Source: an optimization exercise on an open RTL-to-GDS flow (aim: small area). Production flows keep margins and buffers that such runs may drop.
The RTL was checked by simulation tests, not by an equivalence proof against the original design.
Not every run is shown, and edits may drop behaviour that the tests do not exercise.
No activity file was given, so power comes from the tool's default toggle rates.

## design/flow/design.v

```verilog
module fsm(
input logic clk,
input logic rst,
input logic put,
input logic right,
input logic left,
input logic col_full,
output logic turn
);
enum logic[2:0] {rec0=3'b000, rec1=3'b001, rec2=3'b010, rec3=3'b011, rec4=3'b100, rec5=3'b101, rec6=3'b110} state;
always_ff@(posedge clk or negedge rst) begin
 if(!rst) begin
     turn<=0;
     state<=rec0;
  end else begin
  case (state)
   rec0: begin
    if (put) begin
     if(col_full==0)begin
     if(turn)begin
       turn<=0;
     end else if(!turn) begin 
     turn<=1;
	  end
     end else if(col_full==1)begin
       turn<=turn;
     end 
       state<=rec0;
    end else if(right) begin
     state<=rec1;
    end else if (left) begin
     state<=rec6;
    end
   end 
   rec1: begin
     if (put) begin
      if(col_full==0)begin
       if(turn)begin
        turn<=0;
       end else if(!turn) begin 
        turn<=1;
		  end
      end else if(col_full==1)begin
       turn<=turn;
     end 
      state<=rec1;
    end else if(right) begin
     state<=rec2;
    end else if (left) begin
     state<=rec0;
    end
   end 
   rec2: begin
   if (put) begin
     if(col_full==0)begin
     if(turn)begin
       turn<=0;
     end else if(!turn) begin 
     turn<=1;
	  end
     end else if(col_full==1)begin
       turn<=turn;
     end 
     state<=rec2;
    end else if(right) begin
     state<=rec2;
    end else if (left) begin
     state<=rec1;
    end
   end 
   rec3: begin
    if (put) begin
  if(col_full==0)begin
     if(turn)begin
       turn<=0;
     end else if(!turn) begin 
     turn<=1;
	  end
     end else if(col_full==1)begin
       turn<=turn;
     end 
        state<=rec3;
    end else if(right) begin
     state<=rec4;
    end else if (left) begin
     state<=rec2;
    end
   end 
   rec4: begin
    if (put) begin
 if(col_full==0)begin
     if(turn)begin
       turn<=0;
     end else if(!turn) begin 
     turn<=1;
	  end
     end else if(col_full==1)begin
       turn<=turn;
     end 
     state<=rec4;
    end else if(right) begin
     state<=rec5;
    end else if (left) begin
     state<=rec3;
    end
   end 
   rec5: begin
    if (put) begin
 if(col_full==0)begin
     if(turn)begin
       turn<=0;
     end else if(!turn) begin 
     turn<=1;
	  end
     end else if(col_full==1)begin
       turn<=turn;
     end 
        state<=rec5;
    end else if(right) begin
     state<=rec6;
    end else if (left) begin
     state<=rec4;
    end
   end 
   rec6: begin
    if (put) begin
  if(col_full==0)begin
     if(turn)begin
       turn<=0;
     end else if(!turn) begin 
     turn<=1;
	  end
     end else if(col_full==1)begin
       turn<=turn;
     end 
     state<=rec6;
    end else if(right) begin
     state<=rec0;
    end else if (left) begin
     state<=rec5;
    end
   end 
endcase
end
end
endmodule
module win(
input logic clk,
input logic rst,
input logic turn,
input logic [0:5][0:6][1:0] panel,
output logic win_a,
output logic win_b
);
int i,j,k,l,m,n,o,p;
always_ff@(posedge clk or negedge rst)
begin 
if(!rst) begin
  win_a <= 0;
  win_b <= 0;
end else begin
 for(i=0; i<=5; i++) begin           
   for(j=0; j<=3; j++) begin   
      if(panel[i][j]==2'b01 && panel[i][j+1]==2'b01 && panel[i][j+2]==2'b01 && panel[i][j+3]==2'b01) begin
              win_a <= 1'b1;
              win_b <= 1'b0;
      end else if(panel[i][j]==2'b10 && panel[i][j+1]==2'b10 && panel[i][j+2]==2'b10 && panel[i][j+3]==2'b10) begin 
              win_a <= 1'b0;
              win_b <= 1'b1;
      end
   end
 end
 for(k=0; k<=2; k++) begin
   for(l=0; l<=6; l++) begin     
      if(panel[k][l]==2'b01 && panel[k+1][l]==2'b01 && panel[k+2][l]==2'b01 && panel[k+3][l]==2'b01) begin
                win_a <= 1'b1;
                win_b <= 1'b0;
      end else if(panel[k][l]==2'b10 && panel[k+1][l]==2'b10 && panel[k+2][l]==2'b10 && panel[k+3][l]==2'b10) begin 
                win_a <= 1'b0;
                win_b <= 1'b1;
      end
   end
 end 
 for(m=0; m<=2; m++) begin
   for(n=0; n<=3; n++) begin   
       if(panel[m+3][n]==2'b01 && panel[m+2][n+1]==2'b01 && panel[m+1][n+2]==2'b01 && panel[m][n+3]==2'b01) begin
                   win_a <= 1'b1;
                   win_b <= 1'b0;
       end else if(panel[m+3][n]==2'b10 && panel[m+2][n+1]==2'b10 && panel[m+1][n+2]==2'b10 && panel[m][n+3]==2'b10) begin 
                   win_a <= 1'b0;
                   win_b <= 1'b1;
       end
   end
 end 
 for(o=0; o<=2; o++) begin
   for(p=0; p<=3; p++) begin 
      if(panel[o][p]==2'b01 && panel[o+1][p+1]==2'b01 && panel[o+2][p+2]==2'b01 && panel[o+3][p+3]==2'b01) begin
                win_a <= 1'b1;
                win_b <= 1'b0;
      end else if(panel[o][p]==2'b10 && panel[o+1][p+1]==2'b10 && panel[o+2][p+2]==2'b10 && panel[o+3][p+3]==2'b10) begin 
                win_a <= 1'b0;
                win_b <= 1'b1;
   end
 end
end 
end
end
endmodule
module state_update(
input logic clk,
input logic rst,
input logic turn,
input logic put,
input logic right,
input logic left,
input logic win_a,
input logic win_b,
output logic [0:5][0:6][1:0] panel,
output logic [0:6] play,
output logic invalid_move,
output logic col_full
);
assign col_full = |(play & {panel[0][0]!=2'b00, panel[0][1]!=2'b00, panel[0][2]!=2'b00, panel[0][3]!=2'b00, panel[0][4]!=2'b00, panel[0][5]!=2'b00, panel[0][6]!=2'b00});
int i,z,j,k,w;
int f,g,c,l,m,n,o,p;
always_ff@(posedge clk or negedge rst)
begin 
  if(!rst) begin
	   for(z=0; z<=5; z++) begin
	     for(i=0; i<=6; i++) begin
		    panel[z][i]<=2'b00;
			 play[i]<=(i==0);
       invalid_move<=0;
			end
	    end
   end else if(put) begin
     invalid_move<=col_full;
     for(i=0; i<=6; i++) begin
       if(play[i]) begin
         if(panel[5][i]==2'b00 && turn==0) begin
            panel[5][i]<=2'b01;
          end else if(panel[5][i]==2'b00 && turn==1) begin
            panel[5][i]<=2'b10;
          end else if(panel[4][i]==2'b00 && turn==0) begin
            panel[4][i]<=2'b01;
          end else if(panel[4][i]==2'b00 && turn==1) begin
            panel[4][i]<=2'b10;       
          end else if(panel[3][i]==2'b00 && turn==0) begin
            panel[3][i]<=2'b01;
          end else if(panel[3][i]==2'b00 && turn==1) begin
            panel[3][i]<=2'b10;  
          end else if(panel[2][i]==2'b00 && turn==0) begin
            panel[2][i]<=2'b01;
          end else if(panel[2][i]==2'b00 && turn==1) begin
            panel[2][i]<=2'b10; 
          end else if(panel[1][i]==2'b00 && turn==0) begin
            panel[1][i]<=2'b01;
          end else if(panel[1][i]==2'b00 && turn==1) begin
            panel[1][i]<=2'b10;    
          end else if(panel[0][i]==2'b00 && turn==0) begin
            panel[0][i]<=2'b01;
          end else if(panel[0][i]==2'b00 && turn==1) begin
            panel[0][i]<=2'b10;
          end
        end
      end
    end else if(right) begin
   for(j=0; j<=5; j++) begin
    if(play[j]) begin
       play[j]<=0;
       play[j+1]<=1;
    end else if (play[6]) begin  
       play[6]<=0;
       play[0]<=1;
    end
  end
 end else if(left)begin
   for(k=1; k<=6; k++) begin
    if(play[k]) begin
       play[k]<=0;
       play[k-1]<=1;
    end else if(play[0]) begin
       play[0]<=0;
       play[6]<=1;
    end
   end
  end else begin
 for(f=0; f<=5; f++) begin           
        for(g=0; g<=3; g++) begin
                if(panel[f][g]==2'b01 && panel[f][g+1]==2'b01 && panel[f][g+2]==2'b01 && panel[f][g+3]==2'b01 && win_a) begin 
                               panel[f][g]<=2'b11;
                               panel[f][g+1]<=2'b11; 
                               panel[f][g+2]<=2'b11; 
                               panel[f][g+3]<=2'b11;                  
                 end else if(panel[f][g]==2'b10 && panel[f][g+1]==2'b10 && panel[f][g+2]==2'b10 && panel[f][g+3]==2'b10 && win_b) begin 
                               panel[f][g]<=2'b11;
                               panel[f][g+1]<=2'b11; 
                               panel[f][g+2]<=2'b11; 
                               panel[f][g+3]<=2'b11; 
                 end
            end
end
        for(c=0; c<=2; c++) begin
        for(l=0; l<=6; l++) begin     
                if(panel[c][l]==2'b01 && panel[c+1][l]==2'b01 && panel[c+2][l]==2'b01 && panel[c+3][l]==2'b01 && win_a) begin
                          panel[c][l]<=2'b11;
                          panel[c+1][l]<=2'b11;
                          panel[c+2][l]<=2'b11;
                          panel[c+3][l]<=2'b11;
                 end else if(panel[c][l]==2'b10 && panel[c+1][l]==2'b10 && panel[c+2][l]==2'b10 && panel[c+3][l]==2'b10 && win_b) begin 
                          panel[c][l]<=2'b11;
                          panel[c+1][l]<=2'b11;
                          panel[c+2][l]<=2'b11;
                          panel[c+3][l]<=2'b11;
                 end
            end
end 
   for(m=0; m<=2; m++) begin
        for(n=0; n<=3; n++) begin   
                if(panel[m+3][n]==2'b01 && panel[m+2][n+1]==2'b01 && panel[m+1][n+2]==2'b01 && panel[m][n+3]==2'b01 && win_a ) begin
                          panel[m+3][n]<=2'b11; 
                          panel[m+2][n+1]<=2'b11;
                          panel[m+1][n+2]<=2'b11;
                          panel[m][n+3]<=2'b11;
                 end else if(panel[m+3][n]==2'b10 && panel[m+2][n+1]==2'b10 && panel[m+1][n+2]==2'b10 && panel[m][n+3]==2'b10 && win_b) begin 
                          panel[m+3][n]<=2'b11; 
                          panel[m+2][n+1]<=2'b11;
                          panel[m+1][n+2]<=2'b11;
                          panel[m][n+3]<=2'b11;
                 end
            end
end 
        for(o=0; o<=2; o++) begin
        for(p=0; p<=3; p++) begin 
                if(panel[o][p]==2'b01 && panel[o+1][p+1]==2'b01 && panel[o+2][p+2]==2'b01 && panel[o+3][p+3]==2'b01 && win_a) begin
                          panel[o][p]<=2'b11;
                          panel[o+1][p+1]<=2'b11;
                          panel[o+2][p+2]<=2'b11;
                          panel[o+3][p+3]<=2'b11;
                 end else if(panel[o][p]==2'b10 && panel[o+1][p+1]==2'b10 && panel[o+2][p+2]==2'b10 && panel[o+3][p+3]==2'b10 && win_b) begin 
                          panel[o][p]<=2'b11;
                          panel[o+1][p+1]<=2'b11;
                          panel[o+2][p+2]<=2'b11;
                          panel[o+3][p+3]<=2'b11;
                 end
            end
end 
end
end
endmodule
module fullpanel(
input logic clk,
input logic rst,
input logic [0:5][0:6][1:0] panel,
output logic full_panel
);
always_ff @(posedge clk or negedge rst)
begin
  if(!rst) begin
     full_panel <= 0;
  end else begin
     if(panel[0][0]!=2'b00 && panel[0][1]!=2'b00 && panel[0][2]!=2'b00 && panel[0][3]!=2'b00 && panel[0][4]!=2'b00 && panel[0][5]!=2'b00 && panel[0][6]!=2'b00) 
     begin
     full_panel <= 1;
  end else full_panel <= 0;
 end
end
endmodule     
module display(
input logic clk,
input logic rst, 
input logic [0:5][0:6][1:0] panel,
input logic [0:6] play,
input logic turn,
output logic hsync,
output logic vsync,
output logic [3:0]red,
output logic [3:0]green,
output logic [3:0]blue
);
logic [9:0] x;                    
logic [9:0] y;                   
logic enable;
always_ff @(posedge clk or negedge rst) 
begin
  if(~rst)begin        
   enable<=0;
  end else enable<= ~enable;
end
  assign vsync = (y>=491 && y<=492) ? 1'b0 : 1'b1;           
  assign hsync = (x>=656 && x<=751) ? 1'b0 : 1'b1;          
always_ff@(posedge clk or negedge rst)
    begin 
      if(~rst)
     begin
      x <= 0;
      y <= 0;
       end else begin
      if(enable) begin 
        if(x==799) begin     
        if(y==523) begin    
          x<=0;
          y<=0;
        end else begin 
          y <= y+1;
          x <= 0; 
            end          
        end else begin 
          y <= y;
          x <= x+1; end
        end 
      end 
  end
int i;   
int j;   
always_ff@(posedge clk or negedge rst)
begin
  if(~rst)begin   
     red <= 0;
     green <= 0;
     blue <= 0;
  end else if(x<640 && y<480) begin    
       red <= 0;
       green <= 0;
       blue <= 0;
       for(i=0; i<=5; i++)begin
        for(j=0; j<=6; j++)begin
          if(panel[i][j]==2'b01 && x>=185+40*j && x<=215+40*j && y>=125+40*i && y<=155+40*i) begin  
               red <= 4'b1111;
               green <= 0;
               blue <= 0;
          end else if(panel[i][j]==2'b10 && x>=185+40*j && x<=215+40*j && y>=125+40*i && y<=155+40*i) begin
               red <= 0;
               green <= 4'b1111;
               blue <= 0;
          end else if(panel[i][j]==2'b11 && x>=185+40*j && x<=215+40*j && y>=125+40*i && y<=155+40*i) begin
               red <= 0;
               green <= 0;
               blue <= 4'b1111;
          end else if(play[j] && turn==0 && x>=185+40*j && x<=215+40*j && y>=400 && y<=420) begin
               red <= 4'b1111;
               green <= 0;
               blue <= 0;
          end else if(play[j] && turn==1 && x>=185+40*j && x<=215+40*j && y>=400 && y<=420) begin
               red <= 0;
               green <= 4'b1111;
               blue <= 0;
          end
        end
      end
    end
end
endmodule
module score4(
input logic clk,
input logic rst,
input logic left,
input logic right,
input logic put,
output logic player,
output logic invalid_move,
output logic win_a,
output logic win_b,
output logic full_panel,
output logic hsync,
output logic vsync,
output logic [3:0] red,  
output logic [3:0] green,
output logic [3:0] blue
);
logic [0:5][0:6][1:0] panel;
logic [0:6] play;
logic col_full;
fsm playing(clk, rst, put, right, left, col_full, player);
win winner(clk, rst, player, panel, win_a, win_b);
state_update up(clk, rst, player, put ,right, left, win_a, win_b, panel, play, invalid_move, col_full);
fullpanel fully(clk, rst, panel, full_panel);
display disp(clk, rst, panel, play, player, hsync, vsync, red, green, blue); 
endmodule
```

## design/flow/run.sh

```bash
#!/bin/bash
# synth_recipe.tcl (not shown) runs the flow's synth.tcl, then flattens the netlist and writes it again
# the make line also repeats each setting of config.mk as NAME=value (left out here)
make -C /OpenROAD-flow-scripts/flow DESIGN_CONFIG=/design/flow/config.mk WORK_HOME=/design/flow/orfs CLKGATE_MAP_FILE= SYNTH_SCRIPT=/design/flow/synth_recipe.tcl finish
```

## design/flow/config.mk

```make
export PLATFORM = sky130hd
export DESIGN_NAME = score4
export DESIGN_NICKNAME = score4
export VERILOG_FILES = /design/flow/design.v
export SDC_FILE = /design/flow/constraint.sdc
export NUM_CORES = 4
export LEC_CHECK = 0
export CAP_MARGIN = 20
export CORE_MARGIN = 2
export CORE_UTILIZATION = 40
export SLEW_MARGIN = 20
```

## design/flow/constraint.sdc

```tcl
create_clock -name core_clock -period 20.0 [get_ports {clk}]
set_input_delay 4.0000 -clock core_clock [delete_from_list [all_inputs] [get_ports {clk}]]
set_output_delay 4.0000 -clock core_clock [all_outputs]
set_load 0.01 [all_outputs]
```

Figure 1. Gate-type map (run 1).
(3 px per um)
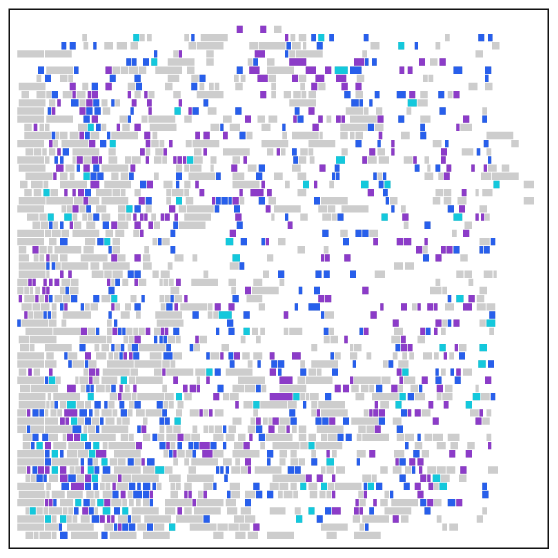
- blue: nand cells (cells 355; most used nand2_1; where widely spread)
- purple: nor cells (cells 336; most used nor2_1; where widely spread)
- cyan: and/or cells (cells 76; most used or3_1; where widely spread)

Figure 2. Hierarchy map of the flops (run 1).
(3 px per um) Other sequential cells in the stronger gray, the rest of the logic in the fainter gray.
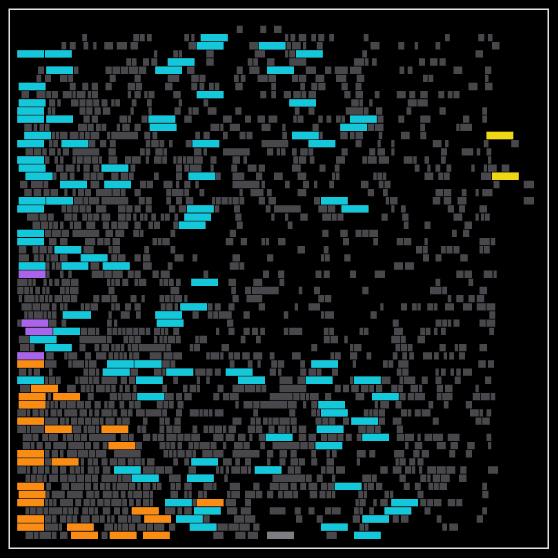
- cyan: `up` (placed flops 92)
- purple: `playing` (placed flops 4; where west)
- yellow: `winner` (placed flops 2)
- orange: `disp` (placed flops 24; where south-west)
- not colored: 1

==> summary.md, run 1 <==
| Metric | Value |
|---|---|
| Seq_cells | 123 |
| Largest cell class by area | multi-input gates |
| Number of flops mapped to enable cells by yosys | 0 |
| Reg2Reg Capture Point | winner.win_a |
| Simple-gate share of the synthesized area | 33.7% |
| CP cell instances | clkdlybuf4s50_1 > nor2_1 > nand2_1 > a22oi_1 > o21ai_0 > a41oi_1 > o311ai_1 > o21a_1 |
| Setup Crit Path Kind | input pin to register |
| Slowest Stage Delay on Critical Path | 0.74 ns |
| Setup violators final | 0 |
| Status | timing/DRC/antenna clean |
| Post-cts sizing count | 0 |
| Via/cell ratio | 7.99 |
| # Taps | 396 |
| Seq. cell area | 3080 um^2 |
| Fin. Hold Viols | 0 |
| Die width | 179 um |
| Logic inverters | 27 |
| TritonCTS Buffers | 17 |
| Clk_skew | 0.0139 ns |
| Final ANT Viol Nets | 0 |
| DR WL/cell | 41.3 um |
| CTS tree | yes |
| Compound-gate portion of the synthesized area | 32.8% |
| Total GRT Usage | 52.5% |
| Clock sink total | 123 |
| Number of antenna cells inserted | 6 |
| Pre-CTS WS | 13.30 ns |
| I/O Pins | 24 |
| Distinct cells, synth | 86 |
| Worst Path Required | 20.35 ns |
| Design Area, Final | 13400 um^2 |
| Total core area | 30400 um^2 |
| Ys async rst share | 100% |
| RSZ-0062 raised after global routing | no |
| Critical path arrival | 6.85 ns |
| Worst Path Max Fanout | 21 |
| DR vias | 16300 |
| Most used flip-flop cell after synthesis | dfrtp_1 |
| Non-clk buf share | 4.61% |
Figure 3. Layout detail (run 1).
Window x 109 to 159, y 20 to 70 um. Cells in gray, sequential cells in the stronger gray; small squares are vias.
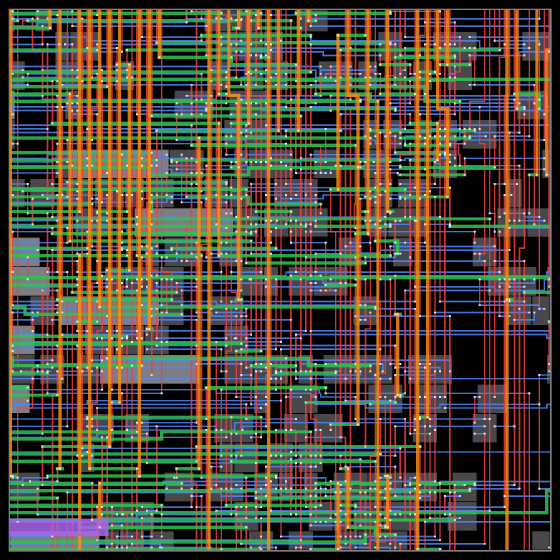
- green: M3
- purple: M5
- orange: M4
- red: M2
- blue: M1
- sequential cells in the window: 5
- most frequent: nand2b_1 (13), nor4_1 (12), nor2_1 (12)
- netlist names of flops here include: `up.panel` (5)
- cells with their middle in the window: 148

run 1: power breakdown:
group	leakage [nW]	switching (mW)	internal [mW]	total (mW)
clock	0.267	0.140	0.174	0.314
combinational	3.06	0.442	0.150	0.591
sequential	1.31	0.148	0.300	0.447
run 1: synthesized netlist by cell type, types with 11 or more instances:
library cell and instances:
nand3_1 65, a211o_1 11, clkbuf_1 109, o22ai_1 43, o211ai_1 12, a31oi_1 29
a2111oi_0 14, nor3_1 55, a21o_1 32, o31ai_1 24, nand4_1 45, inv_1 26
a21oi_1 84, nor2b_1 76, nor4_1 51, nor2_1 138, or4_1 12, dfrtp_1 122
or3_1 23, nand2b_1 106, nand3b_1 12, o221ai_1 18, buf_2 19, a22oi_1 17
a211oi_1 12, o21ai_0 132, o21bai_1 17, and3_1 21, nand2_1 120
run 1: flip-flops by register name, summed over array words and instances, names as in the netlist, 3 cells and up:
register and flops:
up.panel 84, disp.x 10, disp.y 10, up.play 7, playing.state 3
run 1: per-layer routing:
layer,share of wire [%],GRT usage [%],up-vias
met5,0.064,0,-
met1,34,61.3,7639
met4,12,43.2,8
met3,16,25.1,618
met2,38,72.1,1701
li1,-,-,6320
## Run 2: files that changed since run 1, shown whole
removed: design/flow/run.sh
==> design/flow/design.v <==
module score4(
input logic clk,
input logic rst,
input logic left,
input logic right,
input logic put,
output logic player,
output logic invalid_move,
output logic win_a,
output logic win_b,
output logic full_panel,
output logic hsync,
output logic vsync,
output logic [3:0] red,
output logic [3:0] green,
output logic [3:0] blue
);
logic [2:0] col;           
logic [1:0] pix;           
logic [1:0] s00, s01, s02, s03, s04, s05, s06;
logic [1:0] s10, s11, s12, s13, s14, s15, s16;
logic [1:0] s20, s21, s22, s23, s24, s25, s26;
logic [1:0] s30, s31, s32, s33, s34, s35, s36;
logic [1:0] s40, s41, s42, s43, s44, s45, s46;
logic [1:0] s50, s51, s52, s53, s54, s55, s56;
wire nz00 = s00[0] | s00[1]; wire a00 = s00[0] & ~s00[1]; wire b00 = s00[1] & ~s00[0];
wire nz01 = s01[0] | s01[1]; wire a01 = s01[0] & ~s01[1]; wire b01 = s01[1] & ~s01[0];
wire nz02 = s02[0] | s02[1]; wire a02 = s02[0] & ~s02[1]; wire b02 = s02[1] & ~s02[0];
wire nz03 = s03[0] | s03[1]; wire a03 = s03[0] & ~s03[1]; wire b03 = s03[1] & ~s03[0];
wire nz04 = s04[0] | s04[1]; wire a04 = s04[0] & ~s04[1]; wire b04 = s04[1] & ~s04[0];
wire nz05 = s05[0] | s05[1]; wire a05 = s05[0] & ~s05[1]; wire b05 = s05[1] & ~s05[0];
wire nz06 = s06[0] | s06[1]; wire a06 = s06[0] & ~s06[1]; wire b06 = s06[1] & ~s06[0];
wire nz10 = s10[0] | s10[1]; wire a10 = s10[0] & ~s10[1]; wire b10 = s10[1] & ~s10[0];
wire nz11 = s11[0] | s11[1]; wire a11 = s11[0] & ~s11[1]; wire b11 = s11[1] & ~s11[0];
wire nz12 = s12[0] | s12[1]; wire a12 = s12[0] & ~s12[1]; wire b12 = s12[1] & ~s12[0];
wire nz13 = s13[0] | s13[1]; wire a13 = s13[0] & ~s13[1]; wire b13 = s13[1] & ~s13[0];
wire nz14 = s14[0] | s14[1]; wire a14 = s14[0] & ~s14[1]; wire b14 = s14[1] & ~s14[0];
wire nz15 = s15[0] | s15[1]; wire a15 = s15[0] & ~s15[1]; wire b15 = s15[1] & ~s15[0];
wire nz16 = s16[0] | s16[1]; wire a16 = s16[0] & ~s16[1]; wire b16 = s16[1] & ~s16[0];
wire nz20 = s20[0] | s20[1]; wire a20 = s20[0] & ~s20[1]; wire b20 = s20[1] & ~s20[0];
wire nz21 = s21[0] | s21[1]; wire a21 = s21[0] & ~s21[1]; wire b21 = s21[1] & ~s21[0];
wire nz22 = s22[0] | s22[1]; wire a22 = s22[0] & ~s22[1]; wire b22 = s22[1] & ~s22[0];
wire nz23 = s23[0] | s23[1]; wire a23 = s23[0] & ~s23[1]; wire b23 = s23[1] & ~s23[0];
wire nz24 = s24[0] | s24[1]; wire a24 = s24[0] & ~s24[1]; wire b24 = s24[1] & ~s24[0];
wire nz25 = s25[0] | s25[1]; wire a25 = s25[0] & ~s25[1]; wire b25 = s25[1] & ~s25[0];
wire nz26 = s26[0] | s26[1]; wire a26 = s26[0] & ~s26[1]; wire b26 = s26[1] & ~s26[0];
wire nz30 = s30[0] | s30[1]; wire a30 = s30[0] & ~s30[1]; wire b30 = s30[1] & ~s30[0];
wire nz31 = s31[0] | s31[1]; wire a31 = s31[0] & ~s31[1]; wire b31 = s31[1] & ~s31[0];
wire nz32 = s32[0] | s32[1]; wire a32 = s32[0] & ~s32[1]; wire b32 = s32[1] & ~s32[0];
wire nz33 = s33[0] | s33[1]; wire a33 = s33[0] & ~s33[1]; wire b33 = s33[1] & ~s33[0];
wire nz34 = s34[0] | s34[1]; wire a34 = s34[0] & ~s34[1]; wire b34 = s34[1] & ~s34[0];
wire nz35 = s35[0] | s35[1]; wire a35 = s35[0] & ~s35[1]; wire b35 = s35[1] & ~s35[0];
wire nz36 = s36[0] | s36[1]; wire a36 = s36[0] & ~s36[1]; wire b36 = s36[1] & ~s36[0];
wire nz40 = s40[0] | s40[1]; wire a40 = s40[0] & ~s40[1]; wire b40 = s40[1] & ~s40[0];
wire nz41 = s41[0] | s41[1]; wire a41 = s41[0] & ~s41[1]; wire b41 = s41[1] & ~s41[0];
wire nz42 = s42[0] | s42[1]; wire a42 = s42[0] & ~s42[1]; wire b42 = s42[1] & ~s42[0];
wire nz43 = s43[0] | s43[1]; wire a43 = s43[0] & ~s43[1]; wire b43 = s43[1] & ~s43[0];
wire nz44 = s44[0] | s44[1]; wire a44 = s44[0] & ~s44[1]; wire b44 = s44[1] & ~s44[0];
wire nz45 = s45[0] | s45[1]; wire a45 = s45[0] & ~s45[1]; wire b45 = s45[1] & ~s45[0];
wire nz46 = s46[0] | s46[1]; wire a46 = s46[0] & ~s46[1]; wire b46 = s46[1] & ~s46[0];
wire nz50 = s50[0] | s50[1]; wire a50 = s50[0] & ~s50[1]; wire b50 = s50[1] & ~s50[0];
wire nz51 = s51[0] | s51[1]; wire a51 = s51[0] & ~s51[1]; wire b51 = s51[1] & ~s51[0];
wire nz52 = s52[0] | s52[1]; wire a52 = s52[0] & ~s52[1]; wire b52 = s52[1] & ~s52[0];
wire nz53 = s53[0] | s53[1]; wire a53 = s53[0] & ~s53[1]; wire b53 = s53[1] & ~s53[0];
wire nz54 = s54[0] | s54[1]; wire a54 = s54[0] & ~s54[1]; wire b54 = s54[1] & ~s54[0];
wire nz55 = s55[0] | s55[1]; wire a55 = s55[0] & ~s55[1]; wire b55 = s55[1] & ~s55[0];
wire nz56 = s56[0] | s56[1]; wire a56 = s56[0] & ~s56[1]; wire b56 = s56[1] & ~s56[0];
wire [6:0] cs;
assign cs[0] = (col == 3'd0);
assign cs[1] = (col == 3'd1);
assign cs[2] = (col == 3'd2);
assign cs[3] = (col == 3'd3);
assign cs[4] = (col == 3'd4);
assign cs[5] = (col == 3'd5);
assign cs[6] = (col == 3'd6);
wire col_full = (cs[0] & nz00) | (cs[1] & nz01) | (cs[2] & nz02) | (cs[3] & nz03) | (cs[4] & nz04) | (cs[5] & nz05) | (cs[6] & nz06);
wire nobtn = ~put & ~right & ~left;
wire hwa = win_a & nobtn;   
wire hwb = win_b & nobtn;
wire pa0 = put & cs[0] & ~player; wire pb0 = put & cs[0] & player;
wire pa1 = put & cs[1] & ~player; wire pb1 = put & cs[1] & player;
wire pa2 = put & cs[2] & ~player; wire pb2 = put & cs[2] & player;
wire pa3 = put & cs[3] & ~player; wire pb3 = put & cs[3] & player;
wire pa4 = put & cs[4] & ~player; wire pb4 = put & cs[4] & player;
wire pa5 = put & cs[5] & ~player; wire pb5 = put & cs[5] & player;
wire pa6 = put & cs[6] & ~player; wire pb6 = put & cs[6] & player;
wire ma0 = a00 & a01 & a02 & a03; wire mb0 = b00 & b01 & b02 & b03; wire q0 = (ma0 & win_a) | (mb0 & win_b);
wire ma1 = a01 & a02 & a03 & a04; wire mb1 = b01 & b02 & b03 & b04; wire q1 = (ma1 & win_a) | (mb1 & win_b);
wire ma2 = a02 & a03 & a04 & a05; wire mb2 = b02 & b03 & b04 & b05; wire q2 = (ma2 & win_a) | (mb2 & win_b);
wire ma3 = a03 & a04 & a05 & a06; wire mb3 = b03 & b04 & b05 & b06; wire q3 = (ma3 & win_a) | (mb3 & win_b);
wire ma4 = a10 & a11 & a12 & a13; wire mb4 = b10 & b11 & b12 & b13; wire q4 = (ma4 & win_a) | (mb4 & win_b);
wire ma5 = a11 & a12 & a13 & a14; wire mb5 = b11 & b12 & b13 & b14; wire q5 = (ma5 & win_a) | (mb5 & win_b);
wire ma6 = a12 & a13 & a14 & a15; wire mb6 = b12 & b13 & b14 & b15; wire q6 = (ma6 & win_a) | (mb6 & win_b);
wire ma7 = a13 & a14 & a15 & a16; wire mb7 = b13 & b14 & b15 & b16; wire q7 = (ma7 & win_a) | (mb7 & win_b);
wire ma8 = a20 & a21 & a22 & a23; wire mb8 = b20 & b21 & b22 & b23; wire q8 = (ma8 & win_a) | (mb8 & win_b);
wire ma9 = a21 & a22 & a23 & a24; wire mb9 = b21 & b22 & b23 & b24; wire q9 = (ma9 & win_a) | (mb9 & win_b);
wire ma10 = a22 & a23 & a24 & a25; wire mb10 = b22 & b23 & b24 & b25; wire q10 = (ma10 & win_a) | (mb10 & win_b);
wire ma11 = a23 & a24 & a25 & a26; wire mb11 = b23 & b24 & b25 & b26; wire q11 = (ma11 & win_a) | (mb11 & win_b);
wire ma12 = a30 & a31 & a32 & a33; wire mb12 = b30 & b31 & b32 & b33; wire q12 = (ma12 & win_a) | (mb12 & win_b);
wire ma13 = a31 & a32 & a33 & a34; wire mb13 = b31 & b32 & b33 & b34; wire q13 = (ma13 & win_a) | (mb13 & win_b);
wire ma14 = a32 & a33 & a34 & a35; wire mb14 = b32 & b33 & b34 & b35; wire q14 = (ma14 & win_a) | (mb14 & win_b);
wire ma15 = a33 & a34 & a35 & a36; wire mb15 = b33 & b34 & b35 & b36; wire q15 = (ma15 & win_a) | (mb15 & win_b);
wire ma16 = a40 & a41 & a42 & a43; wire mb16 = b40 & b41 & b42 & b43; wire q16 = (ma16 & win_a) | (mb16 & win_b);
wire ma17 = a41 & a42 & a43 & a44; wire mb17 = b41 & b42 & b43 & b44; wire q17 = (ma17 & win_a) | (mb17 & win_b);
wire ma18 = a42 & a43 & a44 & a45; wire mb18 = b42 & b43 & b44 & b45; wire q18 = (ma18 & win_a) | (mb18 & win_b);
wire ma19 = a43 & a44 & a45 & a46; wire mb19 = b43 & b44 & b45 & b46; wire q19 = (ma19 & win_a) | (mb19 & win_b);
wire ma20 = a50 & a51 & a52 & a53; wire mb20 = b50 & b51 & b52 & b53; wire q20 = (ma20 & win_a) | (mb20 & win_b);
wire ma21 = a51 & a52 & a53 & a54; wire mb21 = b51 & b52 & b53 & b54; wire q21 = (ma21 & win_a) | (mb21 & win_b);
wire ma22 = a52 & a53 & a54 & a55; wire mb22 = b52 & b53 & b54 & b55; wire q22 = (ma22 & win_a) | (mb22 & win_b);
wire ma23 = a53 & a54 & a55 & a56; wire mb23 = b53 & b54 & b55 & b56; wire q23 = (ma23 & win_a) | (mb23 & win_b);
wire ma24 = a00 & a10 & a20 & a30; wire mb24 = b00 & b10 & b20 & b30; wire q24 = (ma24 & win_a) | (mb24 & win_b);
wire ma25 = a01 & a11 & a21 & a31; wire mb25 = b01 & b11 & b21 & b31; wire q25 = (ma25 & win_a) | (mb25 & win_b);
wire ma26 = a02 & a12 & a22 & a32; wire mb26 = b02 & b12 & b22 & b32; wire q26 = (ma26 & win_a) | (mb26 & win_b);
wire ma27 = a03 & a13 & a23 & a33; wire mb27 = b03 & b13 & b23 & b33; wire q27 = (ma27 & win_a) | (mb27 & win_b);
wire ma28 = a04 & a14 & a24 & a34; wire mb28 = b04 & b14 & b24 & b34; wire q28 = (ma28 & win_a) | (mb28 & win_b);
wire ma29 = a05 & a15 & a25 & a35; wire mb29 = b05 & b15 & b25 & b35; wire q29 = (ma29 & win_a) | (mb29 & win_b);
wire ma30 = a06 & a16 & a26 & a36; wire mb30 = b06 & b16 & b26 & b36; wire q30 = (ma30 & win_a) | (mb30 & win_b);
wire ma31 = a10 & a20 & a30 & a40; wire mb31 = b10 & b20 & b30 & b40; wire q31 = (ma31 & win_a) | (mb31 & win_b);
wire ma32 = a11 & a21 & a31 & a41; wire mb32 = b11 & b21 & b31 & b41; wire q32 = (ma32 & win_a) | (mb32 & win_b);
wire ma33 = a12 & a22 & a32 & a42; wire mb33 = b12 & b22 & b32 & b42; wire q33 = (ma33 & win_a) | (mb33 & win_b);
wire ma34 = a13 & a23 & a33 & a43; wire mb34 = b13 & b23 & b33 & b43; wire q34 = (ma34 & win_a) | (mb34 & win_b);
wire ma35 = a14 & a24 & a34 & a44; wire mb35 = b14 & b24 & b34 & b44; wire q35 = (ma35 & win_a) | (mb35 & win_b);
wire ma36 = a15 & a25 & a35 & a45; wire mb36 = b15 & b25 & b35 & b45; wire q36 = (ma36 & win_a) | (mb36 & win_b);
wire ma37 = a16 & a26 & a36 & a46; wire mb37 = b16 & b26 & b36 & b46; wire q37 = (ma37 & win_a) | (mb37 & win_b);
wire ma38 = a20 & a30 & a40 & a50; wire mb38 = b20 & b30 & b40 & b50; wire q38 = (ma38 & win_a) | (mb38 & win_b);
wire ma39 = a21 & a31 & a41 & a51; wire mb39 = b21 & b31 & b41 & b51; wire q39 = (ma39 & win_a) | (mb39 & win_b);
wire ma40 = a22 & a32 & a42 & a52; wire mb40 = b22 & b32 & b42 & b52; wire q40 = (ma40 & win_a) | (mb40 & win_b);
wire ma41 = a23 & a33 & a43 & a53; wire mb41 = b23 & b33 & b43 & b53; wire q41 = (ma41 & win_a) | (mb41 & win_b);
wire ma42 = a24 & a34 & a44 & a54; wire mb42 = b24 & b34 & b44 & b54; wire q42 = (ma42 & win_a) | (mb42 & win_b);
wire ma43 = a25 & a35 & a45 & a55; wire mb43 = b25 & b35 & b45 & b55; wire q43 = (ma43 & win_a) | (mb43 & win_b);
wire ma44 = a26 & a36 & a46 & a56; wire mb44 = b26 & b36 & b46 & b56; wire q44 = (ma44 & win_a) | (mb44 & win_b);
wire ma45 = a30 & a21 & a12 & a03; wire mb45 = b30 & b21 & b12 & b03; wire q45 = (ma45 & win_a) | (mb45 & win_b);
wire ma46 = a31 & a22 & a13 & a04; wire mb46 = b31 & b22 & b13 & b04; wire q46 = (ma46 & win_a) | (mb46 & win_b);
wire ma47 = a32 & a23 & a14 & a05; wire mb47 = b32 & b23 & b14 & b05; wire q47 = (ma47 & win_a) | (mb47 & win_b);
wire ma48 = a33 & a24 & a15 & a06; wire mb48 = b33 & b24 & b15 & b06; wire q48 = (ma48 & win_a) | (mb48 & win_b);
wire ma49 = a40 & a31 & a22 & a13; wire mb49 = b40 & b31 & b22 & b13; wire q49 = (ma49 & win_a) | (mb49 & win_b);
wire ma50 = a41 & a32 & a23 & a14; wire mb50 = b41 & b32 & b23 & b14; wire q50 = (ma50 & win_a) | (mb50 & win_b);
wire ma51 = a42 & a33 & a24 & a15; wire mb51 = b42 & b33 & b24 & b15; wire q51 = (ma51 & win_a) | (mb51 & win_b);
wire ma52 = a43 & a34 & a25 & a16; wire mb52 = b43 & b34 & b25 & b16; wire q52 = (ma52 & win_a) | (mb52 & win_b);
wire ma53 = a50 & a41 & a32 & a23; wire mb53 = b50 & b41 & b32 & b23; wire q53 = (ma53 & win_a) | (mb53 & win_b);
wire ma54 = a51 & a42 & a33 & a24; wire mb54 = b51 & b42 & b33 & b24; wire q54 = (ma54 & win_a) | (mb54 & win_b);
wire ma55 = a52 & a43 & a34 & a25; wire mb55 = b52 & b43 & b34 & b25; wire q55 = (ma55 & win_a) | (mb55 & win_b);
wire ma56 = a53 & a44 & a35 & a26; wire mb56 = b53 & b44 & b35 & b26; wire q56 = (ma56 & win_a) | (mb56 & win_b);
wire ma57 = a00 & a11 & a22 & a33; wire mb57 = b00 & b11 & b22 & b33; wire q57 = (ma57 & win_a) | (mb57 & win_b);
wire ma58 = a01 & a12 & a23 & a34; wire mb58 = b01 & b12 & b23 & b34; wire q58 = (ma58 & win_a) | (mb58 & win_b);
wire ma59 = a02 & a13 & a24 & a35; wire mb59 = b02 & b13 & b24 & b35; wire q59 = (ma59 & win_a) | (mb59 & win_b);
wire ma60 = a03 & a14 & a25 & a36; wire mb60 = b03 & b14 & b25 & b36; wire q60 = (ma60 & win_a) | (mb60 & win_b);
wire ma61 = a10 & a21 & a32 & a43; wire mb61 = b10 & b21 & b32 & b43; wire q61 = (ma61 & win_a) | (mb61 & win_b);
wire ma62 = a11 & a22 & a33 & a44; wire mb62 = b11 & b22 & b33 & b44; wire q62 = (ma62 & win_a) | (mb62 & win_b);
wire ma63 = a12 & a23 & a34 & a45; wire mb63 = b12 & b23 & b34 & b45; wire q63 = (ma63 & win_a) | (mb63 & win_b);
wire ma64 = a13 & a24 & a35 & a46; wire mb64 = b13 & b24 & b35 & b46; wire q64 = (ma64 & win_a) | (mb64 & win_b);
wire ma65 = a20 & a31 & a42 & a53; wire mb65 = b20 & b31 & b42 & b53; wire q65 = (ma65 & win_a) | (mb65 & win_b);
wire ma66 = a21 & a32 & a43 & a54; wire mb66 = b21 & b32 & b43 & b54; wire q66 = (ma66 & win_a) | (mb66 & win_b);
wire ma67 = a22 & a33 & a44 & a55; wire mb67 = b22 & b33 & b44 & b55; wire q67 = (ma67 & win_a) | (mb67 & win_b);
wire ma68 = a23 & a34 & a45 & a56; wire mb68 = b23 & b34 & b45 & b56; wire q68 = (ma68 & win_a) | (mb68 & win_b);
wire hl00 = nobtn & (q0 | q24 | q57);
wire g00 = nz10 & ~nz00;   
wire hl01 = nobtn & (q0 | q1 | q25 | q58);
wire g01 = nz11 & ~nz01;   
wire hl02 = nobtn & (q0 | q1 | q2 | q26 | q59);
wire g02 = nz12 & ~nz02;   
wire hl03 = nobtn & (q0 | q1 | q2 | q3 | q27 | q45 | q60);
wire g03 = nz13 & ~nz03;   
wire hl04 = nobtn & (q1 | q2 | q3 | q28 | q46);
wire g04 = nz14 & ~nz04;   
wire hl05 = nobtn & (q2 | q3 | q29 | q47);
wire g05 = nz15 & ~nz05;   
wire hl06 = nobtn & (q3 | q30 | q48);
wire g06 = nz16 & ~nz06;   
wire hl10 = nobtn & (q4 | q24 | q31 | q61);
wire g10 = nz20 & ~nz10;   
wire hl11 = nobtn & (q4 | q5 | q25 | q32 | q57 | q62);
wire g11 = nz21 & ~nz11;   
wire hl12 = nobtn & (q4 | q5 | q6 | q26 | q33 | q45 | q58 | q63);
wire g12 = nz22 & ~nz12;   
wire hl13 = nobtn & (q4 | q5 | q6 | q7 | q27 | q34 | q46 | q49 | q59 | q64);
wire g13 = nz23 & ~nz13;   
wire hl14 = nobtn & (q5 | q6 | q7 | q28 | q35 | q47 | q50 | q60);
wire g14 = nz24 & ~nz14;   
wire hl15 = nobtn & (q6 | q7 | q29 | q36 | q48 | q51);
wire g15 = nz25 & ~nz15;   
wire hl16 = nobtn & (q7 | q30 | q37 | q52);
wire g16 = nz26 & ~nz16;   
wire hl20 = nobtn & (q8 | q24 | q31 | q38 | q65);
wire g20 = nz30 & ~nz20;   
wire hl21 = nobtn & (q8 | q9 | q25 | q32 | q39 | q45 | q61 | q66);
wire g21 = nz31 & ~nz21;   
wire hl22 = nobtn & (q8 | q9 | q10 | q26 | q33 | q40 | q46 | q49 | q57 | q62 | q67);
wire g22 = nz32 & ~nz22;   
wire hl23 = nobtn & (q8 | q9 | q10 | q11 | q27 | q34 | q41 | q47 | q50 | q53 | q58 | q63 | q68);
wire g23 = nz33 & ~nz23;   
wire hl24 = nobtn & (q9 | q10 | q11 | q28 | q35 | q42 | q48 | q51 | q54 | q59 | q64);
wire g24 = nz34 & ~nz24;   
wire hl25 = nobtn & (q10 | q11 | q29 | q36 | q43 | q52 | q55 | q60);
wire g25 = nz35 & ~nz25;   
wire hl26 = nobtn & (q11 | q30 | q37 | q44 | q56);
wire g26 = nz36 & ~nz26;   
wire hl30 = nobtn & (q12 | q24 | q31 | q38 | q45);
wire g30 = nz40 & ~nz30;   
wire hl31 = nobtn & (q12 | q13 | q25 | q32 | q39 | q46 | q49 | q65);
wire g31 = nz41 & ~nz31;   
wire hl32 = nobtn & (q12 | q13 | q14 | q26 | q33 | q40 | q47 | q50 | q53 | q61 | q66);
wire g32 = nz42 & ~nz32;   
wire hl33 = nobtn & (q12 | q13 | q14 | q15 | q27 | q34 | q41 | q48 | q51 | q54 | q57 | q62 | q67);
wire g33 = nz43 & ~nz33;   
wire hl34 = nobtn & (q13 | q14 | q15 | q28 | q35 | q42 | q52 | q55 | q58 | q63 | q68);
wire g34 = nz44 & ~nz34;   
wire hl35 = nobtn & (q14 | q15 | q29 | q36 | q43 | q56 | q59 | q64);
wire g35 = nz45 & ~nz35;   
wire hl36 = nobtn & (q15 | q30 | q37 | q44 | q60);
wire g36 = nz46 & ~nz36;   
wire hl40 = nobtn & (q16 | q31 | q38 | q49);
wire g40 = nz50 & ~nz40;   
wire hl41 = nobtn & (q16 | q17 | q32 | q39 | q50 | q53);
wire g41 = nz51 & ~nz41;   
wire hl42 = nobtn & (q16 | q17 | q18 | q33 | q40 | q51 | q54 | q65);
wire g42 = nz52 & ~nz42;   
wire hl43 = nobtn & (q16 | q17 | q18 | q19 | q34 | q41 | q52 | q55 | q61 | q66);
wire g43 = nz53 & ~nz43;   
wire hl44 = nobtn & (q17 | q18 | q19 | q35 | q42 | q56 | q62 | q67);
wire g44 = nz54 & ~nz44;   
wire hl45 = nobtn & (q18 | q19 | q36 | q43 | q63 | q68);
wire g45 = nz55 & ~nz45;   
wire hl46 = nobtn & (q19 | q37 | q44 | q64);
wire g46 = nz56 & ~nz46;   
wire hl50 = nobtn & (q20 | q38 | q53);
wire g50 = ~nz50;   
wire hl51 = nobtn & (q20 | q21 | q39 | q54);
wire g51 = ~nz51;   
wire hl52 = nobtn & (q20 | q21 | q22 | q40 | q55);
wire g52 = ~nz52;   
wire hl53 = nobtn & (q20 | q21 | q22 | q23 | q41 | q56 | q65);
wire g53 = ~nz53;   
wire hl54 = nobtn & (q21 | q22 | q23 | q42 | q66);
wire g54 = ~nz54;   
wire hl55 = nobtn & (q22 | q23 | q43 | q67);
wire g55 = ~nz55;   
wire hl56 = nobtn & (q23 | q44 | q68);
wire g56 = ~nz56;   
logic wa_n, wb_n;
always_comb begin
  wa_n = win_a; wb_n = win_b;
  if (ma0) begin wa_n = 1'b1; wb_n = 1'b0; end else if (mb0) begin wa_n = 1'b0; wb_n = 1'b1; end
  if (ma1) begin wa_n = 1'b1; wb_n = 1'b0; end else if (mb1) begin wa_n = 1'b0; wb_n = 1'b1; end
  if (ma2) begin wa_n = 1'b1; wb_n = 1'b0; end else if (mb2) begin wa_n = 1'b0; wb_n = 1'b1; end
  if (ma3) begin wa_n = 1'b1; wb_n = 1'b0; end else if (mb3) begin wa_n = 1'b0; wb_n = 1'b1; end
  if (ma4) begin wa_n = 1'b1; wb_n = 1'b0; end else if (mb4) begin wa_n = 1'b0; wb_n = 1'b1; end
  if (ma5) begin wa_n = 1'b1; wb_n = 1'b0; end else if (mb5) begin wa_n = 1'b0; wb_n = 1'b1; end
  if (ma6) begin wa_n = 1'b1; wb_n = 1'b0; end else if (mb6) begin wa_n = 1'b0; wb_n = 1'b1; end
  if (ma7) begin wa_n = 1'b1; wb_n = 1'b0; end else if (mb7) begin wa_n = 1'b0; wb_n = 1'b1; end
  if (ma8) begin wa_n = 1'b1; wb_n = 1'b0; end else if (mb8) begin wa_n = 1'b0; wb_n = 1'b1; end
  if (ma9) begin wa_n = 1'b1; wb_n = 1'b0; end else if (mb9) begin wa_n = 1'b0; wb_n = 1'b1; end
  if (ma10) begin wa_n = 1'b1; wb_n = 1'b0; end else if (mb10) begin wa_n = 1'b0; wb_n = 1'b1; end
  if (ma11) begin wa_n = 1'b1; wb_n = 1'b0; end else if (mb11) begin wa_n = 1'b0; wb_n = 1'b1; end
  if (ma12) begin wa_n = 1'b1; wb_n = 1'b0; end else if (mb12) begin wa_n = 1'b0; wb_n = 1'b1; end
  if (ma13) begin wa_n = 1'b1; wb_n = 1'b0; end else if (mb13) begin wa_n = 1'b0; wb_n = 1'b1; end
  if (ma14) begin wa_n = 1'b1; wb_n = 1'b0; end else if (mb14) begin wa_n = 1'b0; wb_n = 1'b1; end
  if (ma15) begin wa_n = 1'b1; wb_n = 1'b0; end else if (mb15) begin wa_n = 1'b0; wb_n = 1'b1; end
  if (ma16) begin wa_n = 1'b1; wb_n = 1'b0; end else if (mb16) begin wa_n = 1'b0; wb_n = 1'b1; end
  if (ma17) begin wa_n = 1'b1; wb_n = 1'b0; end else if (mb17) begin wa_n = 1'b0; wb_n = 1'b1; end
  if (ma18) begin wa_n = 1'b1; wb_n = 1'b0; end else if (mb18) begin wa_n = 1'b0; wb_n = 1'b1; end
  if (ma19) begin wa_n = 1'b1; wb_n = 1'b0; end else if (mb19) begin wa_n = 1'b0; wb_n = 1'b1; end
  if (ma20) begin wa_n = 1'b1; wb_n = 1'b0; end else if (mb20) begin wa_n = 1'b0; wb_n = 1'b1; end
  if (ma21) begin wa_n = 1'b1; wb_n = 1'b0; end else if (mb21) begin wa_n = 1'b0; wb_n = 1'b1; end
  if (ma22) begin wa_n = 1'b1; wb_n = 1'b0; end else if (mb22) begin wa_n = 1'b0; wb_n = 1'b1; end
  if (ma23) begin wa_n = 1'b1; wb_n = 1'b0; end else if (mb23) begin wa_n = 1'b0; wb_n = 1'b1; end
  if (ma24) begin wa_n = 1'b1; wb_n = 1'b0; end else if (mb24) begin wa_n = 1'b0; wb_n = 1'b1; end
  if (ma25) begin wa_n = 1'b1; wb_n = 1'b0; end else if (mb25) begin wa_n = 1'b0; wb_n = 1'b1; end
  if (ma26) begin wa_n = 1'b1; wb_n = 1'b0; end else if (mb26) begin wa_n = 1'b0; wb_n = 1'b1; end
  if (ma27) begin wa_n = 1'b1; wb_n = 1'b0; end else if (mb27) begin wa_n = 1'b0; wb_n = 1'b1; end
  if (ma28) begin wa_n = 1'b1; wb_n = 1'b0; end else if (mb28) begin wa_n = 1'b0; wb_n = 1'b1; end
  if (ma29) begin wa_n = 1'b1; wb_n = 1'b0; end else if (mb29) begin wa_n = 1'b0; wb_n = 1'b1; end
  if (ma30) begin wa_n = 1'b1; wb_n = 1'b0; end else if (mb30) begin wa_n = 1'b0; wb_n = 1'b1; end
  if (ma31) begin wa_n = 1'b1; wb_n = 1'b0; end else if (mb31) begin wa_n = 1'b0; wb_n = 1'b1; end
  if (ma32) begin wa_n = 1'b1; wb_n = 1'b0; end else if (mb32) begin wa_n = 1'b0; wb_n = 1'b1; end
  if (ma33) begin wa_n = 1'b1; wb_n = 1'b0; end else if (mb33) begin wa_n = 1'b0; wb_n = 1'b1; end
  if (ma34) begin wa_n = 1'b1; wb_n = 1'b0; end else if (mb34) begin wa_n = 1'b0; wb_n = 1'b1; end
  if (ma35) begin wa_n = 1'b1; wb_n = 1'b0; end else if (mb35) begin wa_n = 1'b0; wb_n = 1'b1; end
  if (ma36) begin wa_n = 1'b1; wb_n = 1'b0; end else if (mb36) begin wa_n = 1'b0; wb_n = 1'b1; end
  if (ma37) begin wa_n = 1'b1; wb_n = 1'b0; end else if (mb37) begin wa_n = 1'b0; wb_n = 1'b1; end
  if (ma38) begin wa_n = 1'b1; wb_n = 1'b0; end else if (mb38) begin wa_n = 1'b0; wb_n = 1'b1; end
  if (ma39) begin wa_n = 1'b1; wb_n = 1'b0; end else if (mb39) begin wa_n = 1'b0; wb_n = 1'b1; end
  if (ma40) begin wa_n = 1'b1; wb_n = 1'b0; end else if (mb40) begin wa_n = 1'b0; wb_n = 1'b1; end
  if (ma41) begin wa_n = 1'b1; wb_n = 1'b0; end else if (mb41) begin wa_n = 1'b0; wb_n = 1'b1; end
  if (ma42) begin wa_n = 1'b1; wb_n = 1'b0; end else if (mb42) begin wa_n = 1'b0; wb_n = 1'b1; end
  if (ma43) begin wa_n = 1'b1; wb_n = 1'b0; end else if (mb43) begin wa_n = 1'b0; wb_n = 1'b1; end
  if (ma44) begin wa_n = 1'b1; wb_n = 1'b0; end else if (mb44) begin wa_n = 1'b0; wb_n = 1'b1; end
  if (ma45) begin wa_n = 1'b1; wb_n = 1'b0; end else if (mb45) begin wa_n = 1'b0; wb_n = 1'b1; end
  if (ma46) begin wa_n = 1'b1; wb_n = 1'b0; end else if (mb46) begin wa_n = 1'b0; wb_n = 1'b1; end
  if (ma47) begin wa_n = 1'b1; wb_n = 1'b0; end else if (mb47) begin wa_n = 1'b0; wb_n = 1'b1; end
  if (ma48) begin wa_n = 1'b1; wb_n = 1'b0; end else if (mb48) begin wa_n = 1'b0; wb_n = 1'b1; end
  if (ma49) begin wa_n = 1'b1; wb_n = 1'b0; end else if (mb49) begin wa_n = 1'b0; wb_n = 1'b1; end
  if (ma50) begin wa_n = 1'b1; wb_n = 1'b0; end else if (mb50) begin wa_n = 1'b0; wb_n = 1'b1; end
  if (ma51) begin wa_n = 1'b1; wb_n = 1'b0; end else if (mb51) begin wa_n = 1'b0; wb_n = 1'b1; end
  if (ma52) begin wa_n = 1'b1; wb_n = 1'b0; end else if (mb52) begin wa_n = 1'b0; wb_n = 1'b1; end
  if (ma53) begin wa_n = 1'b1; wb_n = 1'b0; end else if (mb53) begin wa_n = 1'b0; wb_n = 1'b1; end
  if (ma54) begin wa_n = 1'b1; wb_n = 1'b0; end else if (mb54) begin wa_n = 1'b0; wb_n = 1'b1; end
  if (ma55) begin wa_n = 1'b1; wb_n = 1'b0; end else if (mb55) begin wa_n = 1'b0; wb_n = 1'b1; end
  if (ma56) begin wa_n = 1'b1; wb_n = 1'b0; end else if (mb56) begin wa_n = 1'b0; wb_n = 1'b1; end
  if (ma57) begin wa_n = 1'b1; wb_n = 1'b0; end else if (mb57) begin wa_n = 1'b0; wb_n = 1'b1; end
  if (ma58) begin wa_n = 1'b1; wb_n = 1'b0; end else if (mb58) begin wa_n = 1'b0; wb_n = 1'b1; end
  if (ma59) begin wa_n = 1'b1; wb_n = 1'b0; end else if (mb59) begin wa_n = 1'b0; wb_n = 1'b1; end
  if (ma60) begin wa_n = 1'b1; wb_n = 1'b0; end else if (mb60) begin wa_n = 1'b0; wb_n = 1'b1; end
  if (ma61) begin wa_n = 1'b1; wb_n = 1'b0; end else if (mb61) begin wa_n = 1'b0; wb_n = 1'b1; end
  if (ma62) begin wa_n = 1'b1; wb_n = 1'b0; end else if (mb62) begin wa_n = 1'b0; wb_n = 1'b1; end
  if (ma63) begin wa_n = 1'b1; wb_n = 1'b0; end else if (mb63) begin wa_n = 1'b0; wb_n = 1'b1; end
  if (ma64) begin wa_n = 1'b1; wb_n = 1'b0; end else if (mb64) begin wa_n = 1'b0; wb_n = 1'b1; end
  if (ma65) begin wa_n = 1'b1; wb_n = 1'b0; end else if (mb65) begin wa_n = 1'b0; wb_n = 1'b1; end
  if (ma66) begin wa_n = 1'b1; wb_n = 1'b0; end else if (mb66) begin wa_n = 1'b0; wb_n = 1'b1; end
  if (ma67) begin wa_n = 1'b1; wb_n = 1'b0; end else if (mb67) begin wa_n = 1'b0; wb_n = 1'b1; end
  if (ma68) begin wa_n = 1'b1; wb_n = 1'b0; end else if (mb68) begin wa_n = 1'b0; wb_n = 1'b1; end
end
always_ff @(posedge clk or negedge rst)
  if (!rst) begin
    s00 <= 2'b00; s01 <= 2'b00; s02 <= 2'b00; s03 <= 2'b00; s04 <= 2'b00; s05 <= 2'b00; s06 <= 2'b00;
    s10 <= 2'b00; s11 <= 2'b00; s12 <= 2'b00; s13 <= 2'b00; s14 <= 2'b00; s15 <= 2'b00; s16 <= 2'b00;
    s20 <= 2'b00; s21 <= 2'b00; s22 <= 2'b00; s23 <= 2'b00; s24 <= 2'b00; s25 <= 2'b00; s26 <= 2'b00;
    s30 <= 2'b00; s31 <= 2'b00; s32 <= 2'b00; s33 <= 2'b00; s34 <= 2'b00; s35 <= 2'b00; s36 <= 2'b00;
    s40 <= 2'b00; s41 <= 2'b00; s42 <= 2'b00; s43 <= 2'b00; s44 <= 2'b00; s45 <= 2'b00; s46 <= 2'b00;
    s50 <= 2'b00; s51 <= 2'b00; s52 <= 2'b00; s53 <= 2'b00; s54 <= 2'b00; s55 <= 2'b00; s56 <= 2'b00;
  end else begin
    s00 <= s00 | {2{hl00}} | {pb0 & g00, pa0 & g00};
    s01 <= s01 | {2{hl01}} | {pb1 & g01, pa1 & g01};
    s02 <= s02 | {2{hl02}} | {pb2 & g02, pa2 & g02};
    s03 <= s03 | {2{hl03}} | {pb3 & g03, pa3 & g03};
    s04 <= s04 | {2{hl04}} | {pb4 & g04, pa4 & g04};
    s05 <= s05 | {2{hl05}} | {pb5 & g05, pa5 & g05};
    s06 <= s06 | {2{hl06}} | {pb6 & g06, pa6 & g06};
    s10 <= s10 | {2{hl10}} | {pb0 & g10, pa0 & g10};
    s11 <= s11 | {2{hl11}} | {pb1 & g11, pa1 & g11};
    s12 <= s12 | {2{hl12}} | {pb2 & g12, pa2 & g12};
    s13 <= s13 | {2{hl13}} | {pb3 & g13, pa3 & g13};
    s14 <= s14 | {2{hl14}} | {pb4 & g14, pa4 & g14};
    s15 <= s15 | {2{hl15}} | {pb5 & g15, pa5 & g15};
    s16 <= s16 | {2{hl16}} | {pb6 & g16, pa6 & g16};
    s20 <= s20 | {2{hl20}} | {pb0 & g20, pa0 & g20};
    s21 <= s21 | {2{hl21}} | {pb1 & g21, pa1 & g21};
    s22 <= s22 | {2{hl22}} | {pb2 & g22, pa2 & g22};
    s23 <= s23 | {2{hl23}} | {pb3 & g23, pa3 & g23};
    s24 <= s24 | {2{hl24}} | {pb4 & g24, pa4 & g24};
    s25 <= s25 | {2{hl25}} | {pb5 & g25, pa5 & g25};
    s26 <= s26 | {2{hl26}} | {pb6 & g26, pa6 & g26};
    s30 <= s30 | {2{hl30}} | {pb0 & g30, pa0 & g30};
    s31 <= s31 | {2{hl31}} | {pb1 & g31, pa1 & g31};
    s32 <= s32 | {2{hl32}} | {pb2 & g32, pa2 & g32};
    s33 <= s33 | {2{hl33}} | {pb3 & g33, pa3 & g33};
    s34 <= s34 | {2{hl34}} | {pb4 & g34, pa4 & g34};
    s35 <= s35 | {2{hl35}} | {pb5 & g35, pa5 & g35};
    s36 <= s36 | {2{hl36}} | {pb6 & g36, pa6 & g36};
    s40 <= s40 | {2{hl40}} | {pb0 & g40, pa0 & g40};
    s41 <= s41 | {2{hl41}} | {pb1 & g41, pa1 & g41};
    s42 <= s42 | {2{hl42}} | {pb2 & g42, pa2 & g42};
    s43 <= s43 | {2{hl43}} | {pb3 & g43, pa3 & g43};
    s44 <= s44 | {2{hl44}} | {pb4 & g44, pa4 & g44};
    s45 <= s45 | {2{hl45}} | {pb5 & g45, pa5 & g45};
    s46 <= s46 | {2{hl46}} | {pb6 & g46, pa6 & g46};
    s50 <= s50 | {2{hl50}} | {pb0 & g50, pa0 & g50};
    s51 <= s51 | {2{hl51}} | {pb1 & g51, pa1 & g51};
    s52 <= s52 | {2{hl52}} | {pb2 & g52, pa2 & g52};
    s53 <= s53 | {2{hl53}} | {pb3 & g53, pa3 & g53};
    s54 <= s54 | {2{hl54}} | {pb4 & g54, pa4 & g54};
    s55 <= s55 | {2{hl55}} | {pb5 & g55, pa5 & g55};
    s56 <= s56 | {2{hl56}} | {pb6 & g56, pa6 & g56};
  end
always_ff @(posedge clk or negedge rst)
  if (!rst) begin
    col <= 3'd0;
    player <= 1'b0;
    invalid_move <= 1'b0;
    win_a <= 1'b0;
    win_b <= 1'b0;
    full_panel <= 1'b0;
  end else begin
    win_a <= wa_n;
    win_b <= wb_n;
    full_panel <= nz00 & nz01 & nz02 & nz03 & nz04 & nz05 & nz06;
    if (put) begin
      invalid_move <= col_full;
      if (!col_full) player <= ~player;
    end else if (right) begin
      col <= (col == 3'd6) ? 3'd0 : col + 3'd1;
    end else if (left) begin
      col <= (col == 3'd0) ? 3'd6 : col - 3'd1;
    end
  end
logic en;
logic [5:0] rx, ry;
logic [4:0] qx, qy;
wire rx_end = rx[5] & rx[2] & rx[1] & rx[0];                   
wire ry_end = ry[5] & ry[2] & ry[1] & ry[0];                   
wire x_end = qx[4] & qx[2] & qx[1] & qx[0] & (rx[4:0] == 5'd14);  
wire y_end = qy[4] & qy[0] & ry[5] & ry[2] & ry[1] & ~ry[0];      
always_ff @(posedge clk or negedge rst)
  if (!rst) begin
    en <= 1'b0;
    rx <= 6'd15; qx <= 5'd3;
    ry <= 6'd35; qy <= 5'd4;
  end else begin
    en <= ~en;
    if (en) begin
      if (x_end) begin
        rx <= 6'd15; qx <= 5'd3;
        if (y_end) begin
          ry <= 6'd35; qy <= 5'd4;
        end else if (ry_end) begin
          ry <= 6'd0; qy <= qy + 5'd1;
        end else
          ry <= ry + 6'd1;
      end else if (rx_end) begin
        rx <= 6'd0; qx <= qx + 5'd1;
      end else
        rx <= rx + 6'd1;
    end
  end
wire rx_ge31 = rx[5] | (&rx[4:0]);
wire ry_ge31 = ry[5] | (&ry[4:0]);
assign hsync = ~((qx == 5'd19 & rx_ge31) | qx == 5'd20 | qx == 5'd21 | (qx == 5'd22 & rx <= 6'd6));
assign vsync = ~(qy == 5'd17 & ry[5:1] == 5'd3);
wire incol = (qx[4:3] == 2'b01) & (qx[2:0] != 3'd7) & ~rx_ge31;
wire inrow = (qy[4:3] == 2'b01) & (qy[2:1] != 2'b11) & ~ry_ge31;
wire inbar = (qy == 5'd14 & ry >= 6'd35) | (qy == 5'd15 & ry <= 6'd15);
logic [1:0] sqv;
always_comb begin
  sqv = 2'b00;
  case (qy[2:0])
    3'd0: case (qx[2:0])
      3'd0: sqv = s00;
      3'd1: sqv = s01;
      3'd2: sqv = s02;
      3'd3: sqv = s03;
      3'd4: sqv = s04;
      3'd5: sqv = s05;
      3'd6: sqv = s06;
      default: sqv = 2'b00;
    endcase
    3'd1: case (qx[2:0])
      3'd0: sqv = s10;
      3'd1: sqv = s11;
      3'd2: sqv = s12;
      3'd3: sqv = s13;
      3'd4: sqv = s14;
      3'd5: sqv = s15;
      3'd6: sqv = s16;
      default: sqv = 2'b00;
    endcase
    3'd2: case (qx[2:0])
      3'd0: sqv = s20;
      3'd1: sqv = s21;
      3'd2: sqv = s22;
      3'd3: sqv = s23;
      3'd4: sqv = s24;
      3'd5: sqv = s25;
      3'd6: sqv = s26;
      default: sqv = 2'b00;
    endcase
    3'd3: case (qx[2:0])
      3'd0: sqv = s30;
      3'd1: sqv = s31;
      3'd2: sqv = s32;
      3'd3: sqv = s33;
      3'd4: sqv = s34;
      3'd5: sqv = s35;
      3'd6: sqv = s36;
      default: sqv = 2'b00;
    endcase
    3'd4: case (qx[2:0])
      3'd0: sqv = s40;
      3'd1: sqv = s41;
      3'd2: sqv = s42;
      3'd3: sqv = s43;
      3'd4: sqv = s44;
      3'd5: sqv = s45;
      3'd6: sqv = s46;
      default: sqv = 2'b00;
    endcase
    3'd5: case (qx[2:0])
      3'd0: sqv = s50;
      3'd1: sqv = s51;
      3'd2: sqv = s52;
      3'd3: sqv = s53;
      3'd4: sqv = s54;
      3'd5: sqv = s55;
      3'd6: sqv = s56;
      default: sqv = 2'b00;
    endcase
    default: sqv = 2'b00;
  endcase
end
wire [1:0] pix_n = (inrow & incol) ? sqv :
                   (inbar & incol & (qx[2:0] == col)) ? {player, ~player} : 2'b00;
always_ff @(posedge clk or negedge rst)
  if (!rst) pix <= 2'b00;
  else pix <= pix_n;
assign red   = {4{pix[0] & ~pix[1]}};
assign green = {4{pix[1] & ~pix[0]}};
assign blue  = {4{pix[1] & pix[0]}};
endmodule
==> design/flow/flow/run.sh <==
#!/bin/bash
# The standard layout (standard.sh) with three changes, all set through
# ORFS's own variables:
#  - ABC maps the logic with an area-oriented script (flow/abc_area.script),
#  - clock tree synthesis uses small clock buffers and no dummy loads,
#  - the port buffers are the smallest buffer cell.
set -e
rm -rf scripts_mod
cp -r "$FLOW_HOME/scripts" scripts_mod
cp flow/abc_area.script scripts_mod/abc_area.script
export SCRIPTS_DIR="$PWD/scripts_mod"
export CTS_ARGS="-sink_clustering_enable -repair_clock_nets -buf_list {sky130_fd_sc_hd__clkbuf_4 sky130_fd_sc_hd__clkbuf_8} -root_buf sky130_fd_sc_hd__clkbuf_8 -dont_use_dummy_load"
export BUFFER_PORTS_ARGS="-buffer_cell sky130_fd_sc_hd__buf_1"
bash standard.sh > standard.log 2>&1
==> design/flow/flow/abc_area.script <==
strash
&get -n
&st
&dc2
&dch -f
&nf -a
&put
topo
==> design/flow/standard.sh <==
#!/bin/bash
# synth_recipe.tcl (not shown) runs the flow's synth.tcl, then flattens the netlist and writes it again
# the make line also repeats each setting of config.mk as NAME=value (left out here)
make -C /OpenROAD-flow-scripts/flow DESIGN_CONFIG=/design/flow/config.mk WORK_HOME=/design/flow/orfs CLKGATE_MAP_FILE= SYNTH_SCRIPT=/design/flow/synth_recipe.tcl "${@:-finish}"
==> design/flow/config.mk <==
export PLATFORM = sky130hd
export DESIGN_NAME = score4
export DESIGN_NICKNAME = score4
export VERILOG_FILES = /design/flow/design.v
export SDC_FILE = /design/flow/constraint.sdc
export NUM_CORES = 4
export LEC_CHECK = 0
export ABC_AREA = 1
export CAP_MARGIN = 20
export CORE_MARGIN = 2
export CORE_UTILIZATION = 40
export SLEW_MARGIN = 20
Figure 4. Cells colored by class (run 2).
(4 px per um)
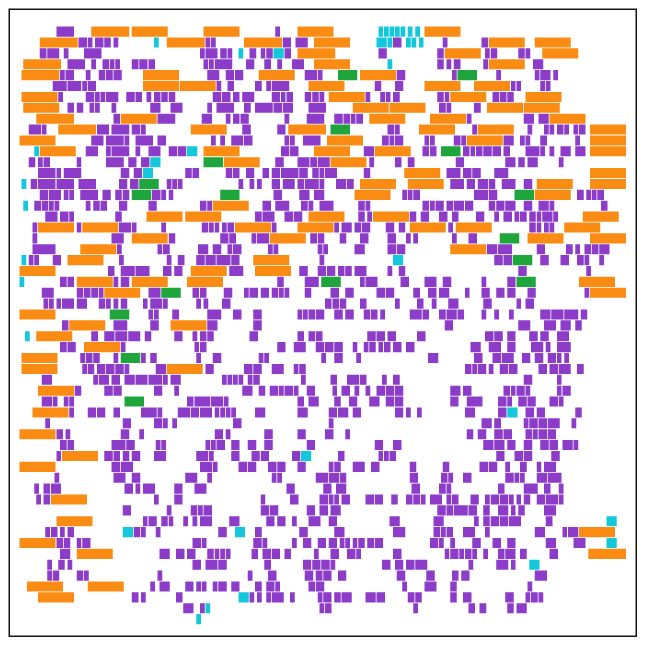
- green: clock-net drivers (cells 17; share of their area 2.4%)
- purple: remaining logic cells (cells 1101; share of their area 65%)
- cyan: remaining buffers and delay cells (cells 36; share of their area 1.9%)
- orange: registers (cells 117; share of their area 30%)

Figure 5. Layout detail (run 2).
Window x 92 to 142, y 14 to 64 um. Cells in gray, sequential cells in the stronger gray; small squares are vias.
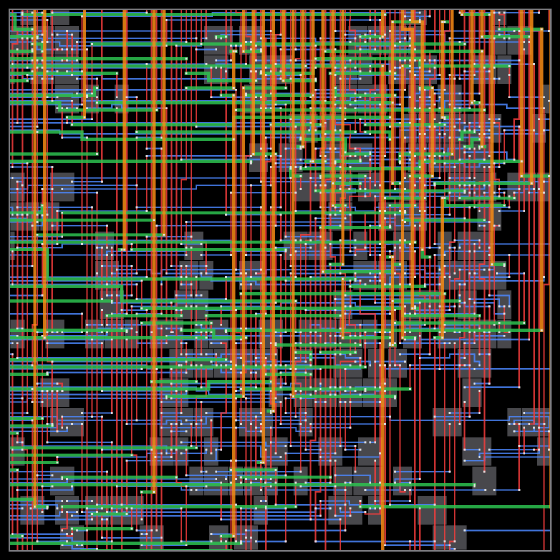
- orange: M4
- green: M3
- red: M2
- blue: M1
- sequential cells in the window: 0
- most frequent: nor4_1 (47), nor2_1 (18), o21ai_0 (13)
- cells with their middle in the window: 165

Figure 6. IR drop map (run 2).
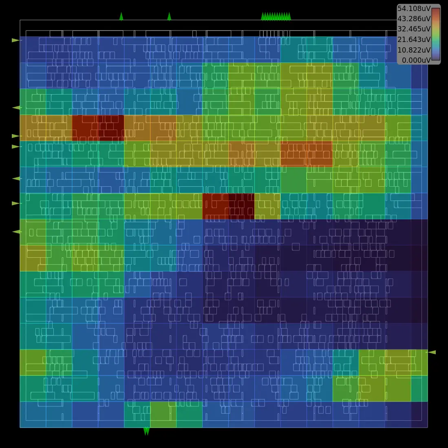
Pint: 0.528 mW
Pwr Density: 118 nW/um^2
Pwr Total: 1.18 mW
net switching power: 0.651 mW

==> run 2 against run 1 <==
  * Largest power group unchanged
  * Hold slack improved by 0.0081 ns
  * Still clean
  * Fmax fell by 37%
  * Highest routed layer unchanged
  * Register-to-register slack worse by 5.8 ns
  * Core utilization barely moved
  * Sequential share of layout area grew 6.4 points
  * Clock power fell by 47%
  * Flip-flop and latch count is 6 lower
  * Routed wire length fell by 43%
  * Die area decreased by 24%
  * Synthesized area is 24% lower
  * Sequential power is 1% higher
  * Critical path type is now register to register
  * First-iteration DRC count down 40%
==> summary.md, run 2 <==
| Metric | Value |
|---|---|
| Status | timing/DRC/antenna clean (unchanged) |
| Total core area | 22700 um^2 (was 30400 um^2) |
| DR WL/cell | 30.9 um (was 41.3 um) |
| I/O Pins | 24 (unchanged) |
| Sequential share of power | 38.5% (was 33.1%) |
| TritonCTS Buffers | 17 (unchanged) |
| Count leader, synth | nor2_1 (unchanged) |
| DR top layer | met5 (unchanged) |
| Die width | 156 um (was 179 um) |
| P_comb | 0.558 mW (was 0.591 mW) |
| Reg2Reg Capture Point | win_b (was winner.win_a) |
| Fin. Hold Viols | 0 (unchanged) |
| Post-cts sizing count | 0 (unchanged) |
| Logic pwr share | 47.4% (was 43.7%) |
| CTS tree | yes (unchanged) |
| DR WL met2 | 19800 um (was 32000 um) |
| Clock sink total | 117 (was 123) |
| Ys async rst share | 100% (unchanged) |
| DR vias | 11200 (was 16300) |
| Met2 Track Usage GR | 57.3% (was 72.1%) |
| Commonest cells post-synth | nor2_1 (168), nor4_1 (123), nand2_1 (108) (was nor2_1 (138), o21ai_0 (132), dfrtp_1 (122)) |
| Compound-gate portion of the synthesized area | 25.9% (was 32.8%) |
| Simple-gate share of the synthesized area | 34.9% (was 33.7%) |
| Distinct cells, synth | 53 (was 86) |
| Final ANT Viol Nets | 0 (unchanged) |
| Worst Path Required | 20.33 ns (was 20.35 ns) |
| Design Area, Final | 10000 um^2 (was 13400 um^2) |
| Wl on met1 | 18500 um (was 28600 um) |
| RSZ-0062 raised after global routing | no (unchanged) |
| Seq pwr | 0.453 mW (was 0.447 mW) |
| Clock net power | 0.167 mW (was 0.314 mW) |
-- run 2: cell count changes in the layout (fill, tap and decap cells not counted), sizes merged, moves of 30 or more --
cell	delta
nor4	+72
clkinv	+60
nor2	+30
inv	-32
a21o	-31
nor2b	-65
nand2b	-30
o21ai	-34
nand3	-38
-- run 2: kinds of logic (layout without fill, tap and decap cells) --
| group | Yosys count | count (layout) |
|---|---|---|
| and+or+nand+nor | 636 | 636 |
| xor gates and xnor gates | 10 | 10 |
| DFF | 117 | 117 |
| adders and majority gates | 23 | 23 |
| AOI/OAI and AO/OA | 366 | 366 |
| buffers and inverters | 73 | 117 |
| muxes | 2 | 2 |
| other | 0 | 1 |
-- run 2: final cells by class --
class / instances / area share (%)
flip-flops and latches: 117 / 29.4
well taps: 285 / 3.56
clock buffers: 17 / 2.34
inverters: 64 / 2.40
multi-input cells: 1037 / 60.4
diodes: 1 / 0.0250
repair buffers: 36 / 1.87
-- run 2: how the worst min path moves through the flow --
stage,endpoint,cells after the start,slack [ns]
after floorplan,ry[1],2,0.46
after global placement,ry[1],2,0.48
after detailed placement,invalid_move,2,0.48
after CTS,ry[1],2,0.50
after global routing,rx[0],2,0.52
final,ry[1],2,0.50
==> run 3, diff against run 2 <==
==> design/flow/run.sh (new file) <==
#!/bin/bash
# synth_recipe.tcl (not shown) runs the flow's synth.tcl, then flattens the netlist and writes it again
# the make line also repeats each setting of config.mk as NAME=value (left out here)
make -C /OpenROAD-flow-scripts/flow DESIGN_CONFIG=/design/flow/config.mk WORK_HOME=/design/flow/orfs CLKGATE_MAP_FILE= SYNTH_SCRIPT=/design/flow/synth_recipe.tcl finish
--- a/design/flow/config.mk
+++ b/design/flow/config.mk
@@ -6,7 +6,9 @@
 export NUM_CORES = 4
 export LEC_CHECK = 0
 export ABC_AREA = 1
+export ABC_CLOCK_PERIOD_IN_PS = 20000
 export CAP_MARGIN = 20
 export CORE_MARGIN = 2
 export CORE_UTILIZATION = 40
+export CTS_BUF_LIST = sky130_fd_sc_hd__clkbuf_4 sky130_fd_sc_hd__clkbuf_8
 export SLEW_MARGIN = 20
removed: design/flow/flow/run.sh
removed: design/flow/flow/abc_area.script
removed: design/flow/standard.sh
Figure 7. Cells colored by class (run 3).
(4 px per um)
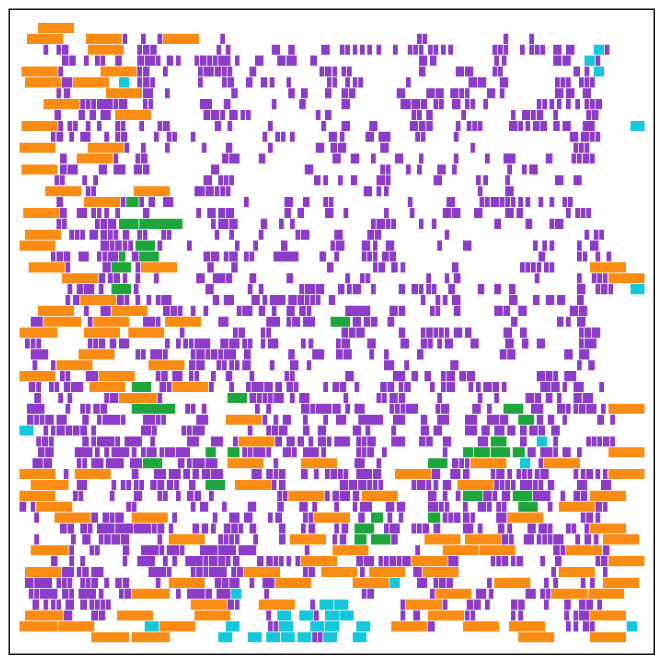
- cyan: remaining buffers and delay cells (cells 31; share of their area 2.8%)
- purple: remaining logic cells (cells 1355; share of their area 65%)
- orange: registers (cells 117; share of their area 28%)
- green: clock drivers and dummy loads (cells 32; share of their area 4.0%)

Figure 8. Path with the least slack (run 3).
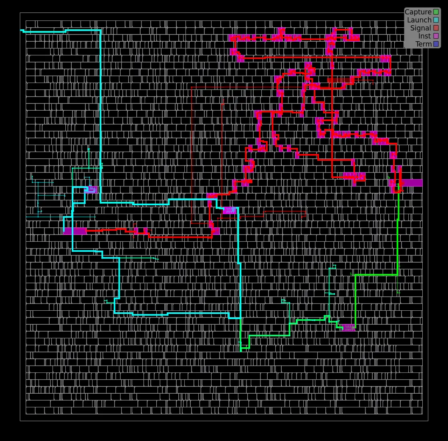
setup_tns: 0 ns
Finished Layout Cells: 1862

Figure 9. Layout detail (run 3).
Window x 96 to 146, y 15 to 65 um. Cells in gray, sequential cells in the stronger gray; small squares are vias.
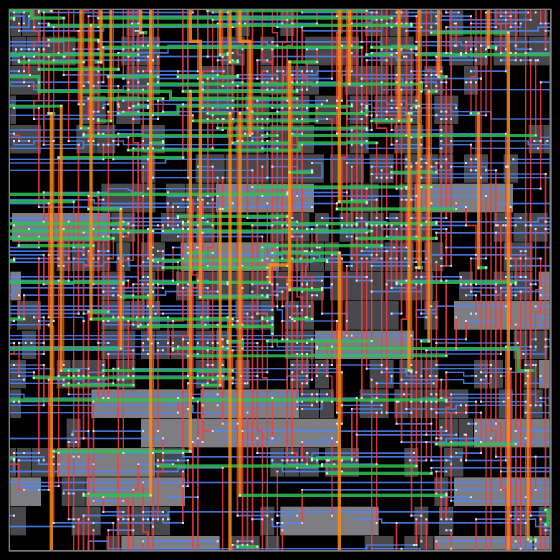
- blue: M1
- green: M3
- orange: M4
- red: M2
- sequential cells in the window: 15
- netlist names of flops here include: `s16` (2), `s23` (2), `s26` (2)
- most frequent: inv_1 (28), nor2_1 (25), nand2_1 (23)
- cells with their middle in the window: 196

==> run 3 against run 2 <==
  * First-iteration DRC count decreased by 12%
  * Critical path depth increased by 67
  * Clock power rose by 47%
  * Die area increased by 5.9%
  * Sequential power down 5.3%
  * Via count is 7.9% higher
  * Fmax is 14% higher
  * Register-to-register slack gained 1.3 ns
  * Worst setup slack better by 1.3 ns
  * Combinational power increased by 15%
==> summary.md, run 3 <==
| Metric | Value |
|---|---|
| Status | timing/DRC/antenna clean (unchanged) |
| Multi-input gates | 1138 (was 1037) |
| Post-cts sizing count | 0 (unchanged) |
| DR top layer | met5 (unchanged) |
| M3 GR Usage | 11.9% (was 15.8%) |
| Reg2Reg Capture Point | win_b (unchanged) |
| Pwr Density | 122 nW/um^2 (was 118 nW/um^2) |
| TritonCTS Buffers | 17 (unchanged) |
| Metal3 WL | 6110 um (was 6610 um) |
| Number of flops mapped to enable cells by yosys | 0 (unchanged) |
| DR WL/cell | 28.6 um (was 30.9 um) |
| Ys async rst share | 100% (unchanged) |
| Final ANT Viol Nets | 0 (unchanged) |
| Count leader, synth | nand2_1 (was nor2_1) |
| I/O Pins | 24 (unchanged) |
| Setup Crit Path Kind | register to register (unchanged) |
| Non-clock buffers | 31 (was 36) |
| Largest cell class by area | multi-input gates (unchanged) |
| Non-clk buf share | 2.66% (was 1.87%) |
| Number of antenna cells inserted | 3 (was 1) |
| Hold Path Depth | 2 (unchanged) |
| Fraction of area in multi-input gates | 54.6% (was 60.4%) |
| CTS tree | yes (unchanged) |
| Worst Path Required | 20.37 ns (was 20.33 ns) |
| Sequential cell area share | 27.2% (was 29.4%) |
| Most used flip-flop cell after synthesis | dfrtp_1 (unchanged) |
| Critical path arrival | 9.33 ns (was 10.56 ns) |
| # Taps | 324 (was 285) |
| Largest registers | rx x6, ry x6 (unchanged) |
| Slowest Stage Delay on Critical Path | 0.53 ns (was 0.46 ns) |
| Clk cell area share | 3.83% (was 2.34%) |
| DR WL met2 | 22600 um (was 19800 um) |
| Wl on met1 | 20700 um (was 18500 um) |
| Setup violators final | 0 (unchanged) |
| DR vias | 12100 (was 11200) |
| Pwr Total | 1.31 mW (was 1.18 mW) |
| Met2 Track Usage GR | 61.6% (was 57.3%) |
| Clk_skew | 0.0235 ns (was 0.0378 ns) |
| Seq. cell area | 2940 um^2 (about the same) |
| Commonest cells post-synth | nand2_1 (324), inv_1 (186), nor2_1 (178) (was nor2_1 (168), nor4_1 (123), nand2_1 (108)) |
| Fin. Hold Viols | 0 (unchanged) |
| Logic inverters | 217 (was 64) |
| Distinct cells, synth | 51 (was 53) |
| Via/cell ratio | 6.50 (was 7.21) |
| Met1 GRT Util | 52.5% (was 50.8%) |
run 3: through the flow:
stage	setup WS [ns]	cell area, um^2
after global routing	9.81	10800
final	11.04	10800
after floorplan	13.26	9850
after detailed placement	11.52	10400
after global placement	11.37	10400
after CTS	11.46	10800
run 3: where the power goes:
part | switching [mW] | total, mW | internal, mW
sequential | 0.119 | 0.429 | 0.310
clock | 0.128 | 0.246 | 0.118
combinational | 0.487 | 0.639 | 0.152
total | 0.734 | 1.31 | 0.581
run 3: cells by family after synthesis:
group | count (synthesis) | share of synthesized area (%)
AO/OA/AOI/OAI | 322 | 20.5
XOR/XNOR | 5 | 0.445
adder cells (fa/ha/maj) | 23 | 2.92
buffers and inverters | 251 | 10.3
flip-flops | 117 | 29.9
AND/OR/NAND/NOR | 788 | 36.0
run 3: how the worst max path moves through the flow:
stage,startpoint,to,slack [ns],cells after the start
finish,s02[0],win_b,11.04,133
CTS,s02[0],win_b,11.46,133
detailed placement,s03[0],win_b,11.52,135
global placement,s02[0],win_b,11.37,133
global route,s02[0],win_b,9.81,133
floorplan,s01[1],win_b,13.26,134
--- run 4: outline of the changes from run 3 ---
design/flow/design.v: 497 -> 530 lines; modules unchanged: 0
  score4: edited, 497 -> 530 lines
==> design/flow/flow/run.sh (new file) <==
#!/bin/bash
# The standard layout (standard.sh) with these changes, all made through
# ORFS's own variables:
#  - ABC maps the logic with an area-oriented script (flow/abc_area.script),
#  - Yosys does not extract half/full adders before ABC (ADDER_MAP_FILE empty),
#    so ABC maps the counters' logic itself,
#  - clock tree synthesis uses clkbuf_8 buffers and no dummy loads,
#  - the port buffers are the smallest buffer cell.
set -e
rm -rf scripts_mod
cp -r "$FLOW_HOME/scripts" scripts_mod
cp flow/abc_area.script scripts_mod/abc_area.script
export SCRIPTS_DIR="$PWD/scripts_mod"
export ADDER_MAP_FILE=
export CTS_ARGS="-sink_clustering_enable -repair_clock_nets -buf_list {sky130_fd_sc_hd__clkbuf_4 sky130_fd_sc_hd__clkbuf_8} -root_buf sky130_fd_sc_hd__clkbuf_8 -dont_use_dummy_load"
export BUFFER_PORTS_ARGS="-buffer_cell sky130_fd_sc_hd__buf_1"
bash standard.sh > standard.log 2>&1
==> design/flow/flow/abc_area.script (new file) <==
strash
&get -n
&st
&dc2
&dch -f
&nf -a -F 20 -A 20 -E 100
&put
topo
==> design/flow/standard.sh (new file) <==
#!/bin/bash
# synth_recipe.tcl (not shown) runs the flow's synth.tcl, then flattens the netlist and writes it again
# the make line also repeats each setting of config.mk as NAME=value (left out here)
make -C /OpenROAD-flow-scripts/flow DESIGN_CONFIG=/design/flow/config.mk WORK_HOME=/design/flow/orfs CLKGATE_MAP_FILE= SYNTH_SCRIPT=/design/flow/synth_recipe.tcl "${@:-finish}"
--- a/design/flow/config.mk
+++ b/design/flow/config.mk
@@ -7,8 +7,6 @@
 export LEC_CHECK = 0
 export ABC_AREA = 1
-export ABC_CLOCK_PERIOD_IN_PS = 20000
 export CAP_MARGIN = 20
 export CORE_MARGIN = 2
 export CORE_UTILIZATION = 40
-export CTS_BUF_LIST = sky130_fd_sc_hd__clkbuf_4 sky130_fd_sc_hd__clkbuf_8
 export SLEW_MARGIN = 20
removed: design/flow/run.sh
Figure 10. Power grid (run 4).
(3 px per um) Pins as bars on the die edge.
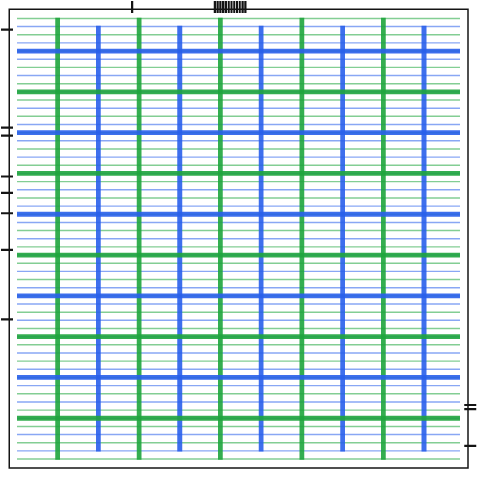
- green: VSS
- blue: VDD
- signal pins: 24
- met1 rails: 55

Figure 11. Gate-type map (run 4).
(4 px per um)
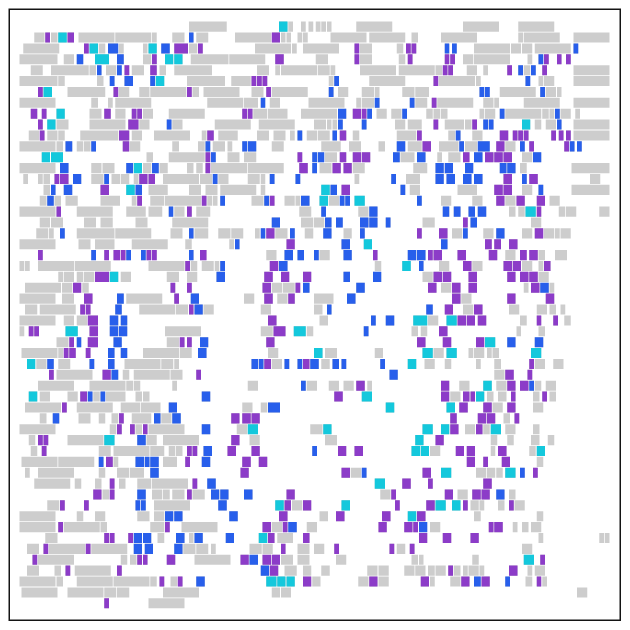
- cyan: and/or cells (cells 63; where widely spread)
- purple: nor cells (cells 309; most used nor2_1; where widely spread)
- blue: nand cells (cells 218; most used nand2_1; where widely spread)

Figure 12. IR drop map (run 4).
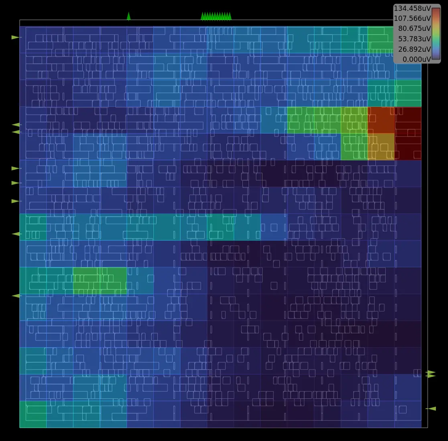
Pwr Total: 1.05 mW
Pint: 0.491 mW
net switching power: 0.557 mW
Pwr Density: 109 nW/um^2

==> run 4 against run 3 <==
  * Highest routed layer is now met4
  * Critical path depth fell by 78
  * Still clean
  * Largest power group unchanged
  * Global-route usage fell by 1.0 points
  * Clock skew rose by 0.021 ns
  * First-iteration DRC count rose by 6.4%
  * Sequential share of layout area rose by 3.5 points
  * Via count fell by 8.7%
==> summary.md, run 4 <==
| Metric | Value |
|---|---|
| CTS tree | yes (unchanged) |
| Met1 GRT Util | 52.5% (about the same) |
| Post-cts sizing count | 0 (unchanged) |
| Multi-input logic area | 5580 um^2 (was 5900 um^2) |
| DR WL/cell | 32.3 um (was 28.6 um) |
| Fraction of area in multi-input gates | 58.2% (was 54.6%) |
| Clk cell area share | 2.44% (was 3.83%) |
| # Taps | 280 (was 324) |
| Most frequent cells in the layout | nor2_1 (140), nor4_1 (123), dfrtp_1 (105) (was nand2_1 (324), inv_1 (185), nor2_1 (178)) |
| Status | timing/DRC/antenna clean (unchanged) |
| Hold Crit Endpoint | rx[1] (was ry[1]) |
| # port buffers | 23 (unchanged) |
| Crit end category | register (unchanged) |
| Commonest cells post-synth | nor2_1 (140), nor4_1 (123), dfrtp_1 (107) (was nand2_1 (324), inv_1 (186), nor2_1 (178)) |
| DR WL met2 | 19800 um (was 22600 um) |
| Sequential cell area share | 30.7% (was 27.2%) |
| Number of flops mapped to enable cells by yosys | 0 (unchanged) |
| Met2 Track Usage GR | 59.0% (was 61.6%) |
| M3 GR Usage | 11.2% (was 11.9%) |
| Hold Path Depth | 1 (was 2) |
| Non-clock buffers | 45 (was 31) |
| Setup violators final | 0 (unchanged) |
| Worst Path Required | 20.29 ns (was 20.37 ns) |
| Count leader, synth | nor2_1 (was nand2_1) |
| Most used flip-flop cell after synthesis | dfrtp_1 (unchanged) |
| Logic inverters | 61 (was 217) |
| Clk_skew | 0.0445 ns (was 0.0235 ns) |
| GP Congestion | 1.06 (was 1.17) |
| First-pass GRT wire length | 69100 um (was 77100 um) |
| Worst Tran Pin Value | 0.973 ns (was 1.13 ns) |
| Critical path arrival | 9.06 ns (was 9.33 ns) |
| Largest registers | rx x6, ry x6 (unchanged) |
| Top Usage Layer GRT | met2 (unchanged) |
| Seq_cells | 117 (unchanged) |
| DR vias | 11100 (was 12100) |
| Seq. cell area | 2940 um^2 (about the same) |
| Total core area | 21700 um^2 (was 24200 um^2) |
| Slowest Stage Delay on Critical Path | 0.54 ns (was 0.53 ns) |
| Non-clk buf share | 2.66% (about the same) |
| CP endpoint | win_a (was win_b) |
| DR top layer | met4 (was met5) |
| Critical path depth | 55 (was 133) |
| Post-synthesis cell area | 8810 um^2 (was 9850 um^2) |
| Multi-input gates | 942 (was 1138) |
| Critical path startpoint | s12[1] (was s02[0]) |
| Min Tclk post-route | 8.77 ns (was 8.96 ns) |
| Die width | 152 um (was 161 um) |
| Setup Crit Path Kind | register to register (unchanged) |
| Distinct cells, synth | 52 (was 51) |
| I/O Pins | 24 (unchanged) |
| Reg2Reg Capture Point | win_a (was win_b) |
| Worst Path Max Fanout | 10 (was 4) |
| TritonCTS Buffers | 17 (unchanged) |
| Clock sink total | 117 (unchanged) |
| Setup_tns | 0 ns (unchanged) |
| Via/cell ratio | 7.55 (was 6.50) |
| Ys async rst share | 100% (unchanged) |
| Clkbuf count | 17 (was 18) |
| Total GRT Usage | 39.9% (was 41.0%) |
run 4: changes by cell type in the layout (fill, tap and decap cells not counted), moves of 38 or more:
cell	delta
a21oi_1	-39
clkinv_1	+58
inv_1	-185
nor4_1	+106
nand2b_1	+58
nand4_1	-39
o22ai_1	-73
nor2_1	-38
nand2_1	-228
nand3_1	-84
a22oi_1	+62
run 4: cell families after synthesis:
| logic type | synth area share [%] |
|---|---|
| AOI/OAI and AO/OA | 27.4 |
| and+or+nand+nor | 34.9 |
| xor gates and xnor gates | 0.994 |
| DFF | 33.4 |
| buffers and inverters | 3.37 |
run 4: power breakdown:
group / leakage [nW] / total (mW) / internal (mW) / switching (mW)
registers: 1.29 / 0.426 / 0.296 / 0.130
clock network: 0.122 / 0.167 / 0.0747 / 0.0924
logic: 1.96 / 0.455 / 0.120 / 0.335
run 4: per-stage QoR:
step	cells	util [%]	cell area [um^2]	worst slack, ns
floorplan	1129	-	8810	13.21
global placement	1445	43.1	9360	11.53
detailed placement	1445	43.1	9360	11.46
CTS	1462	44.2	9590	11.36
global route	1462	44.2	9590	10.42
finish	1463	44.2	9590	11.23

## Gallery

Power grid.
(3 px per um) Pins as bars on the die edge.
(a)
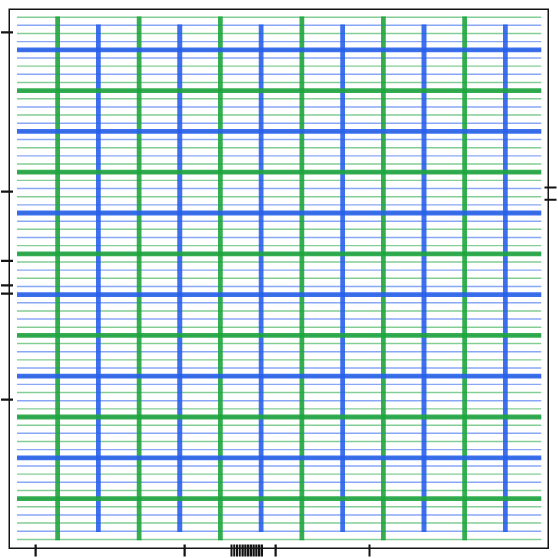
(b)
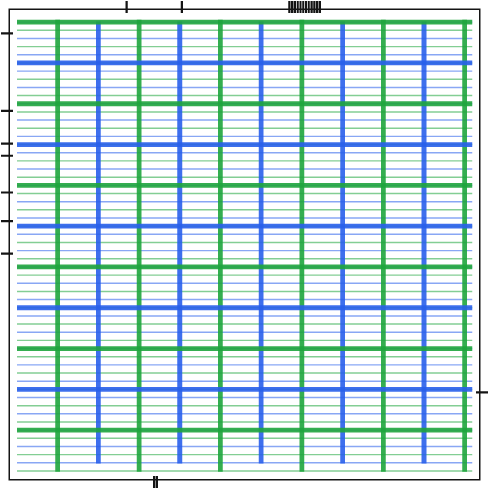
(b) is run 2.
(a) is run 1.
- largest die: (a)

Key to (a):
- green: VSS
- blue: VDD
- signal pins: 24
- met5 straps: 12
- met1 rails: 65

-- static timing again, ports no longer ideal --
The flow's constraints put no driver on any port. The routed layouts listed below were extracted and timed again, unchanged, in two steps.
Step 1, drivers: a clkbuf_16 drives clk and a buf_2 each remaining input, both assumed.
Step 2 moves the port delays by t, midway between the first and last clock arrival at a register: inputs arrive t later, outputs are due t later. That takes back most of the time a late clock gives input paths.
Slacks: ideal ports / drivers / drivers and shift; pairs: ideal ports / drivers.
| run | t, ns | setup slack, ns | worst hold slack (ns) | pins driven straight from the clock port |
|---|---|---|---|---|
| run 1 | 0.509 | 13.506 / 13.504 / 13.029 | 0.489 / 0.489 / 0.489 | 1 |
| run 2 | 0.492 | 9.770 / 9.770 / 9.770 | 0.497 / 0.497 / 0.497 | 1 |
| run 3 | 0.521 | 11.042 / 11.042 / 11.042 | 0.478 / 0.478 / 0.478 | 1 |
| run 4 | 0.481 | 11.227 / 11.227 / 11.227 | 0.507 / 0.507 / 0.507 | 1 |
After both steps every run listed still meets setup and hold. The setup slack of run 1, which loses most, moves by -0.002 ns with the drivers and by -0.477 ns with both steps.
